Source: an optimization exercise on an open RTL-to-GDS flow (aim: small area). Production flows keep margins and buffers that such runs may drop. At most, simulation tests tie the RTL to the original design; equivalence was not proved. Some runs may be left out. An edit can pass the tests and still lose a function that they never use. No functional check of the RTL was part of runs 2 to 5.

### flow/config.mk
export PLATFORM = sky130hd
export DESIGN_NAME = flappy_core
export DESIGN_NICKNAME = flappy_core
export VERILOG_FILES = /design/flow/design.v
export SDC_FILE = /design/flow/constraint.sdc
export NUM_CORES = 4
export LEC_CHECK = 0
export CAP_MARGIN = 20
export CORE_MARGIN = 2
export CORE_UTILIZATION = 40
export SLEW_MARGIN = 20
### flow/constraint.sdc
create_clock -name core_clock -period 14.0 [get_ports {clk}]
set_input_delay 2.8000 -clock core_clock [delete_from_list [all_inputs] [get_ports {clk}]]
set_output_delay 2.8000 -clock core_clock [all_outputs]
set_load 0.01 [all_outputs]
### flow/design.v
`timescale 1ns / 1ps
module vga_640x480(
	input  wire       clk,
	input  wire       clr,
	output wire       hsync,
	output wire       vsync,
	output reg  [9:0] x,
	output reg  [9:0] y,
	output wire       xjump,
	output wire       vidon
);
	function [15:0] radd(input [15:0] a, input [15:0] b, input cin);
		integer i;
		reg c;
		begin
			c = cin;
			for (i = 0; i < 16; i = i + 1) begin
				radd[i] = a[i] ^ b[i] ^ c;
				c = (a[i] & b[i]) | (c & (a[i] ^ b[i]));
			end
		end
	endfunction
	reg vsenable;
	wire xend = (x == 10'd654);
	assign xjump = xend | (&x);
	wire [15:0] xinc = radd({6'd0, x}, 16'd0, 1'b1);
	wire [15:0] yinc = radd({6'd0, y}, 16'd0, 1'b1);
	always @(posedge clk) begin
		if (clr) begin
			x <= 10'd879;
			vsenable <= 1'b0;
		end else begin
			x <= xend ? 10'd879 : xinc[9:0];
			vsenable <= xend;
		end
	end
	always @(posedge clk) begin
		if (clr)
			y <= 10'd992;
		else if (vsenable)
			y <= (y == 10'd488) ? 10'd992 : yinc[9:0];
	end
	assign hsync = ~((x > 10'd654) && (x < 10'd975));
	assign vsync = ~(y[9:1] == 9'd496);
	assign vidon = (x < 10'd639) && (y < 10'd479);
endmodule
`timescale 1ns / 1ps
module vga_initials(
	input  wire        clk,
	input  wire        rst,
	input  wire        tick,
	input  wire        vidon,
	input  wire        xjump,
	input  wire [9:0]  x,
	input  wire [9:0]  y,
	input  wire [10:0] ax, bx, cx,
	input  wire [8:0]  at, bt, ct,
	input  wire [9:0]  bird,
	input  wire [7:0]  back_data,
	input  wire [7:0]  bird_data1,
	input  wire [7:0]  bird_data2,
	input  wire [7:0]  bird_data3,
	input  wire [7:0]  downtube_data1,
	input  wire [7:0]  downtube_data2,
	input  wire [7:0]  downtube_data3,
	input  wire [7:0]  uptube_data1,
	input  wire [7:0]  uptube_data2,
	input  wire [7:0]  uptube_data3,
	input  wire [7:0]  strip_data,
	input  wire [7:0]  num_data1,
	input  wire [7:0]  num_data2,
	input  wire [7:0]  num_data3,
	input  wire [3:0]  score1,
	input  wire [3:0]  score2,
	input  wire [3:0]  score3,
	input  wire [1:0]  state,
	input  wire [7:0]  startback_data,
	input  wire [7:0]  retback_data,
	output wire [10:0] startback_add,
	output wire [10:0] retback_add,
	output wire [10:0] num_add1,
	output wire [10:0] num_add2,
	output wire [10:0] num_add3,
	output wire [8:0]  strip_add,
	output wire [12:0] downtube_add1,
	output wire [12:0] downtube_add2,
	output wire [12:0] downtube_add3,
	output wire [12:0] uptube_add1,
	output wire [12:0] uptube_add2,
	output wire [12:0] uptube_add3,
	output wire [14:0] back_add,
	output wire [9:0]  bird_add,
	output reg  [2:0]  red,
	output reg  [2:0]  green,
	output reg  [1:0]  blue
);
	function [15:0] radd(input [15:0] a, input [15:0] b, input cin);
		integer i;
		reg c;
		begin
			c = cin;
			for (i = 0; i < 16; i = i + 1) begin
				radd[i] = a[i] ^ b[i] ^ c;
				c = (a[i] & b[i]) | (c & (a[i] ^ b[i]));
			end
		end
	endfunction
	reg [3:0] cnt;
	reg [3:0] m;
	wire [4:0] mstep = {1'b0, m} + (xjump ? 5'd9 : 5'd1) + {4'd0, tick};
	always @(posedge clk) begin
		if (rst) begin
			cnt <= 4'd0;
			m <= 4'd3;
		end else begin
			if (tick)
				cnt <= cnt + 4'd1;
			m <= (mstep >= 5'd12) ? mstep[3:0] - 4'd12 : mstep[3:0];
		end
	end
	wire [15:0] y5 = radd({8'd0, y[9:2]}, {6'd0, y[9:2], 2'b0}, 1'b0);
	wire [15:0] bk = radd(y5, {13'd0, x[9:7]}, 1'b0);
	assign back_add = {bk[9:0], x[6:2]};
	wire [15:0] yb = radd({6'd0, y}, ~{6'd0, bird}, 1'b1);
	wire [15:0] ba1 = radd({6'd0, x}, {yb[14:0], 1'b0}, 1'b0);
	wire [15:0] ba2 = radd(ba1, {yb[10:0], 5'b0}, 1'b0);
	wire [15:0] ba3 = radd(ba2, 16'd632, 1'b0);
	assign bird_add = ba3[9:0];
	wire [15:0] da = radd({5'd0, ax}, ~{6'd0, x}, 1'b1);
	wire [15:0] db = radd({5'd0, bx}, ~{6'd0, x}, 1'b1);
	wire [15:0] dc = radd({5'd0, cx}, ~{6'd0, x}, 1'b1);
	wire [15:0] ea = radd({7'd0, at}, ~{6'd0, y}, 1'b1);
	wire [15:0] eb = radd({7'd0, bt}, ~{6'd0, y}, 1'b1);
	wire [15:0] ec = radd({7'd0, ct}, ~{6'd0, y}, 1'b1);
	function [25:0] tubeadd(input [15:0] d, input [15:0] e);
		reg [15:0] p, q, q3, t, pt, up, dn;
		begin
			p = {{2{d[15]}}, d[15:2]};
			q = {{2{e[15]}}, e[15:2]};
			q3 = radd(q, {q[14:0], 1'b0}, 1'b0);
			t = radd({q3[12:0], 3'b0}, q, 1'b0);
			dn = radd(p, t, 1'b0);
			pt = radd(p, ~t, 1'b1);
			up = radd(pt, (e[1:0] != 2'b00) ? -16'd650 : -16'd625, 1'b0);
			tubeadd = {dn[12:0], up[12:0]};
		end
	endfunction
	assign {downtube_add1, uptube_add1} = tubeadd(da, ea);
	assign {downtube_add2, uptube_add2} = tubeadd(db, eb);
	assign {downtube_add3, uptube_add3} = tubeadd(dc, ec);
	wire [15:0] nb1 = radd({7'd0, x[9:1]}, {6'd0, y[9:1], 1'b0}, 1'b0);
	wire [15:0] nb2 = radd(nb1, {5'd0, y[4:1], 7'd0}, 1'b0);
	function [10:0] nconst(input [3:0] s, input [1:0] k, input x0, input y0);
		nconst = 11'd13 * s - 11'd13 * k - 11'd689 - (x0 ? 11'd0 : 11'd1) - (y0 ? 11'd0 : 11'd130);
	endfunction
	wire [15:0] na1 = radd(nb2, {5'd0, nconst(score1, 2'd0, x[0], y[0])}, 1'b0);
	wire [15:0] na2 = radd(nb2, {5'd0, nconst(score2, 2'd1, x[0], y[0])}, 1'b0);
	wire [15:0] na3 = radd(nb2, {5'd0, nconst(score3, 2'd2, x[0], y[0])}, 1'b0);
	assign num_add1 = na1[10:0];
	assign num_add2 = na2[10:0];
	assign num_add3 = na3[10:0];
	wire [15:0] y3 = radd({6'd0, y}, {5'd0, y, 1'b0}, 1'b0);
	wire [6:0] s55 = 7'd55 + {5'd0, m[3:2]};
	wire [15:0] st = radd(y3, {9'd0, s55}, 1'b0);
	assign strip_add = {st[6:0], m[1:0]};
	wire [15:0] r1 = radd(y3, {8'd0, y[3:0], 4'd0}, 1'b0);       
	wire [15:0] r2 = radd(r1, {9'd0, x[9:3]}, 1'b0);
	wire [15:0] r3 = radd(r2, 16'd18, 1'b0);
	assign retback_add = {r3[7:0], x[2:0]};
	wire [15:0] s1 = radd(r3, {8'd0, y[7:0]}, 1'b0);
	wire [15:0] s2 = radd(s1, 16'd16, 1'b0);
	assign startback_add = {s2[7:0], x[2:0]};
	wire in_bird = (x > 10'd150) && (x < 10'd184) &&
	               (yb[15] || yb[9:0] == 10'd0) && (!yb[15] || yb[9:0] >= 10'd1001);
	wire nrow = (y > 10'd40) && (y <= 10'd70);
	wire n1 = (num_data1 != 8'hFF) && (x > 10'd274) && (x <= 10'd300) && nrow && (score1 != 4'd0);
	wire n2 = (num_data2 != 8'hFF) && (x > 10'd300) && (x <= 10'd326) && nrow && ((score2 != 4'd0) || (score1 != 4'd0));
	wire n3 = (num_data3 != 8'hFF) && (x > 10'd326) && (x <= 10'd352) && nrow;
	wire capt = (x > 10'd240) && (y >= 10'd240) && (y < 10'd251);
	wire in_a = !da[15] && (da[10:0] < 11'd100);
	wire in_b = !db[15] && (db[10:0] < 11'd100);
	wire in_c = !dc[15] && (dc[10:0] < 11'd100);
	wire dn_a = !ea[15], up_a = ea[15] && (ea[10:0] <= 11'd1948);
	wire dn_b = !eb[15], up_b = eb[15] && (eb[10:0] <= 11'd1948);
	wire dn_c = !ec[15], up_c = ec[15] && (ec[10:0] <= 11'd1948);
	reg [7:0] birdpix;
	always @(*) begin
		case (cnt[3:2])
			2'b01: birdpix = bird_data2;
			2'b10: birdpix = bird_data3;
			default: birdpix = bird_data1;
		endcase
	end
	function [7:0] tubepix(input dsel, input usel,
	                       input [7:0] down, input [7:0] up, input [7:0] back);
		begin
			if (dsel && down != 8'hFF)
				tubepix = down;
			else if (usel && up != 8'hFF)
				tubepix = up;
			else
				tubepix = back;
		end
	endfunction
	reg [7:0] pix;
	always @(*) begin
		if (!vidon)
			pix = 8'h00;
		else if (y > 10'd450)
			pix = strip_data;
		else if (state != 2'd2) begin
			if (state == 2'd0 && capt && x < 10'd400 && startback_data != 8'hFF)
				pix = startback_data;
			else if (in_bird)
				pix = (birdpix != 8'hFF) ? birdpix : back_data;
			else if (n1)
				pix = num_data1;
			else if (n2)
				pix = num_data2;
			else if (n3)
				pix = num_data3;
			else if (in_a)
				pix = tubepix(dn_a, up_a, downtube_data1, uptube_data1, back_data);
			else if (in_b)
				pix = tubepix(dn_b, up_b, downtube_data2, uptube_data2, back_data);
			else if (in_c)
				pix = tubepix(dn_c, up_c, downtube_data3, uptube_data3, back_data);
			else
				pix = back_data;
		end else begin
			if (n1)
				pix = num_data1;
			else if (n2)
				pix = num_data2;
			else if (n3)
				pix = num_data3;
			else if (capt && x < 10'd392 && retback_data != 8'hFF)
				pix = retback_data;
			else
				pix = back_data;
		end
		{red, green, blue} = pix;
	end
endmodule
`timescale 1ns / 1ps
module randomgenerator(
	input  wire       clk,
	input  wire       rst,
	input  wire       fly,
	output reg  [8:0] num
);
	function [15:0] radd(input [15:0] a, input [15:0] b, input cin);
		integer i;
		reg c;
		begin
			c = cin;
			for (i = 0; i < 16; i = i + 1) begin
				radd[i] = a[i] ^ b[i] ^ c;
				c = (a[i] & b[i]) | (c & (a[i] ^ b[i]));
			end
		end
	endfunction
	wire [15:0] dn = radd({7'd0, num}, -16'd24, 1'b0);
	wire [15:0] up = radd({7'd0, num}, 16'd325, 1'b0);
	wire [15:0] inc = radd({7'd0, num}, 16'd0, 1'b1);
	always @(posedge clk) begin
		if (rst)
			num <= 9'd0;
		else if (fly)
			num <= (num >= 9'd24) ? dn[8:0] : up[8:0];
		else
			num <= (num == 9'd348) ? 9'd0 : inc[8:0];
	end
endmodule
`timescale 1ns / 1ps
module objects(
	input  wire        clk,
	input  wire        rst,
	input  wire        clk10ms,
	input  wire [8:0]  num,
	input  wire        fly,
	input  wire        start,
	input  wire        ret,
	output reg  [10:0] ax, bx, cx,
	output reg  [8:0]  at, bt, ct,
	output reg  [9:0]  bird,
	output reg         plusone,
	output reg         clr,
	output reg  [1:0]  state
);
	function [15:0] radd(input [15:0] a, input [15:0] b, input cin);
		integer i;
		reg c;
		begin
			c = cin;
			for (i = 0; i < 16; i = i + 1) begin
				radd[i] = a[i] ^ b[i] ^ c;
				c = (a[i] & b[i]) | (c & (a[i] ^ b[i]));
			end
		end
	endfunction
	function hit(input [10:0] tx, input [8:0] tt, input [9:0] b);
		reg [15:0] d;
		begin
			d = radd({6'd0, b}, ~{7'd0, tt}, 1'b1);
			hit = (tx <= 11'd282) && (tx >= 11'd151) &&
			      (d[15] || (d[10:0] <= 11'd24) || (d[10:0] >= 11'd100));
		end
	endfunction
	reg [12:0] speed;
	reg tf, sf, rf;
	reg af, bf;
	wire [15:0] adec = radd({5'd0, ax}, 16'hFFFF, 1'b0);
	wire [15:0] bdec = radd({5'd0, bx}, 16'hFFFF, 1'b0);
	wire [15:0] cdec = radd({5'd0, cx}, 16'hFFFF, 1'b0);
	wire [15:0] sinc = radd({3'd0, speed}, 16'd0, 1'b1);
	wire [15:0] bnew = radd({6'd0, bird}, {6'd0, speed[12:3]}, 1'b0);
	always @(posedge clk) begin
		if (rst) begin
			speed <= 13'd0;
			ax <= 11'd740; bx <= 11'd1010; cx <= 11'd1280;
			af <= 1'b0; bf <= 1'b0;
			at <= 9'd220; bt <= 9'd330; ct <= 9'd210;
			bird <= 10'd250;
			plusone <= 1'b0;
			state <= 2'd0;
			tf <= 1'b0; sf <= 1'b0; rf <= 1'b0;
			clr <= 1'b0;
		end else begin
			tf <= clk10ms; sf <= start; rf <= ret;
			if (start && !sf && state == 2'd0)
				state <= 2'd1;
			else if (ret && !rf && state == 2'd2)
				state <= 2'd0;
			else if (state == 2'd0) begin
				speed <= 13'd0;
				ax <= 11'd740; bx <= 11'd1010; cx <= 11'd1280;
				af <= 1'b0; bf <= 1'b0;
				at <= 9'd220; bt <= 9'd330; ct <= 9'd210;
				bird <= 10'd250;
				plusone <= 1'b0;
				clr <= 1'b1;
			end else begin
				clr <= 1'b0;
				if (state == 2'd1 && clk10ms && !tf) begin
					speed <= fly ? -13'd15 : sinc[12:0];
					if (ax == 11'd0) begin
						ax <= af ? 11'd812 : 11'd810; af <= 1'b1; at <= num;
					end else
						ax <= adec[10:0];
					if (bx == 11'd0) begin
						bx <= bf ? 11'd812 : 11'd811; bf <= 1'b1; bt <= num;
					end else
						bx <= bdec[10:0];
					if (cx == 11'd0) begin
						cx <= 11'd812; ct <= num;
					end else
						cx <= cdec[10:0];
					bird <= bnew[9:0];
					plusone <= (ax == 11'd201) || (bx == 11'd201) || (cx == 11'd201);
					if (hit(ax, at, bird) || hit(bx, bt, bird) || hit(cx, ct, bird) || bird > 10'd450)
						state <= 2'd2;
				end
			end
		end
	end
endmodule
`timescale 1ns / 1ps
module scorecnt(
	input  wire       clk,
	input  wire       rst,
	input  wire       plusone,
	input  wire       reset,
	output reg  [3:0] s0, s1, s2,
	output reg  [3:0] h0, h1, h2
);
	reg fp;
	wire inc = plusone & ~fp;
	always @(posedge clk) begin
		if (rst) begin
			fp <= 1'b0;
			{s2, s1, s0} <= 12'd0;
			{h2, h1, h0} <= 12'd0;
		end else begin
			fp <= plusone;
			if (reset)
				{s2, s1, s0} <= 12'd0;
			else begin
				if (inc) begin
					if (s2 == 4'd10 && s1 == 4'd2 && s0 == 4'd3)
						{s2, s1, s0} <= 12'd0;
					else if (s0 == 4'd9) begin
						s0 <= 4'd0;
						if (s1 == 4'd9) begin
							s1 <= 4'd0;
							s2 <= s2 + 4'd1;
						end else
							s1 <= s1 + 4'd1;
					end else
						s0 <= s0 + 4'd1;
				end
				if ({h2, h1, h0} < {s2, s1, s0})
					{h2, h1, h0} <= {s2, s1, s0};
			end
		end
	end
endmodule
`timescale 1ns / 1ps
module flappy_core(
	input  wire        clk,
	input  wire        rst,
	input  wire        tick,
	input  wire        fly,
	input  wire        start,
	input  wire        ret,
	input  wire        rnd_btn,
	input  wire [7:0]  back_data,
	input  wire [7:0]  bird_data1,
	input  wire [7:0]  bird_data2,
	input  wire [7:0]  bird_data3,
	input  wire [7:0]  downtube_data1,
	input  wire [7:0]  downtube_data2,
	input  wire [7:0]  downtube_data3,
	input  wire [7:0]  uptube_data1,
	input  wire [7:0]  uptube_data2,
	input  wire [7:0]  uptube_data3,
	input  wire [7:0]  strip_data,
	input  wire [7:0]  num_data1,
	input  wire [7:0]  num_data2,
	input  wire [7:0]  num_data3,
	input  wire [7:0]  startback_data,
	input  wire [7:0]  retback_data,
	output wire        hsync,
	output wire        vsync,
	output wire [2:0]  red,
	output wire [2:0]  green,
	output wire [1:0]  blue,
	output wire [14:0] back_add,
	output wire [9:0]  bird_add,
	output wire [12:0] downtube_add1,
	output wire [12:0] downtube_add2,
	output wire [12:0] downtube_add3,
	output wire [12:0] uptube_add1,
	output wire [12:0] uptube_add2,
	output wire [12:0] uptube_add3,
	output wire [8:0]  strip_add,
	output wire [10:0] num_add1,
	output wire [10:0] num_add2,
	output wire [10:0] num_add3,
	output wire [10:0] startback_add,
	output wire [10:0] retback_add,
	output wire [1:0]  game_state,
	output wire [9:0]  bird_y,
	output wire [12:0] tube_x1,
	output wire [12:0] tube_x2,
	output wire [12:0] tube_x3,
	output wire [9:0]  tube_top1,
	output wire [9:0]  tube_top2,
	output wire [9:0]  tube_top3,
	output wire [3:0]  score_d0,
	output wire [3:0]  score_d1,
	output wire [3:0]  score_d2,
	output wire [3:0]  high_score_d0,
	output wire [3:0]  high_score_d1,
	output wire [3:0]  high_score_d2
);
	wire vidon, xjump;
	wire [9:0] x, y;
	wire [8:0] num;
	wire [10:0] ax, bx, cx;
	wire [8:0] at, bt, ct;
	wire [9:0] bird;
	wire [3:0] s0, s1, s2, h0, h1, h2;
	wire plusone;
	wire clr2;
	wire [1:0] state;
	vga_640x480 U2 (.clk(clk), .clr(rst), .hsync(hsync), .vsync(vsync), .x(x), .y(y), .xjump(xjump), .vidon(vidon));
	vga_initials U3 (.clk(clk), .rst(rst), .tick(tick), .vidon(vidon), .xjump(xjump), .x(x), .y(y),
		.ax(ax), .bx(bx), .cx(cx), .at(at), .bt(bt), .ct(ct), .bird(bird),
		.back_data(back_data), .back_add(back_add), .red(red), .green(green), .blue(blue),
		.bird_add(bird_add), .bird_data1(bird_data1), .bird_data2(bird_data2), .bird_data3(bird_data3),
		.downtube_add1(downtube_add1), .downtube_data1(downtube_data1),
		.uptube_data1(uptube_data1), .uptube_add1(uptube_add1),
		.downtube_add2(downtube_add2), .downtube_data2(downtube_data2),
		.uptube_data2(uptube_data2), .uptube_add2(uptube_add2),
		.downtube_add3(downtube_add3), .downtube_data3(downtube_data3),
		.uptube_data3(uptube_data3), .uptube_add3(uptube_add3),
		.strip_data(strip_data), .strip_add(strip_add),
		.num_add1(num_add1), .num_add2(num_add2), .num_add3(num_add3),
		.num_data1(num_data1), .num_data2(num_data2), .num_data3(num_data3),
		.score1(s2), .score2(s1), .score3(s0), .state(state),
		.startback_add(startback_add), .startback_data(startback_data),
		.retback_add(retback_add), .retback_data(retback_data));
	randomgenerator U4 (.clk(clk), .rst(rst), .fly(rnd_btn), .num(num));
	objects U5 (.clk(clk), .rst(rst), .clk10ms(tick), .num(num), .fly(fly), .ax(ax), .bx(bx), .cx(cx),
		.at(at), .bt(bt), .ct(ct), .bird(bird), .plusone(plusone),
		.start(start), .ret(ret), .clr(clr2), .state(state));
	scorecnt U20 (.clk(clk), .rst(rst), .plusone(plusone), .reset(clr2),
		.s0(s0), .s1(s1), .s2(s2), .h0(h0), .h1(h1), .h2(h2));
	assign game_state = state;
	assign bird_y     = bird;
	assign tube_x1    = {2'b0, ax};
	assign tube_x2    = {2'b0, bx};
	assign tube_x3    = {2'b0, cx};
	assign tube_top1  = {1'b0, at};
	assign tube_top2  = {1'b0, bt};
	assign tube_top3  = {1'b0, ct};
	assign score_d0   = s0;
	assign score_d1   = s1;
	assign score_d2   = s2;
	assign high_score_d0 = h0;
	assign high_score_d1 = h1;
	assign high_score_d2 = h2;
endmodule
### flow/flow/run.sh
#!/bin/bash
set -euo pipefail
export BUFFER_PORTS_ARGS="-buffer_cell sky130_fd_sc_hd__buf_1"
bash standard.sh > standard_flow.log 2>&1
### flow/standard.sh
#!/bin/bash
# synth_recipe.tcl (not shown) runs the flow's synth.tcl, then flattens the netlist and writes it again
# the make line also repeats each setting of config.mk as NAME=value (left out here)
make -C /OpenROAD-flow-scripts/flow DESIGN_CONFIG=/design/flow/config.mk WORK_HOME=/design/flow/orfs CLKGATE_MAP_FILE= SYNTH_SCRIPT=/design/flow/synth_recipe.tcl "${@:-finish}"
==> Implementation_results.wiki, run 1 <==
{| class="wikitable"
! Metric !! Value
|-
| Slew @ Worst Pin || about 1.1 ns
|-
| Total setup violations reported at the end of the flow || 0
|-
| Count of unresolved DRC violations after routing || 0
|-
| Biggest fanout along the worst timing path || 13
|-
| Pin count of the biggest net entering global routing || 64
|-
| Leading post-synthesis cells by cell area || sky130_fd_sc_hd__fa_1 (28%), sky130_fd_sc_hd__ha_1 (18%), sky130_fd_sc_hd__dfxtp_1 (15%)
|-
| Number of setup buffers added after CTS || 0
|-
| Horiz. Die Dim || approximately 230 um
|-
| Startpoint type of the worst setup path || register
|-
| Detailed Place HPWL || roughly 65000 um
|-
| Leading area contributor after synthesis || sky130_fd_sc_hd__fa_1
|-
| Count of routing violations after the opening detailed-route iteration || 1389
|-
| Number of synthesized flops with an enable pin || 0
|-
| Count of placed standard cells in the final layout, fillers left out || 3375
|-
| Clock-pin slew on the worst setup and hold paths || about 0.07 ns
|-
| Longest Clk Path Bufs || 2
|-
| Number of CTS-inserted buffers || 17
|-
| Post-CTS resize count || 0
|-
| Final sum of negative setup slack || 0 ns
|-
| Share of the cycle needed by the critical path after routing || between 80% and 90%
|-
| Number of antenna violations at the first check in global routing || 1
|-
| Area share of the leading cell type in the synthesized netlist || between 20% and 30%
|-
| # hold bufs at CTS || 0
|-
| Number of H-tree levels || 4
|-
| First-pass GRT wire length || 115000 um
|-
| Clock Root Buffer || sky130_fd_sc_hd__clkbuf_16
|-
| Ys flop type || sky130_fd_sc_hd__dfxtp_1
|-
| Most common cell after layout, fill and taps aside || sky130_fd_sc_hd__inv_1
|-
| Port Buffers || 407
|-
| Routed wire per std cell || ~22 um
|-
| CP Data Required Time || about 11 ns
|-
| Critical Setup Path Class || reg -> out
|-
| Layout Nets || about 3400
|-
| Fraction of synthesis flops using an asynchronous set or reset pin || 0%
|-
| Outcome || no timing/DRC/antenna violations
|-
| Number of max-capacitance violations reported || 0
|-
| GP Congestion || 0.958
|-
| Type of the worst min-delay path || reg -> reg
|-
| Count of pins on the block boundary || about 420
|-
| Ys Warns || 5
|-
| Footprint of the multi-input gates || approximately 16000 um^2
|-
| Cell variety after synth || just over 80
|-
| Startpoint of the tightest hold check path || U5.speed[8]
|-
| Overflow left after global routing || 0
|-
| Gate count of the mapped netlist || 2300
|-
| Via-to-Cell Ratio || around 5.4
|-
| Relative slew slack || 28.8%
|-
| Register Area || 3100 um^2
|-
| Commonest non-fill, non-tap cells in the layout || sky130_fd_sc_hd__inv_1 (449), sky130_fd_sc_hd__buf_1 (406), sky130_fd_sc_hd__ha_1 (315)
|-
| Number of diodes added for antenna fixing || 0
|-
| Layout cells sized above 1 || under 10%
|-
| Remaining antenna violation count || 0
|-
| Count of fill cells added during filler insertion || between 5000 and 6000
|-
| Via count of the first global-routing pass || approximately 18000
|-
| Portion of the post-synthesis area used by sequential elements || approximately 15%
|-
| Total number of placement rows || 84
|-
| Number of instances in the placed design || between 3000 and 4000
|}
-- run 1: cells by family (layout without fill, tap and decap cells) --
family	Yosys count	after routing	synth area share, %
buffers and inverters	528	907	9.77
AOI/OAI and AO/OA	360	360	11.7
DFF	155	155	14.6
and+or+nand+nor	512	512	12.1
muxes	44	44	2.08
other	1	9	0.0176
adders and majority gates	608	608	46.0
xor gates and xnor gates	92	92	3.78
-- run 1: state kept, by name (all words and copies together), names as in the netlist, 10 cells and up --
register,flops
U5.speed,13
U5.ax,11
U5.bx,11
U5.cx,11
U2.x,10
U2.y,10
U5.bird,10
-- run 1: stage by stage --
step                setup WS (ns)  hold WS, ns  utilization (%)  instance area (um^2)
global placement             3.00        0.455             44.6                 23500
global route                 1.99        0.506             45.7                 24100
finish                       2.34        0.475             45.7                 24100
CTS                          2.35        0.478             45.7                 24100
detailed placement           2.85        0.463             44.6                 23500
floorplan                    3.63        0.440                -                 21400
-- run 1: worst max-delay path: stages (launching register included) --
cell	delay, ns
sky130_fd_sc_hd__dfxtp_1	0.76
sky130_fd_sc_hd__inv_1	0.53
sky130_fd_sc_hd__fa_1	0.55
sky130_fd_sc_hd__fa_1	0.40
sky130_fd_sc_hd__fa_1	0.39
sky130_fd_sc_hd__fa_1	0.39
sky130_fd_sc_hd__fa_1	0.42
sky130_fd_sc_hd__fa_1	0.56
sky130_fd_sc_hd__inv_1	0.14
sky130_fd_sc_hd__fa_1	0.46
sky130_fd_sc_hd__fa_1	0.40
sky130_fd_sc_hd__fa_1	0.41
sky130_fd_sc_hd__fa_1	0.42
sky130_fd_sc_hd__fa_1	0.40
sky130_fd_sc_hd__fa_1	0.54
sky130_fd_sc_hd__inv_1	0.07
sky130_fd_sc_hd__fa_1	0.42
sky130_fd_sc_hd__fa_1	0.50
sky130_fd_sc_hd__ha_1	0.16
sky130_fd_sc_hd__xor2_1	0.17
sky130_fd_sc_hd__xnor2_1	0.14
sky130_fd_sc_hd__buf_1	0.17
-- run 1: cells in the mapped netlist (all sizes together) (37+ instances only) --
cell type	n
inv	449
ha	315
fa	293
dfxtp	155
nand2	136
nor2	132
o21ai	76
a21oi	71
xnor2	67
nand4	43
clkbuf	42
mux2i	41
buf	37
-- run 1: final cells by class --
class	count	area share [%]
flip-flops and latches	155	12.9
clock buffers	20	1.90
inverters	449	7.00
repair buffers	426	6.94
clock inverters	12	0.530
multi-input cells	1625	67.2
well taps	688	3.58
-- run 1: routing by layer --
metal,GRT usage (%),vias up,share of wire [%]
met5,0,-,0.025
met4,7.79,2,2.5
met3,5.78,101,7.7
met2,43.7,766,46
met1,37.1,9072,43
li1,-,8364,-
-- run 1: final timing paths --
path | to | cells past startpoint
setup / recovery | uptube_add2[12] | 21
hold / removal | U5.speed[8] | 2
setup reg to reg | U5.state[1] | 18
hold reg to reg | U5.speed[8] | 2
Figure 1. M4 wires (run 1).
Supply wires on this layer in gray.
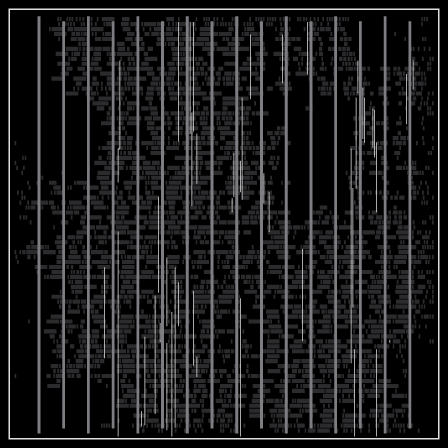
longest straight run	118 um
share of all routed wire	2.5%
main direction	vertical
aggregate routed wire length: 75900 um
Via Count: 18305

Figure 2. Clock wiring as the flow saved it (run 1).
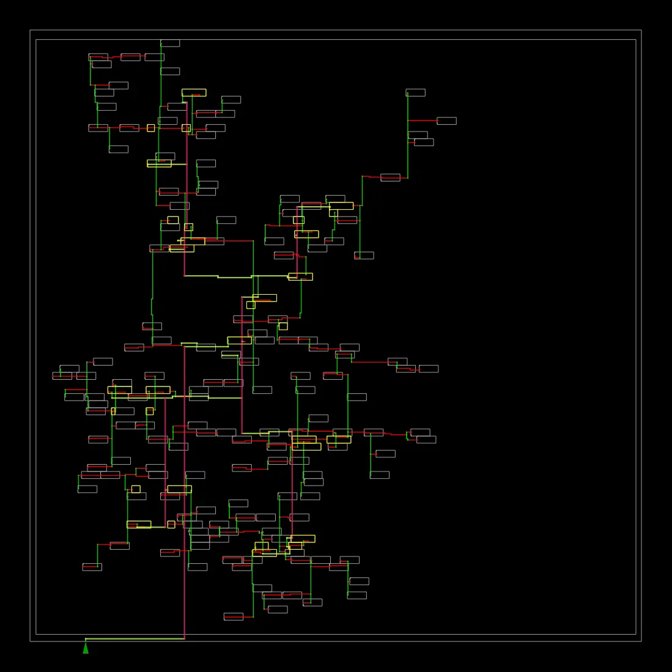
setup skew after layout: 0.0139 ns
insertion delay to the later sink of the worst-skew pair: 0.46 ns
# clk buffers: 20
clk sinks: 155

Figure 3. Sequential cells colored by instance or generate block (run 1).
Bar = 50 um.
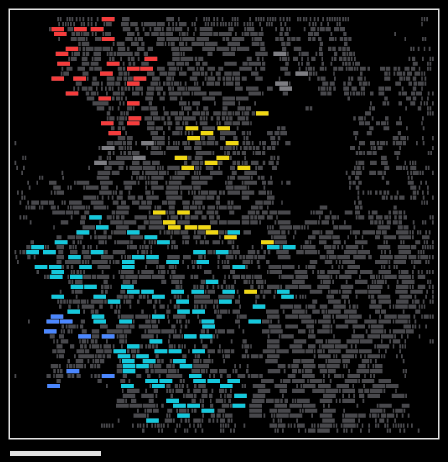
scope	color	flops
U4	blue	9
U2	yellow	21
U20	red	25
U5	cyan	92
floorplan die area: 55200 um^2
final core area utilization: 45.7%

==> run 2: a larger rewrite; changed files in full <==
removed: flow/flow/run.sh
removed: flow/standard.sh
==> flow/design.v <==
`timescale 1ns / 1ps
module vga_640x480(
	input  wire       clk,
	input  wire       clr,
	output wire       hsync,
	output wire       vsync,
	output reg  [9:0] x,
	output reg  [9:0] y,
	output wire       xjump,
	output wire       vidon
);
	reg vsenable;
	wire xend = (x == 10'd654);
	assign xjump = xend | (&x);
	always @(posedge clk) begin
		if (clr) begin
			x <= 10'd879;
			vsenable <= 1'b0;
		end else begin
			x <= xend ? 10'd879 : x + 10'd1;
			vsenable <= xend;
		end
	end
	always @(posedge clk) begin
		if (clr)
			y <= 10'd992;
		else if (vsenable)
			y <= (y == 10'd488) ? 10'd992 : y + 10'd1;
	end
	assign hsync = ~((x > 10'd654) && (x < 10'd975));
	assign vsync = ~(y[9:1] == 9'd496);
	assign vidon = (x < 10'd639) && (y < 10'd479);
endmodule
`timescale 1ns / 1ps
module vga_initials(
	input  wire        clk,
	input  wire        rst,
	input  wire        tick,
	input  wire        vidon,
	input  wire        xjump,
	input  wire [9:0]  x,
	input  wire [9:0]  y,
	input  wire [10:0] ax, bx, cx,
	input  wire [8:0]  at, bt, ct,
	input  wire [9:0]  bird,
	input  wire [7:0]  back_data,
	input  wire [7:0]  bird_data1,
	input  wire [7:0]  bird_data2,
	input  wire [7:0]  bird_data3,
	input  wire [7:0]  downtube_data1,
	input  wire [7:0]  downtube_data2,
	input  wire [7:0]  downtube_data3,
	input  wire [7:0]  uptube_data1,
	input  wire [7:0]  uptube_data2,
	input  wire [7:0]  uptube_data3,
	input  wire [7:0]  strip_data,
	input  wire [7:0]  num_data1,
	input  wire [7:0]  num_data2,
	input  wire [7:0]  num_data3,
	input  wire [3:0]  score1,
	input  wire [3:0]  score2,
	input  wire [3:0]  score3,
	input  wire [1:0]  state,
	input  wire [7:0]  startback_data,
	input  wire [7:0]  retback_data,
	output wire [10:0] startback_add,
	output wire [10:0] retback_add,
	output wire [10:0] num_add1,
	output wire [10:0] num_add2,
	output wire [10:0] num_add3,
	output wire [8:0]  strip_add,
	output wire [12:0] downtube_add1,
	output wire [12:0] downtube_add2,
	output wire [12:0] downtube_add3,
	output wire [12:0] uptube_add1,
	output wire [12:0] uptube_add2,
	output wire [12:0] uptube_add3,
	output wire [14:0] back_add,
	output wire [9:0]  bird_add,
	output reg  [2:0]  red,
	output reg  [2:0]  green,
	output reg  [1:0]  blue
);
	reg [3:0] cnt;
	reg [3:0] m;
	wire [4:0] mstep = {1'b0, m} + (xjump ? 5'd9 : 5'd1) + {4'd0, tick};
	always @(posedge clk) begin
		if (rst) begin
			cnt <= 4'd0;
			m <= 4'd3;
		end else begin
			if (tick)
				cnt <= cnt + 4'd1;
			m <= (mstep >= 5'd12) ? mstep[3:0] - 4'd12 : mstep[3:0];
		end
	end
	assign back_add = {y[9:2] * 10'd5 + {7'd0, x[9:7]}, x[6:2]};
	wire [9:0] yb = y - bird;
	assign bird_add = x + 10'd632 + {yb[8:0], 1'b0} + {yb[4:0], 5'd0};
	wire signed [11:0] da = {1'b0, ax} - {2'b0, x};
	wire signed [11:0] db = {1'b0, bx} - {2'b0, x};
	wire signed [11:0] dc = {1'b0, cx} - {2'b0, x};
	wire signed [10:0] ea = {2'b0, at} - {1'b0, y};
	wire signed [10:0] eb = {2'b0, bt} - {1'b0, y};
	wire signed [10:0] ec = {2'b0, ct} - {1'b0, y};
	wire signed [10:0] fa = {1'b0, y} - {2'b0, at} - 11'sd100;
	wire signed [10:0] fb = {1'b0, y} - {2'b0, bt} - 11'sd100;
	wire signed [10:0] fc = {1'b0, y} - {2'b0, ct} - 11'sd100;
	function [12:0] tubeadd(input signed [11:0] d, input signed [10:0] e);
		reg [12:0] p, q;
		begin
			p = {{3{d[11]}}, d[11:2]};
			q = {{4{e[10]}}, e[10:2]};
			tubeadd = p + (q << 4) + (q << 3) + q;
		end
	endfunction
	assign downtube_add1 = tubeadd(da, ea);
	assign uptube_add1   = tubeadd(da, fa);
	assign downtube_add2 = tubeadd(db, eb);
	assign uptube_add2   = tubeadd(db, fb);
	assign downtube_add3 = tubeadd(dc, ec);
	assign uptube_add3   = tubeadd(dc, fc);
	wire [11:0] xn = {2'b0, x} - 12'd275;
	wire [11:0] yn = {2'b0, y} - 12'd41;
	wire [10:0] nbase = xn[11:1] + {yn[4:1], 7'd0} + {yn[10:1], 1'b0};
	function [10:0] x13(input [3:0] s);
		x13 = {s, 3'b0} + {s, 2'b0} + s;
	endfunction
	assign num_add1 = nbase + x13(score1);
	assign num_add2 = nbase + x13(score2) - 11'd13;
	assign num_add3 = nbase + x13(score3) - 11'd26;
	assign strip_add = {5'd0, m} + {y[5:0], 3'b0} + {y[6:0], 2'b0} + 9'd220;
	wire [10:0] xs = {1'b0, x} - 11'd240;
	wire [10:0] ys = {1'b0, y} - 11'd240;
	assign startback_add = xs + {ys[3:0], 7'd0} + {ys[5:0], 5'd0};
	assign retback_add   = xs + {ys[3:0], 7'd0} + {ys[6:0], 4'd0} + {ys[7:0], 3'd0};
	wire [9:0] gb = bird - y;    
	wire in_bird = (x > 10'd150) && (x < 10'd184) && (y <= bird) && (gb <= 10'd23);
	wire nrow = (y > 10'd40) && (y <= 10'd70);
	wire n1 = (num_data1 != 8'hFF) && (x > 10'd274) && (x <= 10'd300) && nrow && (score1 != 4'd0);
	wire n2 = (num_data2 != 8'hFF) && (x > 10'd300) && (x <= 10'd326) && nrow && ((score2 != 4'd0) || (score1 != 4'd0));
	wire n3 = (num_data3 != 8'hFF) && (x > 10'd326) && (x <= 10'd352) && nrow;
	wire capt = (x > 10'd240) && (y >= 10'd240) && (y < 10'd251);
	wire in_a = !da[11] && (da < 12'sd100);
	wire in_b = !db[11] && (db < 12'sd100);
	wire in_c = !dc[11] && (dc < 12'sd100);
	reg [7:0] birdpix;
	always @(*) begin
		case (cnt[3:2])
			2'b01: birdpix = bird_data2;
			2'b10: birdpix = bird_data3;
			default: birdpix = bird_data1;
		endcase
	end
	function [7:0] tubepix(input signed [10:0] e, input signed [10:0] f,
	                       input [7:0] down, input [7:0] up, input [7:0] back);
		begin
			if (!e[10] && down != 8'hFF)
				tubepix = down;
			else if (!f[10] && up != 8'hFF)
				tubepix = up;
			else
				tubepix = back;
		end
	endfunction
	reg [7:0] pix;
	always @(*) begin
		if (!vidon)
			pix = 8'h00;
		else if (y > 10'd450)
			pix = strip_data;
		else if (state != 2'd2) begin
			if (state == 2'd0 && capt && x < 10'd400 && startback_data != 8'hFF)
				pix = startback_data;
			else if (in_bird)
				pix = (birdpix != 8'hFF) ? birdpix : back_data;
			else if (n1)
				pix = num_data1;
			else if (n2)
				pix = num_data2;
			else if (n3)
				pix = num_data3;
			else if (in_a)
				pix = tubepix(ea, fa, downtube_data1, uptube_data1, back_data);
			else if (in_b)
				pix = tubepix(eb, fb, downtube_data2, uptube_data2, back_data);
			else if (in_c)
				pix = tubepix(ec, fc, downtube_data3, uptube_data3, back_data);
			else
				pix = back_data;
		end else begin
			if (n1)
				pix = num_data1;
			else if (n2)
				pix = num_data2;
			else if (n3)
				pix = num_data3;
			else if (capt && x < 10'd392 && retback_data != 8'hFF)
				pix = retback_data;
			else
				pix = back_data;
		end
		{red, green, blue} = pix;
	end
endmodule
`timescale 1ns / 1ps
module randomgenerator(
	input  wire       clk,
	input  wire       rst,
	input  wire       fly,
	output reg  [8:0] num
);
	always @(posedge clk) begin
		if (rst)
			num <= 9'd0;
		else if (fly)
			num <= (num >= 9'd24) ? num - 9'd24 : num + 9'd325;
		else
			num <= (num == 9'd348) ? 9'd0 : num + 9'd1;
	end
endmodule
`timescale 1ns / 1ps
module objects(
	input  wire        clk,
	input  wire        rst,
	input  wire        clk10ms,
	input  wire [8:0]  num,
	input  wire        fly,
	input  wire        start,
	input  wire        ret,
	output reg  [10:0] ax, bx, cx,
	output reg  [8:0]  at, bt, ct,
	output reg  [9:0]  bird,
	output reg         plusone,
	output reg         clr,
	output reg  [1:0]  state
);
	reg [12:0] speed;
	reg tf, sf, rf;
	reg af, bf;
	wire hit_a = (ax <= 11'd282) && (ax >= 11'd151) &&
	             (({1'b0, at} + 10'd24 >= bird) || ({1'b0, at} + 10'd100 <= bird));
	wire hit_b = (bx <= 11'd282) && (bx >= 11'd151) &&
	             (({1'b0, bt} + 10'd24 >= bird) || ({1'b0, bt} + 10'd100 <= bird));
	wire hit_c = (cx <= 11'd282) && (cx >= 11'd151) &&
	             (({1'b0, ct} + 10'd24 >= bird) || ({1'b0, ct} + 10'd100 <= bird));
	always @(posedge clk) begin
		if (rst) begin
			speed <= 13'd0;
			ax <= 11'd740; bx <= 11'd1010; cx <= 11'd1280;
			af <= 1'b0; bf <= 1'b0;
			at <= 9'd220; bt <= 9'd330; ct <= 9'd210;
			bird <= 10'd250;
			plusone <= 1'b0;
			state <= 2'd0;
			tf <= 1'b0; sf <= 1'b0; rf <= 1'b0;
			clr <= 1'b0;
		end else begin
			tf <= clk10ms; sf <= start; rf <= ret;
			if (start && !sf && state == 2'd0)
				state <= 2'd1;
			else if (ret && !rf && state == 2'd2)
				state <= 2'd0;
			else if (state == 2'd0) begin
				speed <= 13'd0;
				ax <= 11'd740; bx <= 11'd1010; cx <= 11'd1280;
				af <= 1'b0; bf <= 1'b0;
				at <= 9'd220; bt <= 9'd330; ct <= 9'd210;
				bird <= 10'd250;
				plusone <= 1'b0;
				clr <= 1'b1;
			end else begin
				clr <= 1'b0;
				if (state == 2'd1 && clk10ms && !tf) begin
					speed <= fly ? -13'd15 : speed + 13'd1;
					if (ax == 11'd0) begin
						ax <= af ? 11'd812 : 11'd810; af <= 1'b1; at <= num;
					end else
						ax <= ax - 11'd1;
					if (bx == 11'd0) begin
						bx <= bf ? 11'd812 : 11'd811; bf <= 1'b1; bt <= num;
					end else
						bx <= bx - 11'd1;
					if (cx == 11'd0) begin
						cx <= 11'd812; ct <= num;
					end else
						cx <= cx - 11'd1;
					bird <= bird + speed[12:3];
					plusone <= (ax == 11'd201) || (bx == 11'd201) || (cx == 11'd201);
					if (hit_a || hit_b || hit_c || bird > 10'd450)
						state <= 2'd2;
				end
			end
		end
	end
endmodule
`timescale 1ns / 1ps
module scorecnt(
	input  wire       clk,
	input  wire       rst,
	input  wire       plusone,
	input  wire       reset,
	output reg  [3:0] s0, s1, s2,
	output reg  [3:0] h0, h1, h2
);
	reg fp;
	wire inc = plusone & ~fp;
	always @(posedge clk) begin
		if (rst) begin
			fp <= 1'b0;
			{s2, s1, s0} <= 12'd0;
			{h2, h1, h0} <= 12'd0;
		end else begin
			fp <= plusone;
			if (reset)
				{s2, s1, s0} <= 12'd0;
			else begin
				if (inc) begin
					if (s2 == 4'd10 && s1 == 4'd2 && s0 == 4'd3)
						{s2, s1, s0} <= 12'd0;
					else if (s0 == 4'd9) begin
						s0 <= 4'd0;
						if (s1 == 4'd9) begin
							s1 <= 4'd0;
							s2 <= s2 + 4'd1;
						end else
							s1 <= s1 + 4'd1;
					end else
						s0 <= s0 + 4'd1;
				end
				if ({h2, h1, h0} < {s2, s1, s0})
					{h2, h1, h0} <= {s2, s1, s0};
			end
		end
	end
endmodule
`timescale 1ns / 1ps
module flappy_core(
	input  wire        clk,
	input  wire        rst,
	input  wire        tick,
	input  wire        fly,
	input  wire        start,
	input  wire        ret,
	input  wire        rnd_btn,
	input  wire [7:0]  back_data,
	input  wire [7:0]  bird_data1,
	input  wire [7:0]  bird_data2,
	input  wire [7:0]  bird_data3,
	input  wire [7:0]  downtube_data1,
	input  wire [7:0]  downtube_data2,
	input  wire [7:0]  downtube_data3,
	input  wire [7:0]  uptube_data1,
	input  wire [7:0]  uptube_data2,
	input  wire [7:0]  uptube_data3,
	input  wire [7:0]  strip_data,
	input  wire [7:0]  num_data1,
	input  wire [7:0]  num_data2,
	input  wire [7:0]  num_data3,
	input  wire [7:0]  startback_data,
	input  wire [7:0]  retback_data,
	output wire        hsync,
	output wire        vsync,
	output wire [2:0]  red,
	output wire [2:0]  green,
	output wire [1:0]  blue,
	output wire [14:0] back_add,
	output wire [9:0]  bird_add,
	output wire [12:0] downtube_add1,
	output wire [12:0] downtube_add2,
	output wire [12:0] downtube_add3,
	output wire [12:0] uptube_add1,
	output wire [12:0] uptube_add2,
	output wire [12:0] uptube_add3,
	output wire [8:0]  strip_add,
	output wire [10:0] num_add1,
	output wire [10:0] num_add2,
	output wire [10:0] num_add3,
	output wire [10:0] startback_add,
	output wire [10:0] retback_add,
	output wire [1:0]  game_state,
	output wire [9:0]  bird_y,
	output wire [12:0] tube_x1,
	output wire [12:0] tube_x2,
	output wire [12:0] tube_x3,
	output wire [9:0]  tube_top1,
	output wire [9:0]  tube_top2,
	output wire [9:0]  tube_top3,
	output wire [3:0]  score_d0,
	output wire [3:0]  score_d1,
	output wire [3:0]  score_d2,
	output wire [3:0]  high_score_d0,
	output wire [3:0]  high_score_d1,
	output wire [3:0]  high_score_d2
);
	wire vidon, xjump;
	wire [9:0] x, y;
	wire [8:0] num;
	wire [10:0] ax, bx, cx;
	wire [8:0] at, bt, ct;
	wire [9:0] bird;
	wire [3:0] s0, s1, s2, h0, h1, h2;
	wire plusone;
	wire clr2;
	wire [1:0] state;
	vga_640x480 U2 (.clk(clk), .clr(rst), .hsync(hsync), .vsync(vsync), .x(x), .y(y), .xjump(xjump), .vidon(vidon));
	vga_initials U3 (.clk(clk), .rst(rst), .tick(tick), .vidon(vidon), .xjump(xjump), .x(x), .y(y),
		.ax(ax), .bx(bx), .cx(cx), .at(at), .bt(bt), .ct(ct), .bird(bird),
		.back_data(back_data), .back_add(back_add), .red(red), .green(green), .blue(blue),
		.bird_add(bird_add), .bird_data1(bird_data1), .bird_data2(bird_data2), .bird_data3(bird_data3),
		.downtube_add1(downtube_add1), .downtube_data1(downtube_data1),
		.uptube_data1(uptube_data1), .uptube_add1(uptube_add1),
		.downtube_add2(downtube_add2), .downtube_data2(downtube_data2),
		.uptube_data2(uptube_data2), .uptube_add2(uptube_add2),
		.downtube_add3(downtube_add3), .downtube_data3(downtube_data3),
		.uptube_data3(uptube_data3), .uptube_add3(uptube_add3),
		.strip_data(strip_data), .strip_add(strip_add),
		.num_add1(num_add1), .num_add2(num_add2), .num_add3(num_add3),
		.num_data1(num_data1), .num_data2(num_data2), .num_data3(num_data3),
		.score1(s2), .score2(s1), .score3(s0), .state(state),
		.startback_add(startback_add), .startback_data(startback_data),
		.retback_add(retback_add), .retback_data(retback_data));
	randomgenerator U4 (.clk(clk), .rst(rst), .fly(rnd_btn), .num(num));
	objects U5 (.clk(clk), .rst(rst), .clk10ms(tick), .num(num), .fly(fly), .ax(ax), .bx(bx), .cx(cx),
		.at(at), .bt(bt), .ct(ct), .bird(bird), .plusone(plusone),
		.start(start), .ret(ret), .clr(clr2), .state(state));
	scorecnt U20 (.clk(clk), .rst(rst), .plusone(plusone), .reset(clr2),
		.s0(s0), .s1(s1), .s2(s2), .h0(h0), .h1(h1), .h2(h2));
	assign game_state = state;
	assign bird_y     = bird;
	assign tube_x1    = {2'b0, ax};
	assign tube_x2    = {2'b0, bx};
	assign tube_x3    = {2'b0, cx};
	assign tube_top1  = {1'b0, at};
	assign tube_top2  = {1'b0, bt};
	assign tube_top3  = {1'b0, ct};
	assign score_d0   = s0;
	assign score_d1   = s1;
	assign score_d2   = s2;
	assign high_score_d0 = h0;
	assign high_score_d1 = h1;
	assign high_score_d2 = h2;
endmodule
==> flow/run.sh <==
#!/bin/bash
# synth_recipe.tcl (not shown) runs the flow's synth.tcl, then flattens the netlist and writes it again
# the make line also repeats each setting of config.mk as NAME=value (left out here)
make -C /OpenROAD-flow-scripts/flow DESIGN_CONFIG=/design/flow/config.mk WORK_HOME=/design/flow/orfs CLKGATE_MAP_FILE= SYNTH_SCRIPT=/design/flow/synth_recipe.tcl finish
Figure 4. M4 wires (run 2).
Supply wires on this layer in gray.
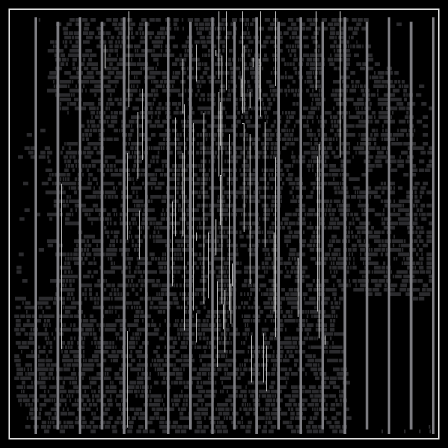
longest straight run	139 um
nets with wire on the layer	48
share of all routed wire	3.0%
aggregate routed wire length: 93700 um
Via Count: 24963

Figure 5. Sequential cells colored by netlist name (run 2).
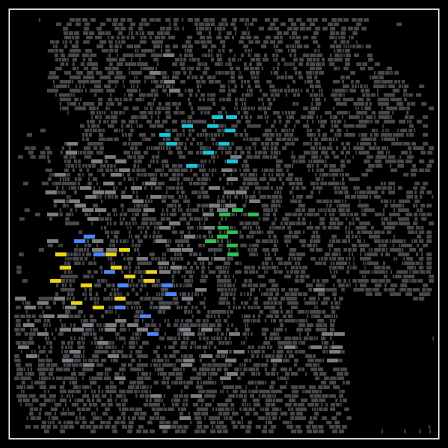
signal	color	flops
U5.bird	blue	10
U5.speed	yellow	13
U5.ct	green	9
U5.ax	cyan	11
not colored	112
Register Area: 3100 um^2
final core area utilization: 48.9%

Figure 6. Clock wiring as the flow saved it (run 2).
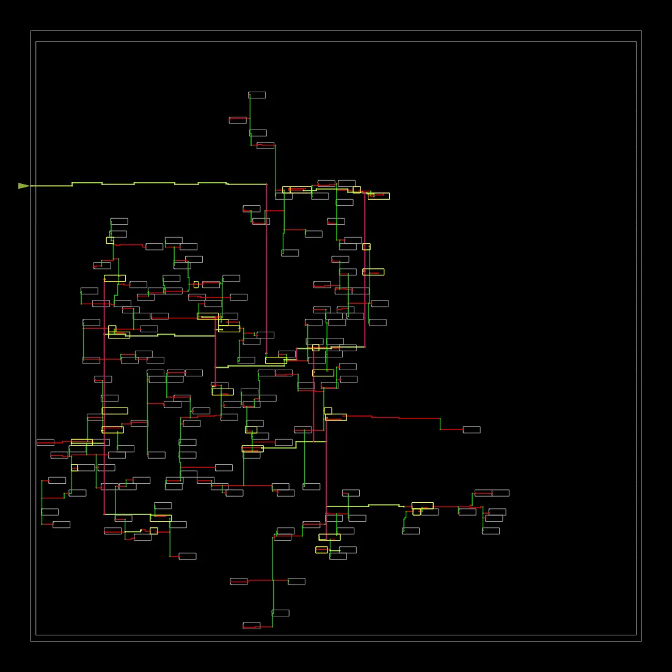
sequential cell count: 155
# clk buffers: 19

==> Implementation_results.wiki, run 2 <==
{| class="wikitable"
! Metric !! Value
|-
| CP Data Required Time || between 10 and 15 ns
|-
| GR met1 Demand/Resource || a little over a third
|-
| Post-CTS resize count || 0
|-
| Overflow left after global routing || 0
|-
| Insertion delay to the later sink of the worst-skew pair || 0.48 ns
|-
| Number of max-capacitance violations reported || 0
|-
| Via-to-Cell Ratio || about 5.5
|-
| Count of fill cells added during filler insertion || between 6000 and 7000
|-
| Outcome || no timing/DRC/antenna violations
|-
| Count of pins on the block boundary || 417
|-
| Cell variety after synth || 93
|-
| Longest Clk Path Bufs || 2
|-
| Startpoint of the tightest hold check path || U5.speed[1]
|-
| Clock Root Buffer || sky130_fd_sc_hd__clkbuf_16
|-
| Horiz. Die Dim || 263 um
|-
| Critical Setup Path Class || reg -> out
|-
| Number of antenna violations at the first check in global routing || 2
|-
| Global routing's busiest layer || met2
|-
| First-pass GRT wire length || between 100000 and 150000 um
|-
| Count of unresolved DRC violations after routing || 0
|-
| Pin count of the biggest net entering global routing || between 60 and 70
|-
| Clk sinks || between 150 and 200
|-
| Largest stage delay on the critical path || between 0.6 and 0.7 ns
|-
| Most flops, register || U5.speed
|-
| Number of setup buffers added after CTS || 0
|-
| Top post-synthesis cells by count || sky130_fd_sc_hd__ha_1 (511), sky130_fd_sc_hd__inv_1 (404), sky130_fd_sc_hd__a21oi_1 (292)
|-
| Remaining antenna violation count || 0
|-
| # hold bufs at CTS || 0
|-
| Standard cell with the maximum stage delay on the critical path || sky130_fd_sc_hd__dfxtp_1
|-
| Count of routing violations after the opening detailed-route iteration || around 1800
|-
| GP Congestion || approximately 0.94
|-
| Share of the cycle needed by the critical path after routing || approximately 71%
|-
| Leading post-synthesis cells by cell area || sky130_fd_sc_hd__ha_1 (24%), sky130_fd_sc_hd__dfxtp_1 (12%), sky130_fd_sc_hd__fa_1 (10%)
|-
| Max reg flops || 13
|-
| Worst Reg-to-Reg Cells || 16
|-
| Setup skew after layout || 0.0128 ns
|-
| Instance area at placement || about 32000 um^2
|-
| Routed wire per std cell || just over 20 um
|-
| Leading area contributor after synthesis || sky130_fd_sc_hd__ha_1
|-
| Number of CTS-inserted buffers || 17
|-
| Clock-pin slew on the worst setup and hold paths || roughly 0.070 ns
|-
| Number of synthesized flops with an enable pin || 0
|-
| Ys Warns || 5
|}
==> run 2: changes by cell type after synthesis, moves of 44 or more <==
| cell | before | now |
|---|---|---|
| sky130_fd_sc_hd__ha_1 | 315 | 511 |
| sky130_fd_sc_hd__xnor2_1 | 67 | 236 |
| sky130_fd_sc_hd__o21bai_1 | 4 | 51 |
| sky130_fd_sc_hd__o21ai_0 | 74 | 146 |
| sky130_fd_sc_hd__nor2_1 | 131 | 241 |
| sky130_fd_sc_hd__xor2_1 | 25 | 69 |
| sky130_fd_sc_hd__a21o_1 | 15 | 86 |
| sky130_fd_sc_hd__fa_1 | 293 | 139 |
| sky130_fd_sc_hd__a21oi_1 | 71 | 292 |
| sky130_fd_sc_hd__inv_1 | 449 | 404 |
==> run 2: cell families (layout without fill, tap and decap cells) <==
family                     count (synthesis)  count (layout)  share of synthesized area (%)
adders and majority gates                652             652                           34.3
other                                      1              11                         0.0140
and+or+nand+nor                          799             799                           14.5
buffers and inverters                    524             878                           7.76
muxes                                     57              57                           2.18
DFF                                      155             155                           11.6
xor gates and xnor gates                 306             306                           10.0
AOI/OAI and AO/OA                        828             828                           19.8
==> run 2: worst max-delay path: cells and delay by family (launching register included) <==
kind                     cells  cell delay [ns]
adder cells (fa/ha/maj)      5             1.95
AND/OR/NAND/NOR              3             0.29
buffers and inverters        5             1.54
AO/OA/AOI/OAI                9             1.75
XOR/XNOR                     2             0.47
flip-flops                   1             0.65
==> run 2: worst max path at each step <==
stage                  from               to  slack, ns  cells after the start
floorplan           U2.y[4]  uptube_add2[12]       5.81                     23
global route        U2.y[3]  uptube_add1[12]       3.63                     24
global placement    U2.y[3]  uptube_add1[12]       4.62                     24
CTS                 U2.y[3]  uptube_add1[12]       3.99                     24
detailed placement  U2.y[3]  uptube_add1[12]       4.52                     24
finish              U2.y[3]  uptube_add1[12]       4.06                     24
==> run 2: layout make-up <==
cell class / instances / area, um^2 / area share (%)
Multi-Input combinational cell: 2651 / 21700 / 67.2
Timing Repair Buffer: 438 / 4300 / 13.3
Sequential cell: 155 / 3100 / 9.60
Inverter: 408 / 1530 / 4.74
Tap cell: 864 / 1080 / 3.34
Clock buffer: 19 / 453 / 1.40
Clock inverter: 13 / 131 / 0.406
Antenna cell: 2 / 5.00 / 0.0155
==> run 2: through the flow <==
stage	utilization (%)	setup slack, ns	hold slack, ns	std cells
final	48.9	4.06	0.471	4550
after detailed placement	48.0	4.52	0.463	4516
after floorplan	-	5.81	0.444	3330
after global placement	48.0	4.62	0.457	4516
after CTS	48.9	3.99	0.473	4548
after global routing	48.9	3.63	0.492	4550
==> run 2: routing by layer <==
| layer | wire [um] | up-vias |
|---|---|---|
| met5 | 0 | - |
| met4 | 2830 | 0 |
| li1 | - | 12217 |
| met2 | 43300 | 708 |
| met3 | 5190 | 123 |
| met1 | 42400 | 11915 |
==> run 3, diff against run 2 <==
==> flow/flow/run.sh (new file) <==
#!/bin/bash
set -euo pipefail
export BUFFER_PORTS_ARGS="-buffer_cell sky130_fd_sc_hd__buf_1"
bash standard.sh > standard_flow.log 2>&1
==> flow/standard.sh (new file) <==
#!/bin/bash
# synth_recipe.tcl (not shown) runs the flow's synth.tcl, then flattens the netlist and writes it again
# the make line also repeats each setting of config.mk as NAME=value (left out here)
make -C /OpenROAD-flow-scripts/flow DESIGN_CONFIG=/design/flow/config.mk WORK_HOME=/design/flow/orfs CLKGATE_MAP_FILE= SYNTH_SCRIPT=/design/flow/synth_recipe.tcl "${@:-finish}"
removed: flow/run.sh
Figure 7. Clock wiring as the flow saved it (run 3).
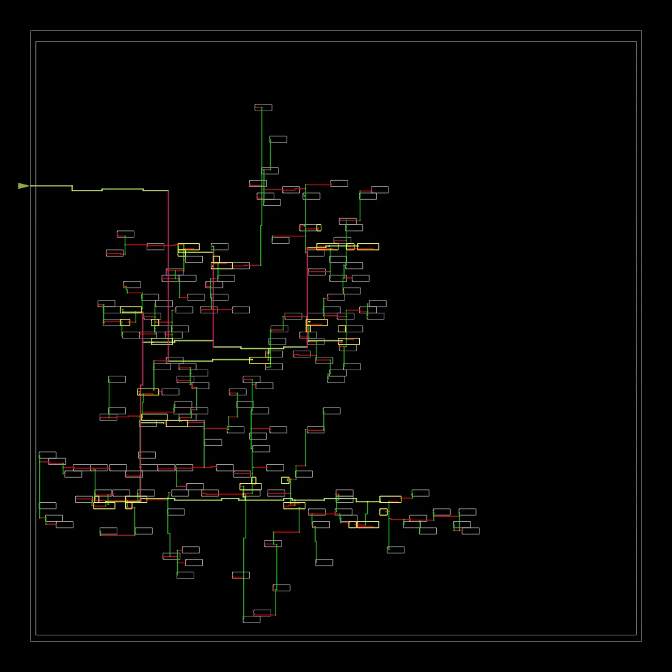
# clk buffers: 17

Figure 8. Sequential cells colored by instance or generate block (run 3).
Bar = 100 um.
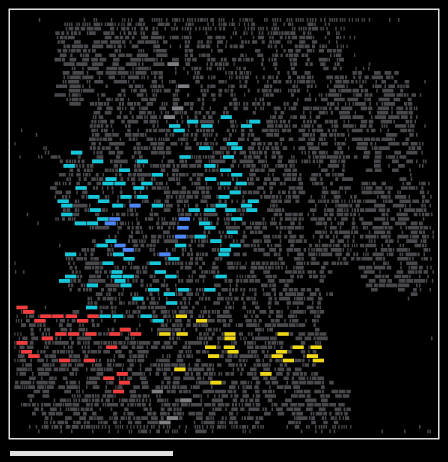
scope	color	flops
U5	cyan	92
U20	red	25
U2	yellow	21
U4	blue	9
floorplan die area: 69200 um^2
final core area utilization: 45.1%
count of placed standard cells in the final layout, fillers left out: 4552

Figure 9. M4 wires (run 3).
Supply wires on this layer in gray.
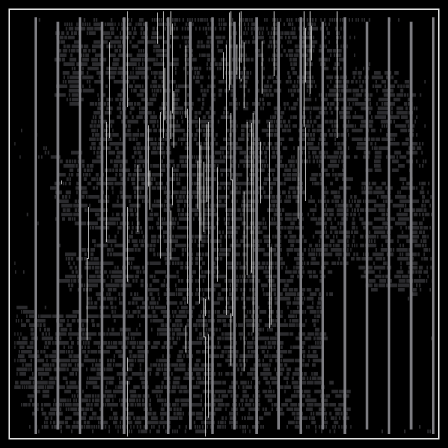
share of all routed wire	3.5%
nets with wire on the layer	58
wire length on this layer	3270 um
longest straight run	166 um
main direction	vertical
aggregate routed wire length: 92500 um
Via Count: 25071

==> Implementation_results.wiki, run 3 <==
{| class="wikitable"
! Metric !! Value
|-
| Outcome || no timing/DRC/antenna violations
|-
| Worst Reg-to-Reg Cells || 13
|-
| Insertion delay to the later sink of the worst-skew pair || 0.46 ns
|-
| Count of routing violations after the opening detailed-route iteration || ~1800
|-
| Crit path buffers/inverters || 3
|-
| Number of setup buffers added after CTS || 0
|-
| Routed wire per std cell || between 20 and 25 um
|-
| Type of the worst min-delay path || reg -> reg
|-
| Startpoint of the tightest hold check path || U5.speed[1]
|-
| Setup skew after layout || roughly 0.018 ns
|-
| Standard cell with the maximum stage delay on the critical path || sky130_fd_sc_hd__fa_1
|-
| Leading post-synthesis cells by cell area || sky130_fd_sc_hd__ha_1 (24%), sky130_fd_sc_hd__dfxtp_1 (12%), sky130_fd_sc_hd__fa_1 (10%)
|-
| Longest Clk Path Bufs || 2
|-
| Pin count of the biggest net entering global routing || 57
|-
| Worst Slack Setup Final || between 4 and 5 ns
|-
| Hold path endpoint || U5.speed[1]
|-
| Register Area || a little over 3000 um^2
|-
| Final sum of negative setup slack || 0 ns
|-
| Ys flop type || sky130_fd_sc_hd__dfxtp_1
|-
| Met3 track demand over resource || 3.88%
|-
| Count of fill cells added during filler insertion || ~6700
|-
| Count of unresolved DRC violations after routing || 0
|-
| Clk sinks || 155
|-
| Layout Nets || 4459
|-
| Most common cell after layout, fill and taps aside || sky130_fd_sc_hd__ha_1
|-
| CP Data Required Time || approximately 11 ns
|-
| Leading area contributor after synthesis || sky130_fd_sc_hd__ha_1
|-
| GP Congestion || about 0.94
|-
| Area share of the leading cell type in the synthesized netlist || around a quarter
|-
| Portion of the post-synthesis area used by sequential elements || between 10% and 20%
|-
| Instance area at placement || around 29000 um^2
|-
| Max reg flops || 13
|-
| Gate count of the mapped netlist || about 3300
|-
| Startpoint type of the worst setup path || register
|-
| Worst setup slack before clock tree synthesis || just under 5 ns
|-
| Share of the cycle needed by the critical path after routing || approximately two thirds
|-
| Most numerous cell in the Yosys netlist || sky130_fd_sc_hd__ha_1
|-
| Count of pins on the block boundary || between 400 and 500
|-
| Hold slack || between 0.4 and 0.5 ns
|-
| Fraction of synthesis flops using an asynchronous set or reset pin || 0%
|-
| First-pass GRT wire length || ~140000 um
|-
| Global routing's busiest layer || met2
|-
| GR met1 Demand/Resource || 34.8%
|-
| Terminus of the critical flop-to-flop path || U3.m[2]
|-
| Number of max-capacitance violations reported || 0
|-
| Critical Setup Path Class || reg -> out
|-
| Detailed Place HPWL || 75300 um
|}
==> run 3: how the worst max path moves through the flow <==
stage / end / from
after detailed placement: uptube_add1[12] / U2.y[2]
after global routing: uptube_add2[12] / U2.y[2]
after global placement: uptube_add1[12] / U2.y[2]
after CTS: uptube_add1[12] / U2.y[2]
after floorplan: uptube_add2[12] / U2.y[4]
final: uptube_add1[12] / U2.y[2]
==> run 3: worst reg2reg max path: stages, from the launching register on <==
cell and delay, ns:
sky130_fd_sc_hd__dfxtp_1 0.75, sky130_fd_sc_hd__inv_1 0.51, sky130_fd_sc_hd__nor3_1 0.45, sky130_fd_sc_hd__and4_1 0.38
sky130_fd_sc_hd__a31o_2 0.17, sky130_fd_sc_hd__ha_1 0.26, sky130_fd_sc_hd__xor2_1 0.18, sky130_fd_sc_hd__inv_1 0.08
sky130_fd_sc_hd__ha_1 0.14, sky130_fd_sc_hd__nand2_1 0.05, sky130_fd_sc_hd__o21bai_1 0.24, sky130_fd_sc_hd__o21ai_0 0.14
sky130_fd_sc_hd__o311a_1 0.15, sky130_fd_sc_hd__a211oi_1 0.22
==> run 3: cell families (layout without fill, tap and decap cells) <==
kind of cell,Yosys count,in the layout,synth area share [%]
and+or+nand+nor,799,799,14.5
buffers and inverters,524,881,7.76
other,1,10,0.0140
xor gates and xnor gates,306,306,10.0
muxes,57,57,2.18
DFF,155,155,11.6
AOI/OAI and AO/OA,828,828,19.8
adders and majority gates,652,652,34.3
==> run 3: area by class of cell <==
class | count | share of cell area (%)
multi-input combinational | 2651 | 72.9
sequential | 155 | 10.4
timing repair buffer | 441 | 6.00
inverter | 408 | 5.14
tap | 864 | 3.63
clock buffer | 17 | 1.43
clock inverter | 15 | 0.462
antenna | 1 | 0.00840
==> run 3: routing by layer <==
layer,routed length (um),vias to the layer above
met1,41200,11892
met3,5830,134
li1,-,12221
met5,13,-
met4,3270,2
met2,42200,822
==> run 3: per-stage QoR <==
| step | cells | util, % |
|---|---|---|
| global route | 4551 | 45.1 |
| floorplan | 3330 | - |
| CTS | 4551 | 45.1 |
| detailed placement | 4519 | 44.2 |
| global placement | 4519 | 44.2 |
| finish | 4552 | 45.1 |
## Run 4: files that changed since run 3, shown whole
removed: flow/flow/run.sh
removed: flow/standard.sh
==> flow/design.v <==
`timescale 1ns / 1ps
module vga_640x480(
input wire clk,
input wire clr,
output reg hsync,
output reg vsync,
output reg [9:0] hc,
output reg [9:0] vc,
output reg vidon
    );
	 parameter hpixels = 10'b1100100000;
	 parameter vlines = 10'b1000001001;
	 parameter hbp = 10'b0010010000;
	 parameter hfp = 10'b1100010000;
	 parameter vbp = 10'b0000011111;
	 parameter vfp = 10'b0111111111;
	 reg vsenable;
	 always @ (posedge clk)
		begin
			if (clr == 1)
			begin
				hc <= 0;
				vsenable <= 0;
			end
			else
			begin
				if (hc == hpixels - 1)
					begin
						hc <= 0;
						vsenable <= 1;
					end
				else
				begin
					hc <= hc + 1;
					vsenable <= 0;
				end
			end
		end
	always @(*)
		begin
			if (hc < 96)
				hsync = 0;
			else
				hsync = 1;
		end
	always @(posedge clk)
		begin
			if (clr == 1)
				vc <= 0;
			else
				if (vsenable == 1)
					begin
						if (vc == vlines - 1)
							vc <= 0;
						else
							vc <= vc + 1;
					end
		end
	always @(*)
		begin
			 if (vc < 2)
				vsync = 0;
			 else
				vsync = 1;
		end
	always @(*)
		begin
			if ((hc < hfp) && (hc > hbp) && (vc < vfp) && (vc > vbp))
				vidon = 1;
			else
				vidon = 0;
		end
endmodule
`timescale 1ns / 1ps
module vga_initials(
	input wire clk,
	input wire rst,
	input wire tick,
	input wire vidon,
	input wire [9:0] hc,
	input wire [9:0] vc,
	input wire [12:0] ax, bx, cx,
	input wire [9:0] at, bt, ct,
	input wire [9:0] bird,
	input wire [7:0] back_data,
	input wire [7:0] bird_data1,
	input wire [7:0] bird_data2,
	input wire [7:0] bird_data3,
	input wire [7:0] downtube_data1,
	input wire [7:0] downtube_data2,
	input wire [7:0] downtube_data3,
	input wire [7:0] uptube_data1,
	input wire [7:0] uptube_data2,
	input wire [7:0] uptube_data3,
	input wire [7:0] strip_data,
	input wire [7:0] num_data1,
	input wire [7:0] num_data2,
	input wire [7:0] num_data3,
	input wire [3:0] score1,
	input wire [3:0] score2,
	input wire [3:0] score3,
	input wire [1:0]  state,
	input wire [7:0] startback_data,
	input wire [7:0] retback_data,
	output wire [10:0] startback_add,
	output wire [10:0] retback_add,
	output wire [10:0] num_add1,
	output wire [10:0] num_add2,
	output wire [10:0] num_add3,
	output wire [8:0] strip_add,
	output wire [12:0] downtube_add1,
	output wire [12:0] downtube_add2,
	output wire [12:0] downtube_add3,
	output wire [12:0] uptube_add1,
	output wire [12:0] uptube_add2,
	output wire [12:0] uptube_add3,
	output wire [14:0] back_add,
	output wire [9:0] bird_add,
	output reg[2:0] red,
	output reg[2:0] green,
	output reg[1:0] blue
);
parameter hbp = 10'b0010010000;
parameter vbp = 10'b0000011111;
parameter gap = 100;
wire [9:0] x, y;
assign x = hc - hbp - 1;
assign y = vc - vbp - 1;
assign back_add = y[9:2] * 160 + x[9:2];
assign bird_add = (x - 150) + (23 + y - bird) * 34;
assign downtube_add1 = ((ax - x) >> 2) + ((at - y) >> 2) * 25;
assign uptube_add1 = ((ax - x) >> 2) + ((y - at - gap) >> 2) * 25;
assign downtube_add2 = ((bx - x) >> 2) + ((bt - y) >> 2) * 25;
assign uptube_add2 = ((bx - x) >> 2) + ((y - bt - gap) >> 2) * 25;
assign downtube_add3 = ((cx - x) >> 2) + ((ct - y) >> 2) * 25;
assign uptube_add3 = ((cx - x) >> 2) + ((y - ct - gap) >> 2) * 25;
assign num_add1 = ((x - 275) >> 1) + 130 * ((y - 41) >> 1) + 13 * score1;
assign num_add2 = ((x - 301) >> 1) + 130 * ((y - 41) >> 1) + 13 * score2;
assign num_add3 = ((x - 327) >> 1) + 130 * ((y - 41) >> 1) + 13 * score3;
assign strip_add = ((x + cnt2) % 12) + 12 * (y - 451);
assign startback_add = (x - 240) + 160 * (y - 240);
assign retback_add = (x - 240) + 152 * (y - 240);
wire [10:0] ax1, bx1, cx1;
assign ax1 = ax - 100;
assign bx1 = bx - 100;
assign cx1 = cx - 100;
reg [3:0] cnt;
reg [5:0] cnt2;
always @ (posedge clk)
begin
	if (rst)
		cnt2 <= 0;
	else if (tick)
	cnt2 <= (cnt2 + 1 ) % 12; 
end
always @(posedge clk)
begin
	if (rst)
		cnt <= 0;
	else if (tick)
	cnt <= cnt + 1; 
end
always @ (*)
begin
	if ((vidon == 1))
	begin
		if (y > 450) 
		begin
			red = strip_data[7:5];
			green = strip_data[4:2];
			blue = strip_data[1:0];
		end
		else
		if (state != 2) 
		begin
			if ( ( state == 0) && (x > 240) && (x < 400) && (y >= 240) && (y < 251) && (startback_data != 'b11111111) )
			begin
				red = startback_data[7:5];
				green = startback_data[4:2];
				blue = startback_data[1:0];
			end
			else
			if ( ( x > 150 ) && (x < 184) && ( (y >= (bird - 23) ) || ( (bird < 23)  ) ) && (y <= bird) )
			begin
				if ( (cnt[3:2] == 2'b00) && (bird_data1 != 8'b11111111) )
				begin
					red = bird_data1[7:5];
					green = bird_data1[4:2];
					blue = bird_data1[1:0];
				end
				else
				if ( (cnt[3:2] == 2'b01) && (bird_data2 != 8'b11111111) )
				begin
					red = bird_data2[7:5];
					green = bird_data2[4:2];
					blue = bird_data2[1:0];
				end
				else
				if ( (cnt[3:2] == 2'b10) && (bird_data3 != 8'b11111111) )
				begin
					red = bird_data3[7:5];
					green = bird_data3[4:2];
					blue = bird_data3[1:0];
				end
				else
				if ( (cnt[3:2] == 2'b11) && (bird_data1 != 8'b11111111) )
				begin
					red = bird_data1[7:5];
					green = bird_data1[4:2];
					blue = bird_data1[1:0];
				end
				else
				begin
					red = back_data[7:5];
					green = back_data[4:2];
					blue = back_data[1:0];
				end
			end
			else
			begin
 				if ( (num_data1 != 8'b11111111) && (x > 274) && (x <= 300) && (y > 40) && (y <= 70) && (score1 != 0) )
				begin
					red = num_data1[7:5];
					green = num_data1[4:2];
					blue = num_data1[1:0];
				end
				else
				if ( (num_data2 != 8'b11111111) && (x > 300) && (x <= 326) && (y > 40) && (y <= 70) && ( ( score2 != 0) || (score1 != 0) ) )
				begin
					red = num_data2[7:5];
					green = num_data2[4:2];
					blue = num_data2[1:0];
				end
				else
				if ( (num_data3 != 8'b11111111) && (x > 326) && (x <= 352) && (y > 40) && (y <= 70) )
				begin
					red = num_data3[7:5];
					green = num_data3[4:2];
					blue = num_data3[1:0];
				end
				else
				if ( ( (x > ax1) || (ax < 100) ) && (x <= ax) )
				begin
					if (y <= at && downtube_data1 != 8'b11111111)
					begin
						red = downtube_data1[7:5];
						green = downtube_data1[4:2];
						blue = downtube_data1[1:0];
					end
					else
						if (y >= at + gap && uptube_data1 != 8'b11111111)
						begin
							red = uptube_data1[7:5];
							green = uptube_data1[4:2];
							blue = uptube_data1[1:0];
						end
					else
					begin
							red = back_data[7:5];
							green = back_data[4:2];
							blue = back_data[1:0];
					end
				end
				else
				if ( ( (x > bx1) || (bx < 100) ) && (x <= bx) )
				begin
					if (y <= bt && downtube_data2 != 8'b11111111)
					begin
						red = downtube_data2[7:5];
						green = downtube_data2[4:2];
						blue = downtube_data2[1:0];
					end
					else
						if (y >= bt + gap && uptube_data2 != 8'b11111111)
						begin
							red = uptube_data2[7:5];
							green = uptube_data2[4:2];
							blue = uptube_data2[1:0];
						end
					else
					begin
							red = back_data[7:5];
							green = back_data[4:2];
							blue = back_data[1:0];
					end
				end
				else
				if ( ( (x > cx1) || (cx < 100) ) && (x <= cx) )
				begin
					if (y <= ct && downtube_data3 != 8'b11111111)
					begin
						red = downtube_data3[7:5];
						green = downtube_data3[4:2];
						blue = downtube_data3[1:0];
					end
					else
						if (y >= ct + gap && uptube_data3 != 8'b11111111)
						begin
							red = 7;
							red = uptube_data3[7:5];
							green = uptube_data3[4:2];
							blue = uptube_data3[1:0];
						end
					else
					begin
							red = back_data[7:5];
							green = back_data[4:2];
							blue = back_data[1:0];
					end
				end
				else
				begin
					red = back_data[7:5];
					green = back_data[4:2];
					blue = back_data[1:0];
				end
			end
		end
		else
		begin 
				if ( (num_data1 != 8'b11111111) && (x > 274) && (x <= 300) && (y > 40) && (y <= 70) && (score1 != 0) )
				begin
					red = num_data1[7:5];
					green = num_data1[4:2];
					blue = num_data1[1:0];
				end
				else
				if ( (num_data2 != 8'b11111111) && (x > 300) && (x <= 326) && (y > 40) && (y <= 70) && ( ( score2 != 0) || (score1 != 0) ) )
				begin
					red = num_data2[7:5];
					green = num_data2[4:2];
					blue = num_data2[1:0];
				end
				else
				if ( (num_data3 != 8'b11111111) && (x > 326) && (x <= 352) && (y > 40) && (y <= 70) )
				begin
					red = num_data3[7:5];
					green = num_data3[4:2];
					blue = num_data3[1:0];
				end
				else
				if ((x > 240) && (x < 392) && (y >= 240) && (y < 251) && (retback_data != 'b11111111) )
				begin
					red = retback_data[7:5];
					green = retback_data[4:2];
					blue = retback_data[1:0];
				end
				else
				begin
					red = back_data[7:5];
					green = back_data[4:2];
					blue = back_data[1:0];
				end
			end
	end
	else 
		begin
			red = 'b000;
			green = 'b000;
			blue = 'b00;
		end
end
endmodule
`timescale 1ns / 1ps
module randomgenerator(
			input wire clk,
			input wire rst,
			input wire fly,
			output reg [9:0] num
    );
	 always @(posedge clk)
	 begin
		if (rst)
			num <= 0;
		else
			if (fly)
				num <= (num + 1023) % 349;
			else
			num <= (num + 1) % 349;
	 end
endmodule
`timescale 1ns / 1ps
module objects(
	 input wire clk,
	 input wire rst,
	 input wire clk10ms,
	 input wire [9:0] num,
	 input wire fly,
	 input start,
	 input ret,
	 output reg [12:0] ax, bx, cx,
	 output reg [9:0] at, bt, ct,
	 output reg [9:0] bird,
	 output reg plusone,
	 output reg clr,
	 output reg [1:0] state
    );
	 reg signed [20:0] speed;
	 reg [1:0] clk10ms_filter, start_filter, ret_filter;
	 always @(posedge clk)
	 begin
		if (rst)
		begin
		speed <= 0;
		ax <= 740;
		bx <= 740 + 270;
		cx <= 740 + 270 + 270;
		at <= 220;
		bt <= 330;
		ct <= 210;
		bird <= 250;
		plusone <= 0;
		state <= 0;
		clk10ms_filter = 0;
		start_filter = 0;
		ret_filter = 0;
		clr <= 0;
		end
		else
		begin
		clk10ms_filter = {clk10ms_filter[0], clk10ms};
		start_filter = {start_filter[0], start};
		ret_filter = {ret_filter[0], ret};
		if (start_filter == 2'b01 && state == 0)
		begin
			state <= 1;
		end
		else
		if (ret_filter == 2'b01 && state == 2)
		begin
			state <= 0;
		end
		else
		begin
			if (state == 0)
			begin
				speed <= 0;
				ax <= 740;
				bx <= 740 + 270;
				cx <= 740 + 270 + 270;
				at <= 220;
				bt <= 330;
				ct <= 210;
				bird <= 250;
				plusone <= 0;
				clr <= 1;
			end
			else
			begin
				clr <= 0;
				if (state == 1)
				begin
					if (clk10ms_filter == 2'b01)
					begin
						if (fly)
							speed <= - 15;
						else speed <= speed + 1;
						if (ax == 0)
							begin
								ax <= cx + 270;
								at <= num;
							end
							else
							begin
								ax <= ax - 1;
								at <= at;
							end
						if (bx == 0)
							begin
								bx <= ax + 270;
								bt <= num;
							end
							else
							begin
								bx <= bx - 1;
								bt <= bt;
							end
						if (cx == 0)
							begin
								cx <= bx + 270;
								ct <= num;
							end
							else
							begin
								cx <= cx - 1;
								ct <= ct;
							end
							bird <= (bird + speed[20:3]);
						if ( ax == 201 || bx == 201 || cx == 201 )
							plusone <= 1;
						else
							plusone <= 0;
						if ( ( ( (ax <= 282) && (ax >= 151) ) && ( ( at + 24 >= bird)  || (at + 100 <= bird) ) ) ||
							  ( ( (bx <= 282) && (bx >= 151) ) && ( ( bt + 24 >= bird)  || (bt + 100 <= bird) ) ) ||
							  ( ( (cx <= 282) && (cx >= 151) ) && ( ( ct + 24 >= bird)  || (ct + 100 <= bird) ) ) ||
							  ( bird > 450) )
							  state <= 2;
					end
				end
			end
		end
		end
	 end
endmodule
`timescale 1ns / 1ps
module scorecnt(
input wire clk,
input wire rst,
input wire plusone,
input wire reset,
output wire [3:0] score1, score2, score3,
						high_score1, high_score2, high_score3
    );
	 reg [9:0] score;
	 reg [9:0] high_score;
	 reg [1:0] filter_plusone, filter_reset;
	 always @(posedge clk)
	 begin
		if (rst)
		begin
			score <= 0;
			high_score <= 0;
			filter_plusone = 0;
			filter_reset = 0;
		end
		else
		begin
		filter_plusone = {filter_plusone[0], plusone};
		filter_reset = {filter_reset[0], reset};
		if (reset == 2'b01)
			score <= 0;
		else
		begin
			if (filter_plusone == 2'b01)
				score <= score + 1;
			if (high_score < score)
				high_score <= score;
		end
		end
	 end
	 assign score1 = score % 10;
	 assign score2 = (score / 10) % 10;
	 assign score3 = (score / 100);
	 assign high_score1 = high_score % 10;
	 assign high_score2 = (high_score / 10) % 10;
	 assign high_score3 = (high_score / 100);
endmodule
`timescale 1ns / 1ps
module flappy_core(
	input  wire        clk,
	input  wire        rst,
	input  wire        tick,
	input  wire        fly,
	input  wire        start,
	input  wire        ret,
	input  wire        rnd_btn,
	input  wire [7:0]  back_data,
	input  wire [7:0]  bird_data1,
	input  wire [7:0]  bird_data2,
	input  wire [7:0]  bird_data3,
	input  wire [7:0]  downtube_data1,
	input  wire [7:0]  downtube_data2,
	input  wire [7:0]  downtube_data3,
	input  wire [7:0]  uptube_data1,
	input  wire [7:0]  uptube_data2,
	input  wire [7:0]  uptube_data3,
	input  wire [7:0]  strip_data,
	input  wire [7:0]  num_data1,
	input  wire [7:0]  num_data2,
	input  wire [7:0]  num_data3,
	input  wire [7:0]  startback_data,
	input  wire [7:0]  retback_data,
	output wire        hsync,
	output wire        vsync,
	output wire [2:0]  red,
	output wire [2:0]  green,
	output wire [1:0]  blue,
	output wire [14:0] back_add,
	output wire [9:0]  bird_add,
	output wire [12:0] downtube_add1,
	output wire [12:0] downtube_add2,
	output wire [12:0] downtube_add3,
	output wire [12:0] uptube_add1,
	output wire [12:0] uptube_add2,
	output wire [12:0] uptube_add3,
	output wire [8:0]  strip_add,
	output wire [10:0] num_add1,
	output wire [10:0] num_add2,
	output wire [10:0] num_add3,
	output wire [10:0] startback_add,
	output wire [10:0] retback_add,
	output wire [1:0]  game_state,
	output wire [9:0]  bird_y,
	output wire [12:0] tube_x1,
	output wire [12:0] tube_x2,
	output wire [12:0] tube_x3,
	output wire [9:0]  tube_top1,
	output wire [9:0]  tube_top2,
	output wire [9:0]  tube_top3,
	output wire [3:0]  score_d0,
	output wire [3:0]  score_d1,
	output wire [3:0]  score_d2,
	output wire [3:0]  high_score_d0,
	output wire [3:0]  high_score_d1,
	output wire [3:0]  high_score_d2
);
	wire vidon;
	wire [9:0] hc, vc, num;
	wire [12:0] ax, bx, cx;
	wire [9:0] at, bt, ct;
	wire [9:0] bird;
	wire [3:0] score1, score2, score3, high_score1, high_score2, high_score3;
	wire plusone;
	wire clr2;
	wire [1:0] state;
	vga_640x480 U2 (.clk(clk), .clr(rst), .hsync(hsync), .vsync(vsync), .hc(hc), .vc(vc), .vidon(vidon));
	vga_initials U3 (.clk(clk), .rst(rst), .tick(tick), .vidon(vidon), .hc(hc), .vc(vc),
		.ax(ax), .bx(bx), .cx(cx), .at(at), .bt(bt), .ct(ct), .bird(bird),
		.back_data(back_data), .back_add(back_add), .red(red), .green(green), .blue(blue),
		.bird_add(bird_add), .bird_data1(bird_data1), .bird_data2(bird_data2), .bird_data3(bird_data3),
		.downtube_add1(downtube_add1), .downtube_data1(downtube_data1),
		.uptube_data1(uptube_data1), .uptube_add1(uptube_add1),
		.downtube_add2(downtube_add2), .downtube_data2(downtube_data2),
		.uptube_data2(uptube_data2), .uptube_add2(uptube_add2),
		.downtube_add3(downtube_add3), .downtube_data3(downtube_data3),
		.uptube_data3(uptube_data3), .uptube_add3(uptube_add3),
		.strip_data(strip_data), .strip_add(strip_add),
		.num_add1(num_add1), .num_add2(num_add2), .num_add3(num_add3),
		.num_data1(num_data1), .num_data2(num_data2), .num_data3(num_data3),
		.score1(score1), .score2(score2), .score3(score3), .state(state),
		.startback_add(startback_add), .startback_data(startback_data),
		.retback_add(retback_add), .retback_data(retback_data));
	randomgenerator U4 (.clk(clk), .rst(rst), .fly(rnd_btn), .num(num));
	objects U5 (.clk(clk), .rst(rst), .clk10ms(tick), .num(num), .fly(fly), .ax(ax), .bx(bx), .cx(cx),
		.at(at), .bt(bt), .ct(ct), .bird(bird), .plusone(plusone),
		.start(start), .ret(ret), .clr(clr2), .state(state));
	scorecnt U20 (.clk(clk), .rst(rst), .plusone(plusone), .score1(score3), .score2(score2), .score3(score1),
		.reset(clr2), .high_score1(high_score3), .high_score2(high_score2), .high_score3(high_score1));
	assign game_state = state;
	assign bird_y     = bird;
	assign tube_x1    = ax;
	assign tube_x2    = bx;
	assign tube_x3    = cx;
	assign tube_top1  = at;
	assign tube_top2  = bt;
	assign tube_top3  = ct;
	assign score_d0   = score3;
	assign score_d1   = score2;
	assign score_d2   = score1;
	assign high_score_d0 = high_score3;
	assign high_score_d1 = high_score2;
	assign high_score_d2 = high_score1;
endmodule
==> flow/run.sh <==
#!/bin/bash
# synth_recipe.tcl (not shown) runs the flow's synth.tcl, then flattens the netlist and writes it again
# the make line also repeats each setting of config.mk as NAME=value (left out here)
make -C /OpenROAD-flow-scripts/flow DESIGN_CONFIG=/design/flow/config.mk WORK_HOME=/design/flow/orfs CLKGATE_MAP_FILE= SYNTH_SCRIPT=/design/flow/synth_recipe.tcl finish
Figure 10. The metal 2 layer (run 4).
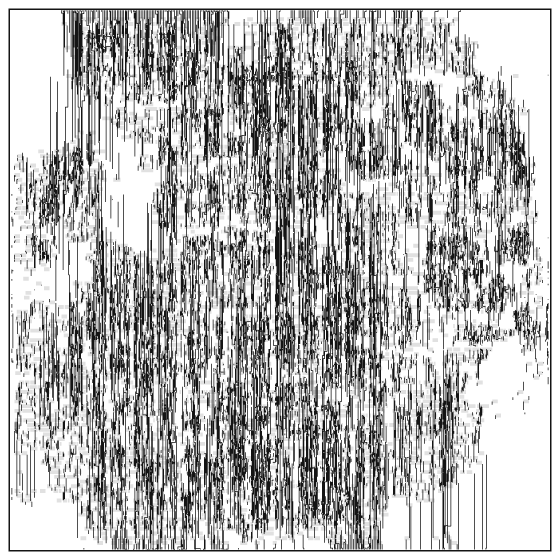
wire length on this layer	63.9 mm
share of all routed wire	46%
main direction	vertical
longest straight run	122 um
nets with wire on the layer	5066
Via Count: 37183
met2 track utilization from global routing: 46.2%
aggregate routed wire length: 140000 um

Figure 11. M4 wires (run 4).
Supply wires on this layer in gray.
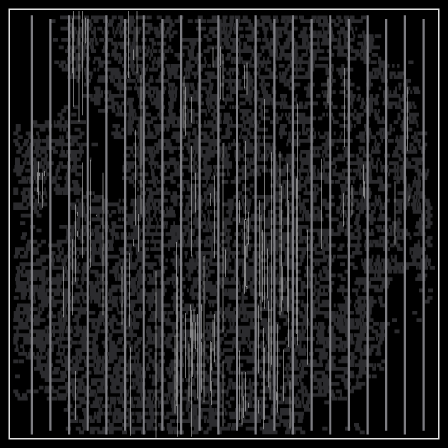
main direction	vertical
nets with wire on the layer	89
longest straight run	175 um

Figure 12. Sequential cells colored by instance or generate block (run 4).
Bar = 100 um.
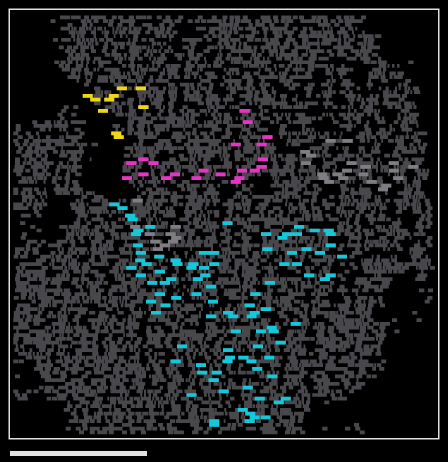
scope	color	flops
U2	magenta	21
U5	cyan	99
U3	yellow	10
not colored	31
final core area utilization: 47.2%
floorplan die area: 97000 um^2
count of placed standard cells in the final layout, fillers left out: 6536

==> Implementation_results.wiki, run 4 <==
{| class="wikitable"
! Metric !! Value
|-
| Outcome || no timing/DRC/antenna violations
|-
| Fraction of synthesis flops using an asynchronous set or reset pin || 0%
|-
| Startpoint type of the worst setup path || register
|-
| Gate count of the mapped netlist || a little under 5000
|-
| Count of pins on the block boundary || 417
|-
| Clock-pin slew on the worst setup and hold paths || around 0.070 ns
|-
| Setup skew after layout || roughly 0.019 ns
|-
| Most prevalent standard cell on the critical path || sky130_fd_sc_hd__ha_1
|-
| Via-to-Cell Ratio || between 5 and 6
|-
| GP Congestion || ~0.92
|-
| Relative slew slack || 23.9%
|-
| First-pass GRT wire length || 213000 um
|-
| Final sum of negative setup slack || 0 ns
|-
| Insertion delay to the later sink of the worst-skew pair || about 0.5 ns
|-
| CP Data Required Time || about 11 ns
|-
| Horiz. Die Dim || 311 um
|-
| Worst Slack Setup Final || ~0.67 ns
|-
| Startpoint of the tightest hold check path || U5.speed[1]
|-
| Remaining antenna violation count || 0
|-
| Count of unresolved DRC violations after routing || 0
|-
| Most numerous cell in the Yosys netlist || sky130_fd_sc_hd__ha_1
|-
| Top post-synthesis cells by count || sky130_fd_sc_hd__ha_1 (733), sky130_fd_sc_hd__a21oi_1 (444), sky130_fd_sc_hd__inv_1 (439)
|-
| Overflow left after global routing || 0
|-
| Area share of the leading cell type in the synthesized netlist || between 20% and 30%
|-
| Number of antenna violations at the first check in global routing || 7
|-
| Number of max-capacitance violations reported || 0
|-
| Portion of the post-synthesis area used by sequential elements || under 10%
|-
| Largest stage delay on the critical path || 0.56 ns
|-
| Number of CTS-inserted buffers || 17
|-
| Standard cell with the maximum stage delay on the critical path || sky130_fd_sc_hd__clkdlybuf4s50_1
|-
| Pin count of the biggest net entering global routing || between 50 and 60
|-
| Cell variety after synth || ~120
|-
| Count of routing violations after the opening detailed-route iteration || approximately 3000
|-
| Worst setup slack before clock tree synthesis || 0.978 ns
|-
| Worst Reg-to-Reg Cells || 25
|-
| Number of H-tree levels || 4
|-
| Leading post-synthesis cells by cell area || sky130_fd_sc_hd__ha_1 (24%), sky130_fd_sc_hd__xnor2_1 (9.0%), sky130_fd_sc_hd__dfxtp_1 (8.5%)
|-
| Clock Root Buffer || sky130_fd_sc_hd__clkbuf_16
|-
| Ys Warns || 5
|-
| Terminus of the critical flop-to-flop path || U4.num[6]
|-
| Via count of the first global-routing pass || about 35000
|-
| Type of the worst min-delay path || reg -> reg
|-
| Launch point of the critical path || U20.score[7]
|-
| Port Buffers || approximately 420
|-
| Total setup violations reported at the end of the flow || 0
|-
| Number of synthesized flops with an enable pin || 0
|-
| Most common cell after layout, fill and taps aside || sky130_fd_sc_hd__ha_1
|-
| Layout cells sized above 1 || between 4 and 5%
|}
-- run 4: worst min path at each step --
stage | to | slack [ns] | cells after the start
global placement | U5.speed[1] | 0.46 | 2
finish | U5.speed[1] | 0.48 | 2
floorplan | U5.speed[1] | 0.44 | 2
detailed placement | U5.speed[1] | 0.47 | 2
global route | U5.speed[12] | 0.52 | 2
CTS | U5.speed[1] | 0.47 | 2
-- run 4: area by class of cell --
| cell class | count | area, um^2 |
|---|---|---|
| clock inverter | 9 | 113 |
| antenna | 5 | 12.5 |
| sequential | 161 | 3220 |
| clock buffer | 19 | 443 |
| multi-input combinational | 4123 | 32200 |
| inverter | 458 | 1720 |
| timing repair buffer | 507 | 4840 |
| fill | 9442 | 49400 |
| tap | 1254 | 1570 |
-- run 4: through the flow --
stage / instance area, um^2 / std cells / util, % / hold slack (ns)
2_1_floorplan: 37800 / 4927 / - / 0.444
4_1_cts: 44000 / 6526 / 47.1 / 0.475
6_report: 44100 / 6536 / 47.2 / 0.478
3_5_place_dp: 43400 / 6498 / 46.5 / 0.466
3_3_place_gp: 43400 / 6497 / 46.5 / 0.458
5_1_grt: 44100 / 6535 / 47.2 / 0.515
-- run 4: routing by layer --
| layer | wire length [um] | vias up | GRT usage [%] |
|---|---|---|---|
| met5 | 27 | - | 0 |
| met4 | 5410 | 4 | 10.1 |
| met3 | 9880 | 244 | 4.26 |
| met2 | 63900 | 1287 | 46.2 |
| met1 | 60500 | 17637 | 37.1 |
| li1 | - | 18011 | - |
-- run 4: logic make-up (layout without fill, tap and decap cells) --
| family | Yosys count | after routing | share of synthesized area, % |
|---|---|---|---|
| adders and majority gates | 877 | 877 | 31.8 |
| xor gates and xnor gates | 508 | 508 | 11.8 |
| and+or+nand+nor | 1358 | 1358 | 17.3 |
| buffers and inverters | 643 | 993 | 6.62 |
| AOI/OAI and AO/OA | 1295 | 1295 | 21.7 |
| muxes | 84 | 84 | 2.28 |
| other | 1 | 6 | 0.00992 |
| DFF | 161 | 161 | 8.53 |
-- run 4: timing repair --
| action | 4_1_cts | 5_1_grt |
|---|---|---|
| endpoints found under the setup margin | 0 | 3 |
| resized for setup | 0 | 11 |
| buffers inserted | 0 | 5 |
| hold endpoints to repair | 0 | 0 |
-- run 4: critical path, delay by kind of cell, from the launching register on --
| kind | cells | cell delay (ns) |
|---|---|---|
| flops | 1 | 0.31 |
| fa+ha+maj | 8 | 2.68 |
| xor+xnor | 2 | 0.36 |
| compound gates | 16 | 3.10 |
| buf+inv | 8 | 1.03 |
| simple gates | 9 | 2.54 |
==> run 5: too many edits to list; what changed since run 4 <==
flow/design.v: 653 -> 791 lines; modules unchanged: 0
  vga_640x480: edited, 72 -> 45 lines
  vga_initials: edited, 289 -> 463 lines
  randomgenerator: edited, 17 -> 29 lines
  objects: edited, 122 -> 92 lines
  scorecnt: edited, 42 -> 50 lines
  flappy_core: edited, 105 -> 106 lines
==> module objects as of run 5 <==
module objects(
	input  wire        clk,
	input  wire        rst,
	input  wire        clk10ms,
	input  wire [8:0]  num,
	input  wire        fly,
	input  wire        start,
	input  wire        ret,
	output reg  [10:0] ax, bx, cx,
	output reg  [8:0]  at, bt, ct,
	output reg  [9:0]  bird,
	output reg         plusone,
	output reg         clr,
	output reg  [1:0]  state
);
	function [15:0] radd(input [15:0] a, input [15:0] b, input cin);
		integer i;
		reg c;
		begin
			c = cin;
			for (i = 0; i < 16; i = i + 1) begin
				radd[i] = a[i] ^ b[i] ^ c;
				c = (a[i] & b[i]) | (c & (a[i] ^ b[i]));
			end
		end
	endfunction
	function hit(input [10:0] tx, input [8:0] tt, input [9:0] b);
		reg [15:0] d;
		begin
			d = radd({6'd0, b}, ~{7'd0, tt}, 1'b1);
			hit = (tx <= 11'd282) && (tx >= 11'd151) &&
			      (d[10] || (d[9:0] <= 10'd24) || (d[9:0] >= 10'd100));
		end
	endfunction
	reg [12:0] speed;
	reg tf, sf, rf;
	reg af, bf;
	wire [15:0] adec = radd({5'd0, ax}, 16'hFFFF, 1'b0);
	wire [15:0] bdec = radd({5'd0, bx}, 16'hFFFF, 1'b0);
	wire [15:0] cdec = radd({5'd0, cx}, 16'hFFFF, 1'b0);
	wire [15:0] sinc = radd({3'd0, speed}, 16'd0, 1'b1);
	wire [15:0] bnew = radd({6'd0, bird}, {6'd0, speed[12:3]}, 1'b0);
	always @(posedge clk) begin
		if (rst) begin
			speed <= 13'd0;
			ax <= 11'd740; bx <= 11'd1010; cx <= 11'd1280;
			af <= 1'b0; bf <= 1'b0;
			at <= 9'd220; bt <= 9'd330; ct <= 9'd210;
			bird <= 10'd250;
			plusone <= 1'b0;
			state <= 2'd0;
			tf <= 1'b0; sf <= 1'b0; rf <= 1'b0;
			clr <= 1'b0;
		end else begin
			tf <= clk10ms; sf <= start; rf <= ret;
			if (start && !sf && state == 2'd0)
				state <= 2'd1;
			else if (ret && !rf && state == 2'd2)
				state <= 2'd0;
			else if (state == 2'd0) begin
				speed <= 13'd0;
				ax <= 11'd740; bx <= 11'd1010; cx <= 11'd1280;
				af <= 1'b0; bf <= 1'b0;
				at <= 9'd220; bt <= 9'd330; ct <= 9'd210;
				bird <= 10'd250;
				plusone <= 1'b0;
				clr <= 1'b1;
			end else begin
				clr <= 1'b0;
				if (state == 2'd1 && clk10ms && !tf) begin
					speed <= fly ? -13'd15 : sinc[12:0];
					if (ax == 11'd0) begin
						ax <= af ? 11'd812 : 11'd810; af <= 1'b1; at <= num;
					end else
						ax <= adec[10:0];
					if (bx == 11'd0) begin
						bx <= bf ? 11'd812 : 11'd811; bf <= 1'b1; bt <= num;
					end else
						bx <= bdec[10:0];
					if (cx == 11'd0) begin
						cx <= 11'd812; ct <= num;
					end else
						cx <= cdec[10:0];
					bird <= bnew[9:0];
					plusone <= (ax == 11'd201) || (bx == 11'd201) || (cx == 11'd201);
					if (hit(ax, at, bird) || hit(bx, bt, bird) || hit(cx, ct, bird) || bird > 10'd450)
						state <= 2'd2;
				end
			end
		end
	end
endmodule
==> module flappy_core as of run 5 <==
module flappy_core(
	input  wire        clk,
	input  wire        rst,
	input  wire        tick,
	input  wire        fly,
	input  wire        start,
	input  wire        ret,
	input  wire        rnd_btn,
	input  wire [7:0]  back_data,
	input  wire [7:0]  bird_data1,
	input  wire [7:0]  bird_data2,
	input  wire [7:0]  bird_data3,
	input  wire [7:0]  downtube_data1,
	input  wire [7:0]  downtube_data2,
	input  wire [7:0]  downtube_data3,
	input  wire [7:0]  uptube_data1,
	input  wire [7:0]  uptube_data2,
	input  wire [7:0]  uptube_data3,
	input  wire [7:0]  strip_data,
	input  wire [7:0]  num_data1,
	input  wire [7:0]  num_data2,
	input  wire [7:0]  num_data3,
	input  wire [7:0]  startback_data,
	input  wire [7:0]  retback_data,
	output wire        hsync,
	output wire        vsync,
	output wire [2:0]  red,
	output wire [2:0]  green,
	output wire [1:0]  blue,
	output wire [14:0] back_add,
	output wire [9:0]  bird_add,
	output wire [12:0] downtube_add1,
	output wire [12:0] downtube_add2,
	output wire [12:0] downtube_add3,
	output wire [12:0] uptube_add1,
	output wire [12:0] uptube_add2,
	output wire [12:0] uptube_add3,
	output wire [8:0]  strip_add,
	output wire [10:0] num_add1,
	output wire [10:0] num_add2,
	output wire [10:0] num_add3,
	output wire [10:0] startback_add,
	output wire [10:0] retback_add,
	output wire [1:0]  game_state,
	output wire [9:0]  bird_y,
	output wire [12:0] tube_x1,
	output wire [12:0] tube_x2,
	output wire [12:0] tube_x3,
	output wire [9:0]  tube_top1,
	output wire [9:0]  tube_top2,
	output wire [9:0]  tube_top3,
	output wire [3:0]  score_d0,
	output wire [3:0]  score_d1,
	output wire [3:0]  score_d2,
	output wire [3:0]  high_score_d0,
	output wire [3:0]  high_score_d1,
	output wire [3:0]  high_score_d2
);
	wire vidon, xjump;
	wire [9:0] x, y;
	wire [8:0] num;
	wire [10:0] ax, bx, cx;
	wire [8:0] at, bt, ct;
	wire [9:0] bird;
	wire [3:0] s0, s1, s2, h0, h1, h2;
	wire plusone;
	wire clr2;
	wire [1:0] state;
	vga_640x480 U2 (.clk(clk), .clr(rst), .hsync(hsync), .vsync(vsync), .x(x), .y(y), .xjump(xjump), .vidon(vidon));
	vga_initials U3 (.clk(clk), .rst(rst), .tick(tick), .vidon(vidon), .xjump(xjump), .x(x), .y(y),
		.ax(ax), .bx(bx), .cx(cx), .at(at), .bt(bt), .ct(ct), .bird(bird),
		.back_data(back_data), .back_add(back_add), .red(red), .green(green), .blue(blue),
		.bird_add(bird_add), .bird_data1(bird_data1), .bird_data2(bird_data2), .bird_data3(bird_data3),
		.downtube_add1(downtube_add1), .downtube_data1(downtube_data1),
		.uptube_data1(uptube_data1), .uptube_add1(uptube_add1),
		.downtube_add2(downtube_add2), .downtube_data2(downtube_data2),
		.uptube_data2(uptube_data2), .uptube_add2(uptube_add2),
		.downtube_add3(downtube_add3), .downtube_data3(downtube_data3),
		.uptube_data3(uptube_data3), .uptube_add3(uptube_add3),
		.strip_data(strip_data), .strip_add(strip_add),
		.num_add1(num_add1), .num_add2(num_add2), .num_add3(num_add3),
		.num_data1(num_data1), .num_data2(num_data2), .num_data3(num_data3),
		.score1(s2), .score2(s1), .score3(s0), .state(state),
		.startback_add(startback_add), .startback_data(startback_data),
		.retback_add(retback_add), .retback_data(retback_data));
	randomgenerator U4 (.clk(clk), .rst(rst), .fly(rnd_btn), .num(num));
	objects U5 (.clk(clk), .rst(rst), .clk10ms(tick), .num(num), .fly(fly), .ax(ax), .bx(bx), .cx(cx),
		.at(at), .bt(bt), .ct(ct), .bird(bird), .plusone(plusone),
		.start(start), .ret(ret), .clr(clr2), .state(state));
	scorecnt U20 (.clk(clk), .rst(rst), .plusone(plusone), .reset(clr2),
		.s0(s0), .s1(s1), .s2(s2), .h0(h0), .h1(h1), .h2(h2));
	assign game_state = state;
	assign bird_y     = bird;
	assign tube_x1    = {2'b0, ax};
	assign tube_x2    = {2'b0, bx};
	assign tube_x3    = {2'b0, cx};
	assign tube_top1  = {1'b0, at};
	assign tube_top2  = {1'b0, bt};
	assign tube_top3  = {1'b0, ct};
	assign score_d0   = s0;
	assign score_d1   = s1;
	assign score_d2   = s2;
	assign high_score_d0 = h0;
	assign high_score_d1 = h1;
	assign high_score_d2 = h2;
endmodule
==> module randomgenerator as of run 5 <==
module randomgenerator(
	input  wire       clk,
	input  wire       rst,
	input  wire       fly,
	output reg  [8:0] num
);
	function [15:0] radd(input [15:0] a, input [15:0] b, input cin);
		integer i;
		reg c;
		begin
			c = cin;
			for (i = 0; i < 16; i = i + 1) begin
				radd[i] = a[i] ^ b[i] ^ c;
				c = (a[i] & b[i]) | (c & (a[i] ^ b[i]));
			end
		end
	endfunction
	wire [15:0] dn = radd({7'd0, num}, -16'd24, 1'b0);
	wire [15:0] up = radd({7'd0, num}, 16'd325, 1'b0);
	wire [15:0] inc = radd({7'd0, num}, 16'd0, 1'b1);
	always @(posedge clk) begin
		if (rst)
			num <= 9'd0;
		else if (fly)
			num <= (num >= 9'd24) ? dn[8:0] : up[8:0];
		else
			num <= (num == 9'd348) ? 9'd0 : inc[8:0];
	end
endmodule
==> flow/flow/run.sh (new file) <==
#!/bin/bash
set -euo pipefail
export BUFFER_PORTS_ARGS="-buffer_cell sky130_fd_sc_hd__buf_1"
bash standard.sh > standard_flow.log 2>&1
==> flow/standard.sh (new file) <==
#!/bin/bash
# synth_recipe.tcl (not shown) runs the flow's synth.tcl, then flattens the netlist and writes it again
# the make line also repeats each setting of config.mk as NAME=value (left out here)
make -C /OpenROAD-flow-scripts/flow DESIGN_CONFIG=/design/flow/config.mk WORK_HOME=/design/flow/orfs CLKGATE_MAP_FILE= SYNTH_SCRIPT=/design/flow/synth_recipe.tcl "${@:-finish}"
--- a/flow/config.mk
+++ b/flow/config.mk
@@ -8,4 +8,5 @@
 export CAP_MARGIN = 20
 export CORE_MARGIN = 2
-export CORE_UTILIZATION = 40
+export CORE_UTILIZATION = 60
+export CTS_BUF_LIST = sky130_fd_sc_hd__clkbuf_8
 export SLEW_MARGIN = 20
removed: flow/run.sh
Figure 13. Sequential cells colored by netlist name (run 5).
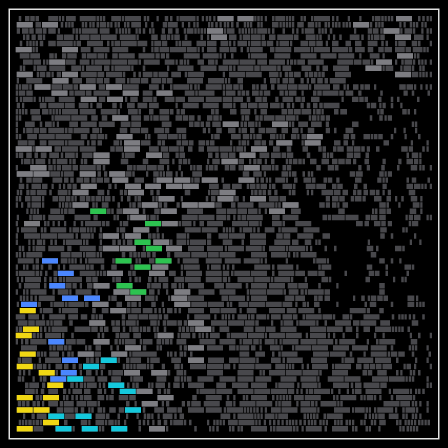
signal	color	flops
U5.speed	yellow	13
U5.ax	cyan	11
U5.bird	blue	10
U5.ct	green	9
final core area utilization: 67.4%
fraction of standard cell area that is sequential: 13.8%

Figure 14. Sequential cells colored by instance or generate block (run 5).
Bar = 50 um.
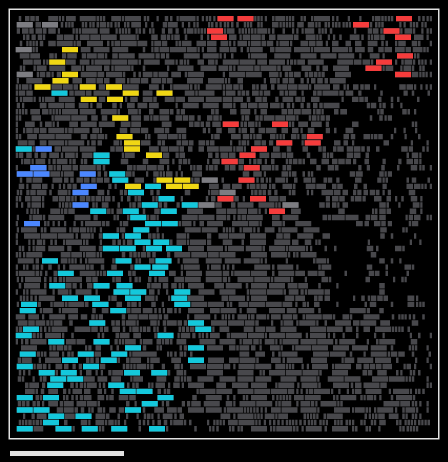
scope	color	flops
U5	cyan	92
U20	red	25
U4	blue	9
U2	yellow	21
not colored	8
floorplan die area: 35100 um^2
count of placed standard cells in the final layout, fillers left out: 3046

Figure 15. M4 wires (run 5).
Supply wires on this layer in gray.
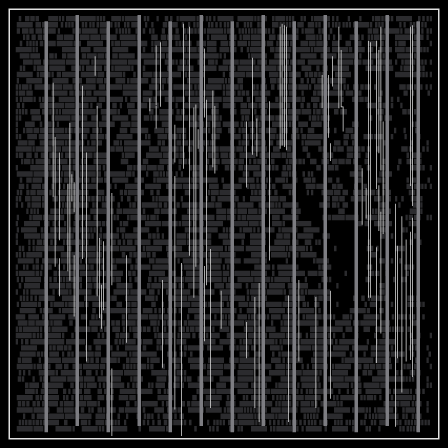
main direction	vertical
longest straight run	112 um
wire length on this layer	3650 um
aggregate routed wire length: 71600 um
Via Count: 18361

==> Implementation_results.wiki, run 5 <==
{| class="wikitable"
! Metric !! Value
|-
| Most numerous cell in the Yosys netlist || sky130_fd_sc_hd__inv_1
|-
| Post-route cell area || 22400 um^2
|-
| Count of routing violations after the opening detailed-route iteration || approximately 1900
|-
| Worst Slack Setup Final || about 1.9 ns
|-
| Largest stage delay on the critical path || ~0.63 ns
|-
| Relative slew slack || about a quarter
|-
| Type of the worst min-delay path || reg -> reg
|-
| Overflow left after global routing || 0
|-
| Post-CTS resize count || 0
|-
| Commonest non-fill, non-tap cells in the layout || sky130_fd_sc_hd__inv_1 (415), sky130_fd_sc_hd__buf_1 (406), sky130_fd_sc_hd__fa_1 (286)
|-
| Most flops, register || U5.speed
|-
| Clock-pin slew on the worst setup and hold paths || approximately 0.10 ns
|-
| Outcome || no timing/DRC/antenna violations
|-
| Most prevalent standard cell on the critical path || sky130_fd_sc_hd__fa_1
|-
| Via count of the first global-routing pass || 18192
|-
| Layout cells sized above 1 || ~3%
|-
| Number of setup buffers added after CTS || 0
|-
| Startpoint of the tightest hold check path || U5.speed[1]
|-
| Critical Setup Path Class || reg -> out
|-
| Startpoint type of the worst setup path || register
|-
| Longest Clk Path Bufs || 2
|-
| Share of the cycle needed by the critical path after routing || between 80% and 90%
|-
| Number of H-tree levels || 4
|-
| Pin count of the biggest net entering global routing || 49
|-
| # hold bufs at CTS || 0
|-
| Hold path endpoint || U5.speed[1]
|-
| Fraction of synthesis flops using an asynchronous set or reset pin || 0%
|-
| Number of CTS-inserted buffers || 17
|-
| Count of unresolved DRC violations after routing || 0
|-
| Total number of placement rows || 67
|-
| CP Data Required Time || between 10 and 15 ns
|-
| Number of max-capacitance violations reported || 0
|-
| Biggest fanout along the worst timing path || 12
|-
| Cell-by-cell listing of the critical path || inv_1 > fa_1 > fa_1 > fa_1 > fa_1 > fa_1 > fa_1 > fa_1 > inv_1 > fa_1 > fa_1 > fa_1 > fa_1 > fa_1 > inv_1 > fa_1 > fa_1 > fa_1 > ha_1 > xor2_1 > xnor2_1 > buf_1
|-
| Number of antenna violations at the first check in global routing || 0
|-
| Setup skew after layout || 0.0233 ns
|-
| Area share of the leading cell type in the synthesized netlist || 28.4%
|-
| Clk sinks || around 160
|-
| Number of synthesized flops with an enable pin || 0
|-
| Portion of the post-synthesis area used by sequential elements || 15.4%
|-
| GP Congestion || between 1 and 1.5
|-
| Via-to-Cell Ratio || around 6.0
|-
| Total setup violations reported at the end of the flow || 0
|-
| First-pass GRT wire length || approximately 110000 um
|-
| Detailed Place HPWL || just under 60000 um
|-
| Worst Reg-to-Reg Cells || 19
|-
| Crit path max-delay family || adder cells
|-
| Clock Root Buffer || sky130_fd_sc_hd__clkbuf_8
|-
| Remaining antenna violation count || 0
|-
| Count of pins on the block boundary || between 400 and 500
|}
==> run 5: how the worst max path moves through the flow <==
stage	startpoint	endpoint	cells past startpoint
final	U2.y[1]	uptube_add2[12]	22
after global routing	U2.y[1]	uptube_add2[12]	22
after CTS	U2.y[1]	uptube_add2[12]	22
after detailed placement	U2.y[1]	uptube_add2[12]	22
after global placement	U2.y[1]	uptube_add2[12]	22
after floorplan	U2.y[1]	uptube_add2[12]	21
==> run 5: worst min-delay path: stages, from the launching register on <==
cell	delay, ns
sky130_fd_sc_hd__dfxtp_1	0.32
sky130_fd_sc_hd__nand2_1	0.05
sky130_fd_sc_hd__a21oi_1	0.05
==> run 5: cell type report <==
type / count / area (um^2) / share of cell area [%]
inverters: 416 / 1560 / 6.96
multi-input cells: 1562 / 15100 / 67.3
flip-flops and latches: 155 / 3100 / 13.8
repair buffers: 433 / 1720 / 7.69
clock inverters: 15 / 153 / 0.681
well taps: 448 / 561 / 2.50
clock buffers: 17 / 234 / 1.04
==> run 5: cell families (layout without fill, tap and decap cells) <==
family,count (synthesis),after routing,share of synthesized area [%]
and+or+nand+nor,546,546,13.6
adders and majority gates,545,545,44.4
buffers and inverters,507,881,9.99
AOI/OAI and AO/OA,365,365,12.2
DFF,155,155,15.4
xor gates and xnor gates,69,69,3.00
muxes,28,28,1.40
other,1,9,0.0186
==> run 5: layer usage <==
metal | track usage [%] | vias up | share of wire, % | wire (um)
met1 | 53.4 | 9024 | 40 | 28300
li1 | - | 8086 | - | -
met3 | 6.55 | 176 | 9.0 | 6460
met5 | 0 | - | 0 | 0
met2 | 66.0 | 1075 | 46 | 33200
met4 | 19.5 | 0 | 5.1 | 3650
==> run 5: per-stage QoR <==
step	std cells	hold slack, ns	util (%)
global route	3046	0.502	67.4
detailed placement	3014	0.453	66.2
finish	3046	0.463	67.4
global placement	3014	0.444	66.2
CTS	3046	0.467	67.4
floorplan	2224	0.436	-
## Run 6: large edit since run 5, in outline
flow/design.v: 791 -> 733 lines; modules unchanged: 1
  vga_640x480: edited, 45 -> 55 lines
  vga_initials: edited, 463 -> 380 lines
  randomgenerator: edited, 29 -> 39 lines
  objects: edited, 92 -> 97 lines
  flappy_core: edited, 106 -> 106 lines
==> module objects as of run 6 <==
module objects(
	input  wire        clk,
	input  wire        rst,
	input  wire        clk10ms,
	input  wire [8:0]  num,
	input  wire        fly,
	input  wire        start,
	input  wire        ret,
	output reg  [10:0] nax, nbx, ncx,
	output reg  [8:0]  at, bt, ct,
	output reg  [9:0]  bird,
	output reg         plusone,
	output reg         clr,
	output reg  [1:0]  state
);
	function [15:0] radd(input [15:0] a, input [15:0] b, input cin);
		integer i;
		reg c;
		begin
			c = cin;
			for (i = 0; i < 16; i = i + 1) begin
				radd[i] = a[i] ^ b[i] ^ c;
				c = (a[i] & b[i]) | (c & (a[i] ^ b[i]));
			end
		end
	endfunction
	function ltc(input [15:0] a, input [15:0] k);
		integer i;
		reg r;
		begin
			r = 1'b0;
			for (i = 0; i < 16; i = i + 1)
				r = k[i] ? (~a[i] | r) : (~a[i] & r);
			ltc = r;
		end
	endfunction
	function hit(input [10:0] ntx, input [8:0] tt, input [9:0] b);
		reg [15:0] d;
		begin
			d = radd({6'd0, b}, ~{7'd0, tt}, 1'b1);
			hit = !ltc(ntx, 1765) && ltc(ntx, 1897) &&
			      (d[10] || ltc(d[9:0], 25) || !ltc(d[9:0], 100));
		end
	endfunction
	reg [12:0] speed;
	reg tf, sf, rf;
	wire go1 = start & ~sf & (state == 2'd0);
	wire go0 = ret & ~rf & (state == 2'd2);
	wire init = rst | ((state == 2'd0) & ~go1);
	wire step = ~rst & (state == 2'd1) & clk10ms & ~tf;
	wire az = &nax, bz = &nbx, cz = &ncx;
	wire [15:0] ainc = radd({5'd0, nax}, 16'd0, step);
	wire [15:0] binc = radd({5'd0, nbx}, 16'd0, step);
	wire [15:0] cinc = radd({5'd0, ncx}, 16'd0, step);
	wire [15:0] sinc = radd({3'd0, speed}, 16'd0, step);
	wire [15:0] bnew = radd({6'd0, bird}, {6'd0, speed[12:3] & {10{step}}}, 1'b0);
	always @(posedge clk) begin
		if (init) begin
			speed <= 13'd0;
			nax <= ~11'd740; nbx <= ~11'd1010; ncx <= ~11'd1280;
			at <= 9'd220; bt <= 9'd330; ct <= 9'd210;
			bird <= 10'd250;
			plusone <= 1'b0;
		end else begin
			speed <= (step & fly) ? -13'd15 : sinc[12:0];
			nax <= (step & az) ? (ncx[1] ? ~11'd810 : ~11'd812) : ainc[10:0];
			nbx <= (step & bz) ? (nax[0] ? ~11'd812 : ~11'd811) : binc[10:0];
			ncx <= (step & cz) ? ~11'd812 : cinc[10:0];
			if (step & az) at <= num;
			if (step & bz) bt <= num;
			if (step & cz) ct <= num;
			bird <= bnew[9:0];
			if (step)
				plusone <= (nax == ~11'd201) || (nbx == ~11'd201) || (ncx == ~11'd201);
		end
	end
	always @(posedge clk) begin
		if (rst) begin
			state <= 2'd0;
			tf <= 1'b0; sf <= 1'b0; rf <= 1'b0;
			clr <= 1'b0;
		end else begin
			tf <= clk10ms; sf <= start; rf <= ret;
			if (go1)
				state <= 2'd1;
			else if (go0)
				state <= 2'd0;
			else if (state == 2'd0)
				clr <= 1'b1;
			else begin
				clr <= 1'b0;
				if (step && (hit(nax, at, bird) || hit(nbx, bt, bird) || hit(ncx, ct, bird) || !ltc(bird, 451)))
					state <= 2'd2;
			end
		end
	end
endmodule
changed, not shown: flow/flow/run.sh
new, not shown: flow/flow/area.abc
new, not shown: flow/flow/debuf.py
new, not shown: flow/flow/dontuse.txt
new, not shown: flow/flow/eq.sh
new, not shown: flow/flow/polar.py
new, not shown: flow/flow/remap.sh
--- a/flow/config.mk
+++ b/flow/config.mk
@@ -9,4 +9,3 @@
 export CORE_MARGIN = 2
 export CORE_UTILIZATION = 60
-export CTS_BUF_LIST = sky130_fd_sc_hd__clkbuf_8
 export SLEW_MARGIN = 20
Figure 16. Sequential cells colored by instance or generate block (run 6).
Bar = 50 um.
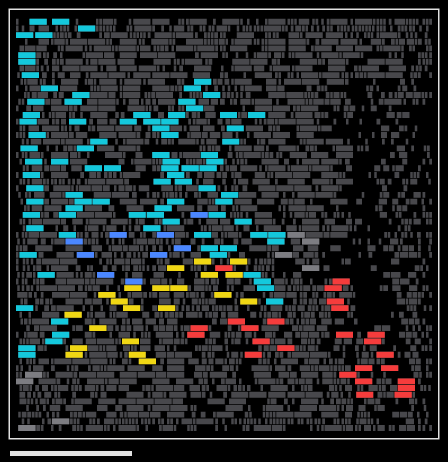
scope	color	flops
U2	yellow	21
U4	blue	9
U20	red	25
U5	cyan	90
count of placed standard cells in the final layout, fillers left out: 2759
floorplan die area: 30600 um^2
final core area utilization: 69.3%

Figure 17. Sequential cells colored by netlist name (run 6).
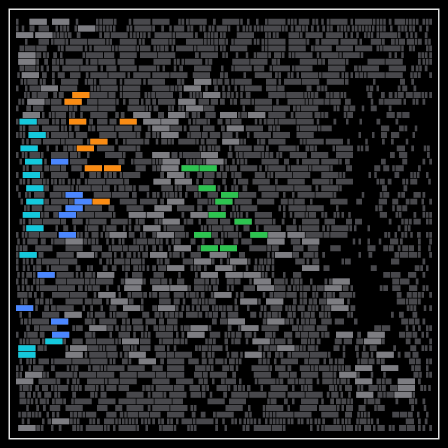
signal	color	flops
U5.speed	cyan	13
U5.nax	green	11
U5.bird	blue	10
U5.ct	orange	9
fraction of standard cell area that is sequential: 15.4%
Register Area: 3060 um^2

Figure 18. Zoomed window (run 6).
Window x 67 to 107, y 102 to 142 um. Cells in gray, sequential cells in the stronger gray; small squares are vias.
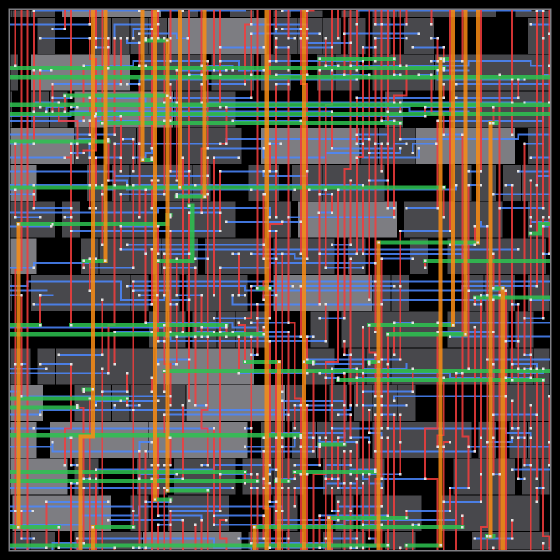
layer	color
metal 2	red
metal 4	orange
metal 1	blue
metal 3	green
sequential cells in the window	15
netlist names of flops here include	U5.nbx (9), U5.nax (3), U5.bt (2)
most frequent	clkinv_1 (17), ha_1 (16)
cells with their middle in the window	140

==> Implementation_results.wiki, run 6 <==
{| class="wikitable"
! Metric !! Value
|-
| Outcome || finished with violations
|-
| Failed Checks || capacitance limit, slew limit
|-
| Post-route cell area || 19900 um^2
|-
| Detailed Place HPWL || 51500 um
|-
| Total setup violations reported at the end of the flow || 0
|-
| Number of setup buffers added after CTS || 0
|-
| Number of antenna violations at the first check in global routing || 4
|-
| Clock Root Buffer || sky130_fd_sc_hd__clkbuf_8
|-
| Crit path buffers/inverters || 3
|-
| CP Data Required Time || 11.20 ns
|-
| Layout cells sized above 1 || 1.48%
|-
| Layout Nets || between 2000 and 3000
|-
| Via Count || about 17000
|-
| Count of routing violations after the opening detailed-route iteration || approximately 1500
|-
| Cell-by-cell listing of the critical path || clkinv_1 > clkbuf_1 > ha_1 > fa_1 > fa_1 > fa_1 > fa_1 > fa_1 > fa_1 > fa_1 > fa_1 > fa_1 > nor4b_1 > a31oi_1 > a2111oi_0 > nand2_1 > o2111ai_1 > o221ai_1 > buf_1
|-
| Count of unresolved DRC violations after routing || 0
|-
| Clk sinks || roughly 150
|-
| Startpoint type of the worst setup path || register
|-
| Final sum of negative setup slack || 0 ns
|-
| Most prevalent standard cell on the critical path || sky130_fd_sc_hd__fa_1
|-
| Final count of pins violating max slew || 37
|-
| Aggregate routed wire length || 61800 um
|-
| WHS Path Cells || 2
|-
| Total number of placement rows || 62
|-
| Crit path max-delay family || adder cells
|-
| Number of instances in the placed design || roughly 2700
|-
| Gate count of the mapped netlist || roughly 1900
|-
| Worst Reg-to-Reg Cells || 18
|-
| Setup skew after layout || about 0.035 ns
|-
| First-pass GRT wire length || between 90000 and 100000 um
|-
| Instance area at placement || 19700 um^2
|-
| Longest Clk Path Bufs || 2
|-
| Via count of the first global-routing pass || around 17000
|-
| Standard cell with the maximum stage delay on the critical path || sky130_fd_sc_hd__a2111oi_0
|-
| Ys Warns || 5
|-
| Largest stage delay on the critical path || ~1.6 ns
|-
| Relative slew slack || -39.9%
|-
| Port Buffers || 407
|-
| Horiz. Die Dim || 175 um
|-
| Number of CTS-inserted buffers || 17
|-
| Remaining antenna violation count || 0
|-
| Count of pins on the block boundary || 417
|-
| Biggest fanout along the worst timing path || 22
|-
| Count of fill cells added during filler insertion || 2446
|-
| Critical Setup Path Class || reg -> out
|-
| Slew @ Worst Pin || approximately 2.0 ns
|-
| Terminus of the critical flop-to-flop path || U5.bird[9]
|-
| Clock-pin slew on the worst setup and hold paths || ~0.09 ns
|-
| Routed wire per std cell || about 22 um
|-
| # hold bufs at CTS || 0
|-
| Number of max-capacitance violations reported || 2
|-
| Most flops, register || U5.speed
|-
| Hold path endpoint || U20.fp
|-
| Post-CTS resize count || 0
|}
[run 6: per-layer routing]
layer	vias to the layer above	wire [um]	GRT usage [%]	part of all wire (%)
met1	8017	22900	51.8	37
li1	7449	-	-	-
met4	0	4150	23.8	6.7
met2	1015	28200	65.3	46
met5	-	0	0	0
met3	243	6460	9.27	10
[run 6: metrics by stage]
| stage | setup slack (ns) | hold slack, ns |
|---|---|---|
| 2_1_floorplan | 2.12 | 0.413 |
| 3_3_place_gp | 2.33 | 0.427 |
| 3_5_place_dp | 2.24 | 0.431 |
| 4_1_cts | 1.65 | 0.443 |
| 5_1_grt | 1.05 | 0.459 |
| 6_report | 1.20 | 0.440 |
[run 6: worst max path at each step]
stage                       start         endpoint  slack (ns)  depth (start not counted)
after floorplan           U2.y[0]  uptube_add3[12]        2.12                         25
after global placement    U2.y[1]  uptube_add3[12]        2.33                         24
after detailed placement  U2.y[1]  uptube_add3[12]        2.24                         24
after CTS                 U2.y[1]  uptube_add3[12]        1.65                         24
after global routing      U2.y[0]          blue[0]        1.05                         19
final                     U2.y[0]          blue[0]        1.20                         19
[run 6: layout make-up]
class / instances / area share, %
Sequential cell: 153 / 15.4
Multi-Input combinational cell: 1405 / 65.6
Tap cell: 384 / 2.41
Clock buffer: 17 / 1.18
Antenna cell: 4 / 0.0503
Timing Repair Buffer: 435 / 8.51
Inverter: 361 / 6.81
[run 6: worst min-delay path, cell delays in order (launching register included)]
cell	delay, ns
sky130_fd_sc_hd__dfxtp_1	0.31
sky130_fd_sc_hd__clkinv_1	0.06
sky130_fd_sc_hd__nor2_1	0.04

==> gallery <==
Clock wiring as the flow saved it.
(a)
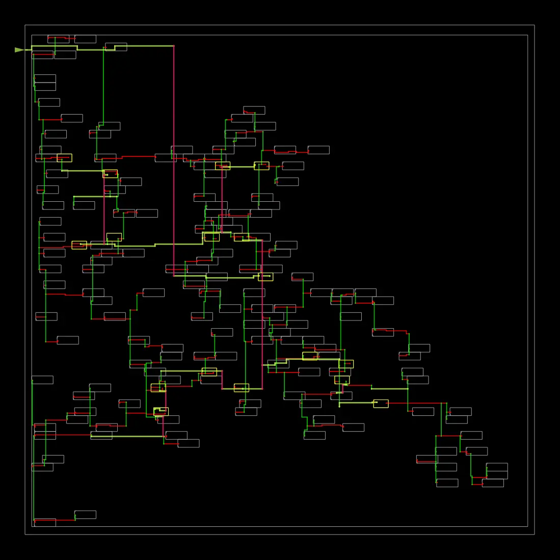
(b)
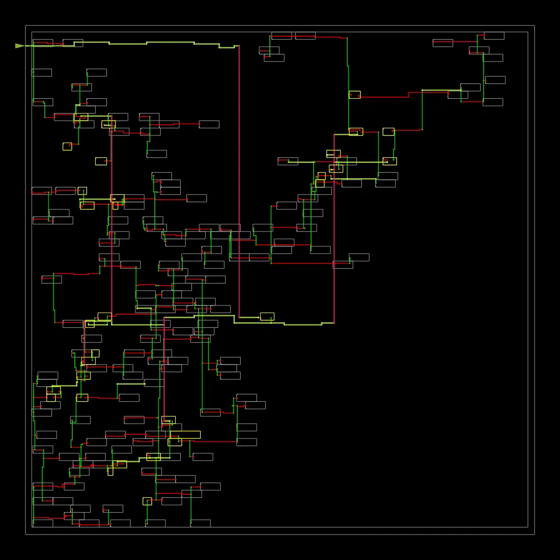
(c)
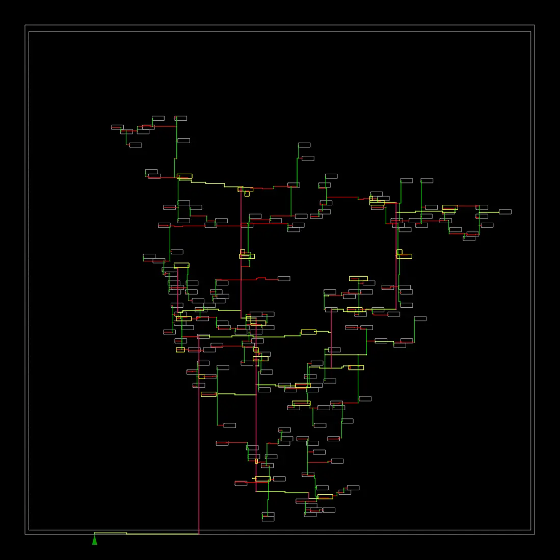
For run 6, see (a).
For run 5, see (b).
For run 4, see (c).

==> re-timing with driven ports <==
How much do the figures lean on ideal ports? The routed layouts below were timed once more, with nothing changed but the port constraints.
Step 1 assumes that a clkbuf_16 drives the clock port and a buf_2 every other input.
Step 2 times the ports against the registers' clock, not the clock port: input delays grow and output delays shrink by t, the midpoint of the rising clock arrivals with the driver on.
Three values: ideal, step 1, step 2; two values: the first two.
run	t, ns	slack for setup (ns)	worst hold slack (ns)	worst register clock-pin slew, ns
run 1	0.505	2.336 / 2.283 / 2.788	0.475 / 0.475 / 0.475	0.08 / 0.08
run 2	0.524	4.059 / 4.004 / 4.528	0.471 / 0.471 / 0.471	0.08 / 0.08
run 3	0.506	4.481 / 4.429 / 4.934	0.472 / 0.472 / 0.472	0.08 / 0.08
run 4	0.560	0.669 / 0.604 / 1.164	0.478 / 0.478 / 0.478	0.08 / 0.08
run 5	0.561	1.915 / 1.860 / 2.422	0.463 / 0.463 / 0.463	0.11 / 0.11
run 6	0.499	1.203 / 1.154 / 1.653	0.440 / 0.440 / 0.440	0.09 / 0.09
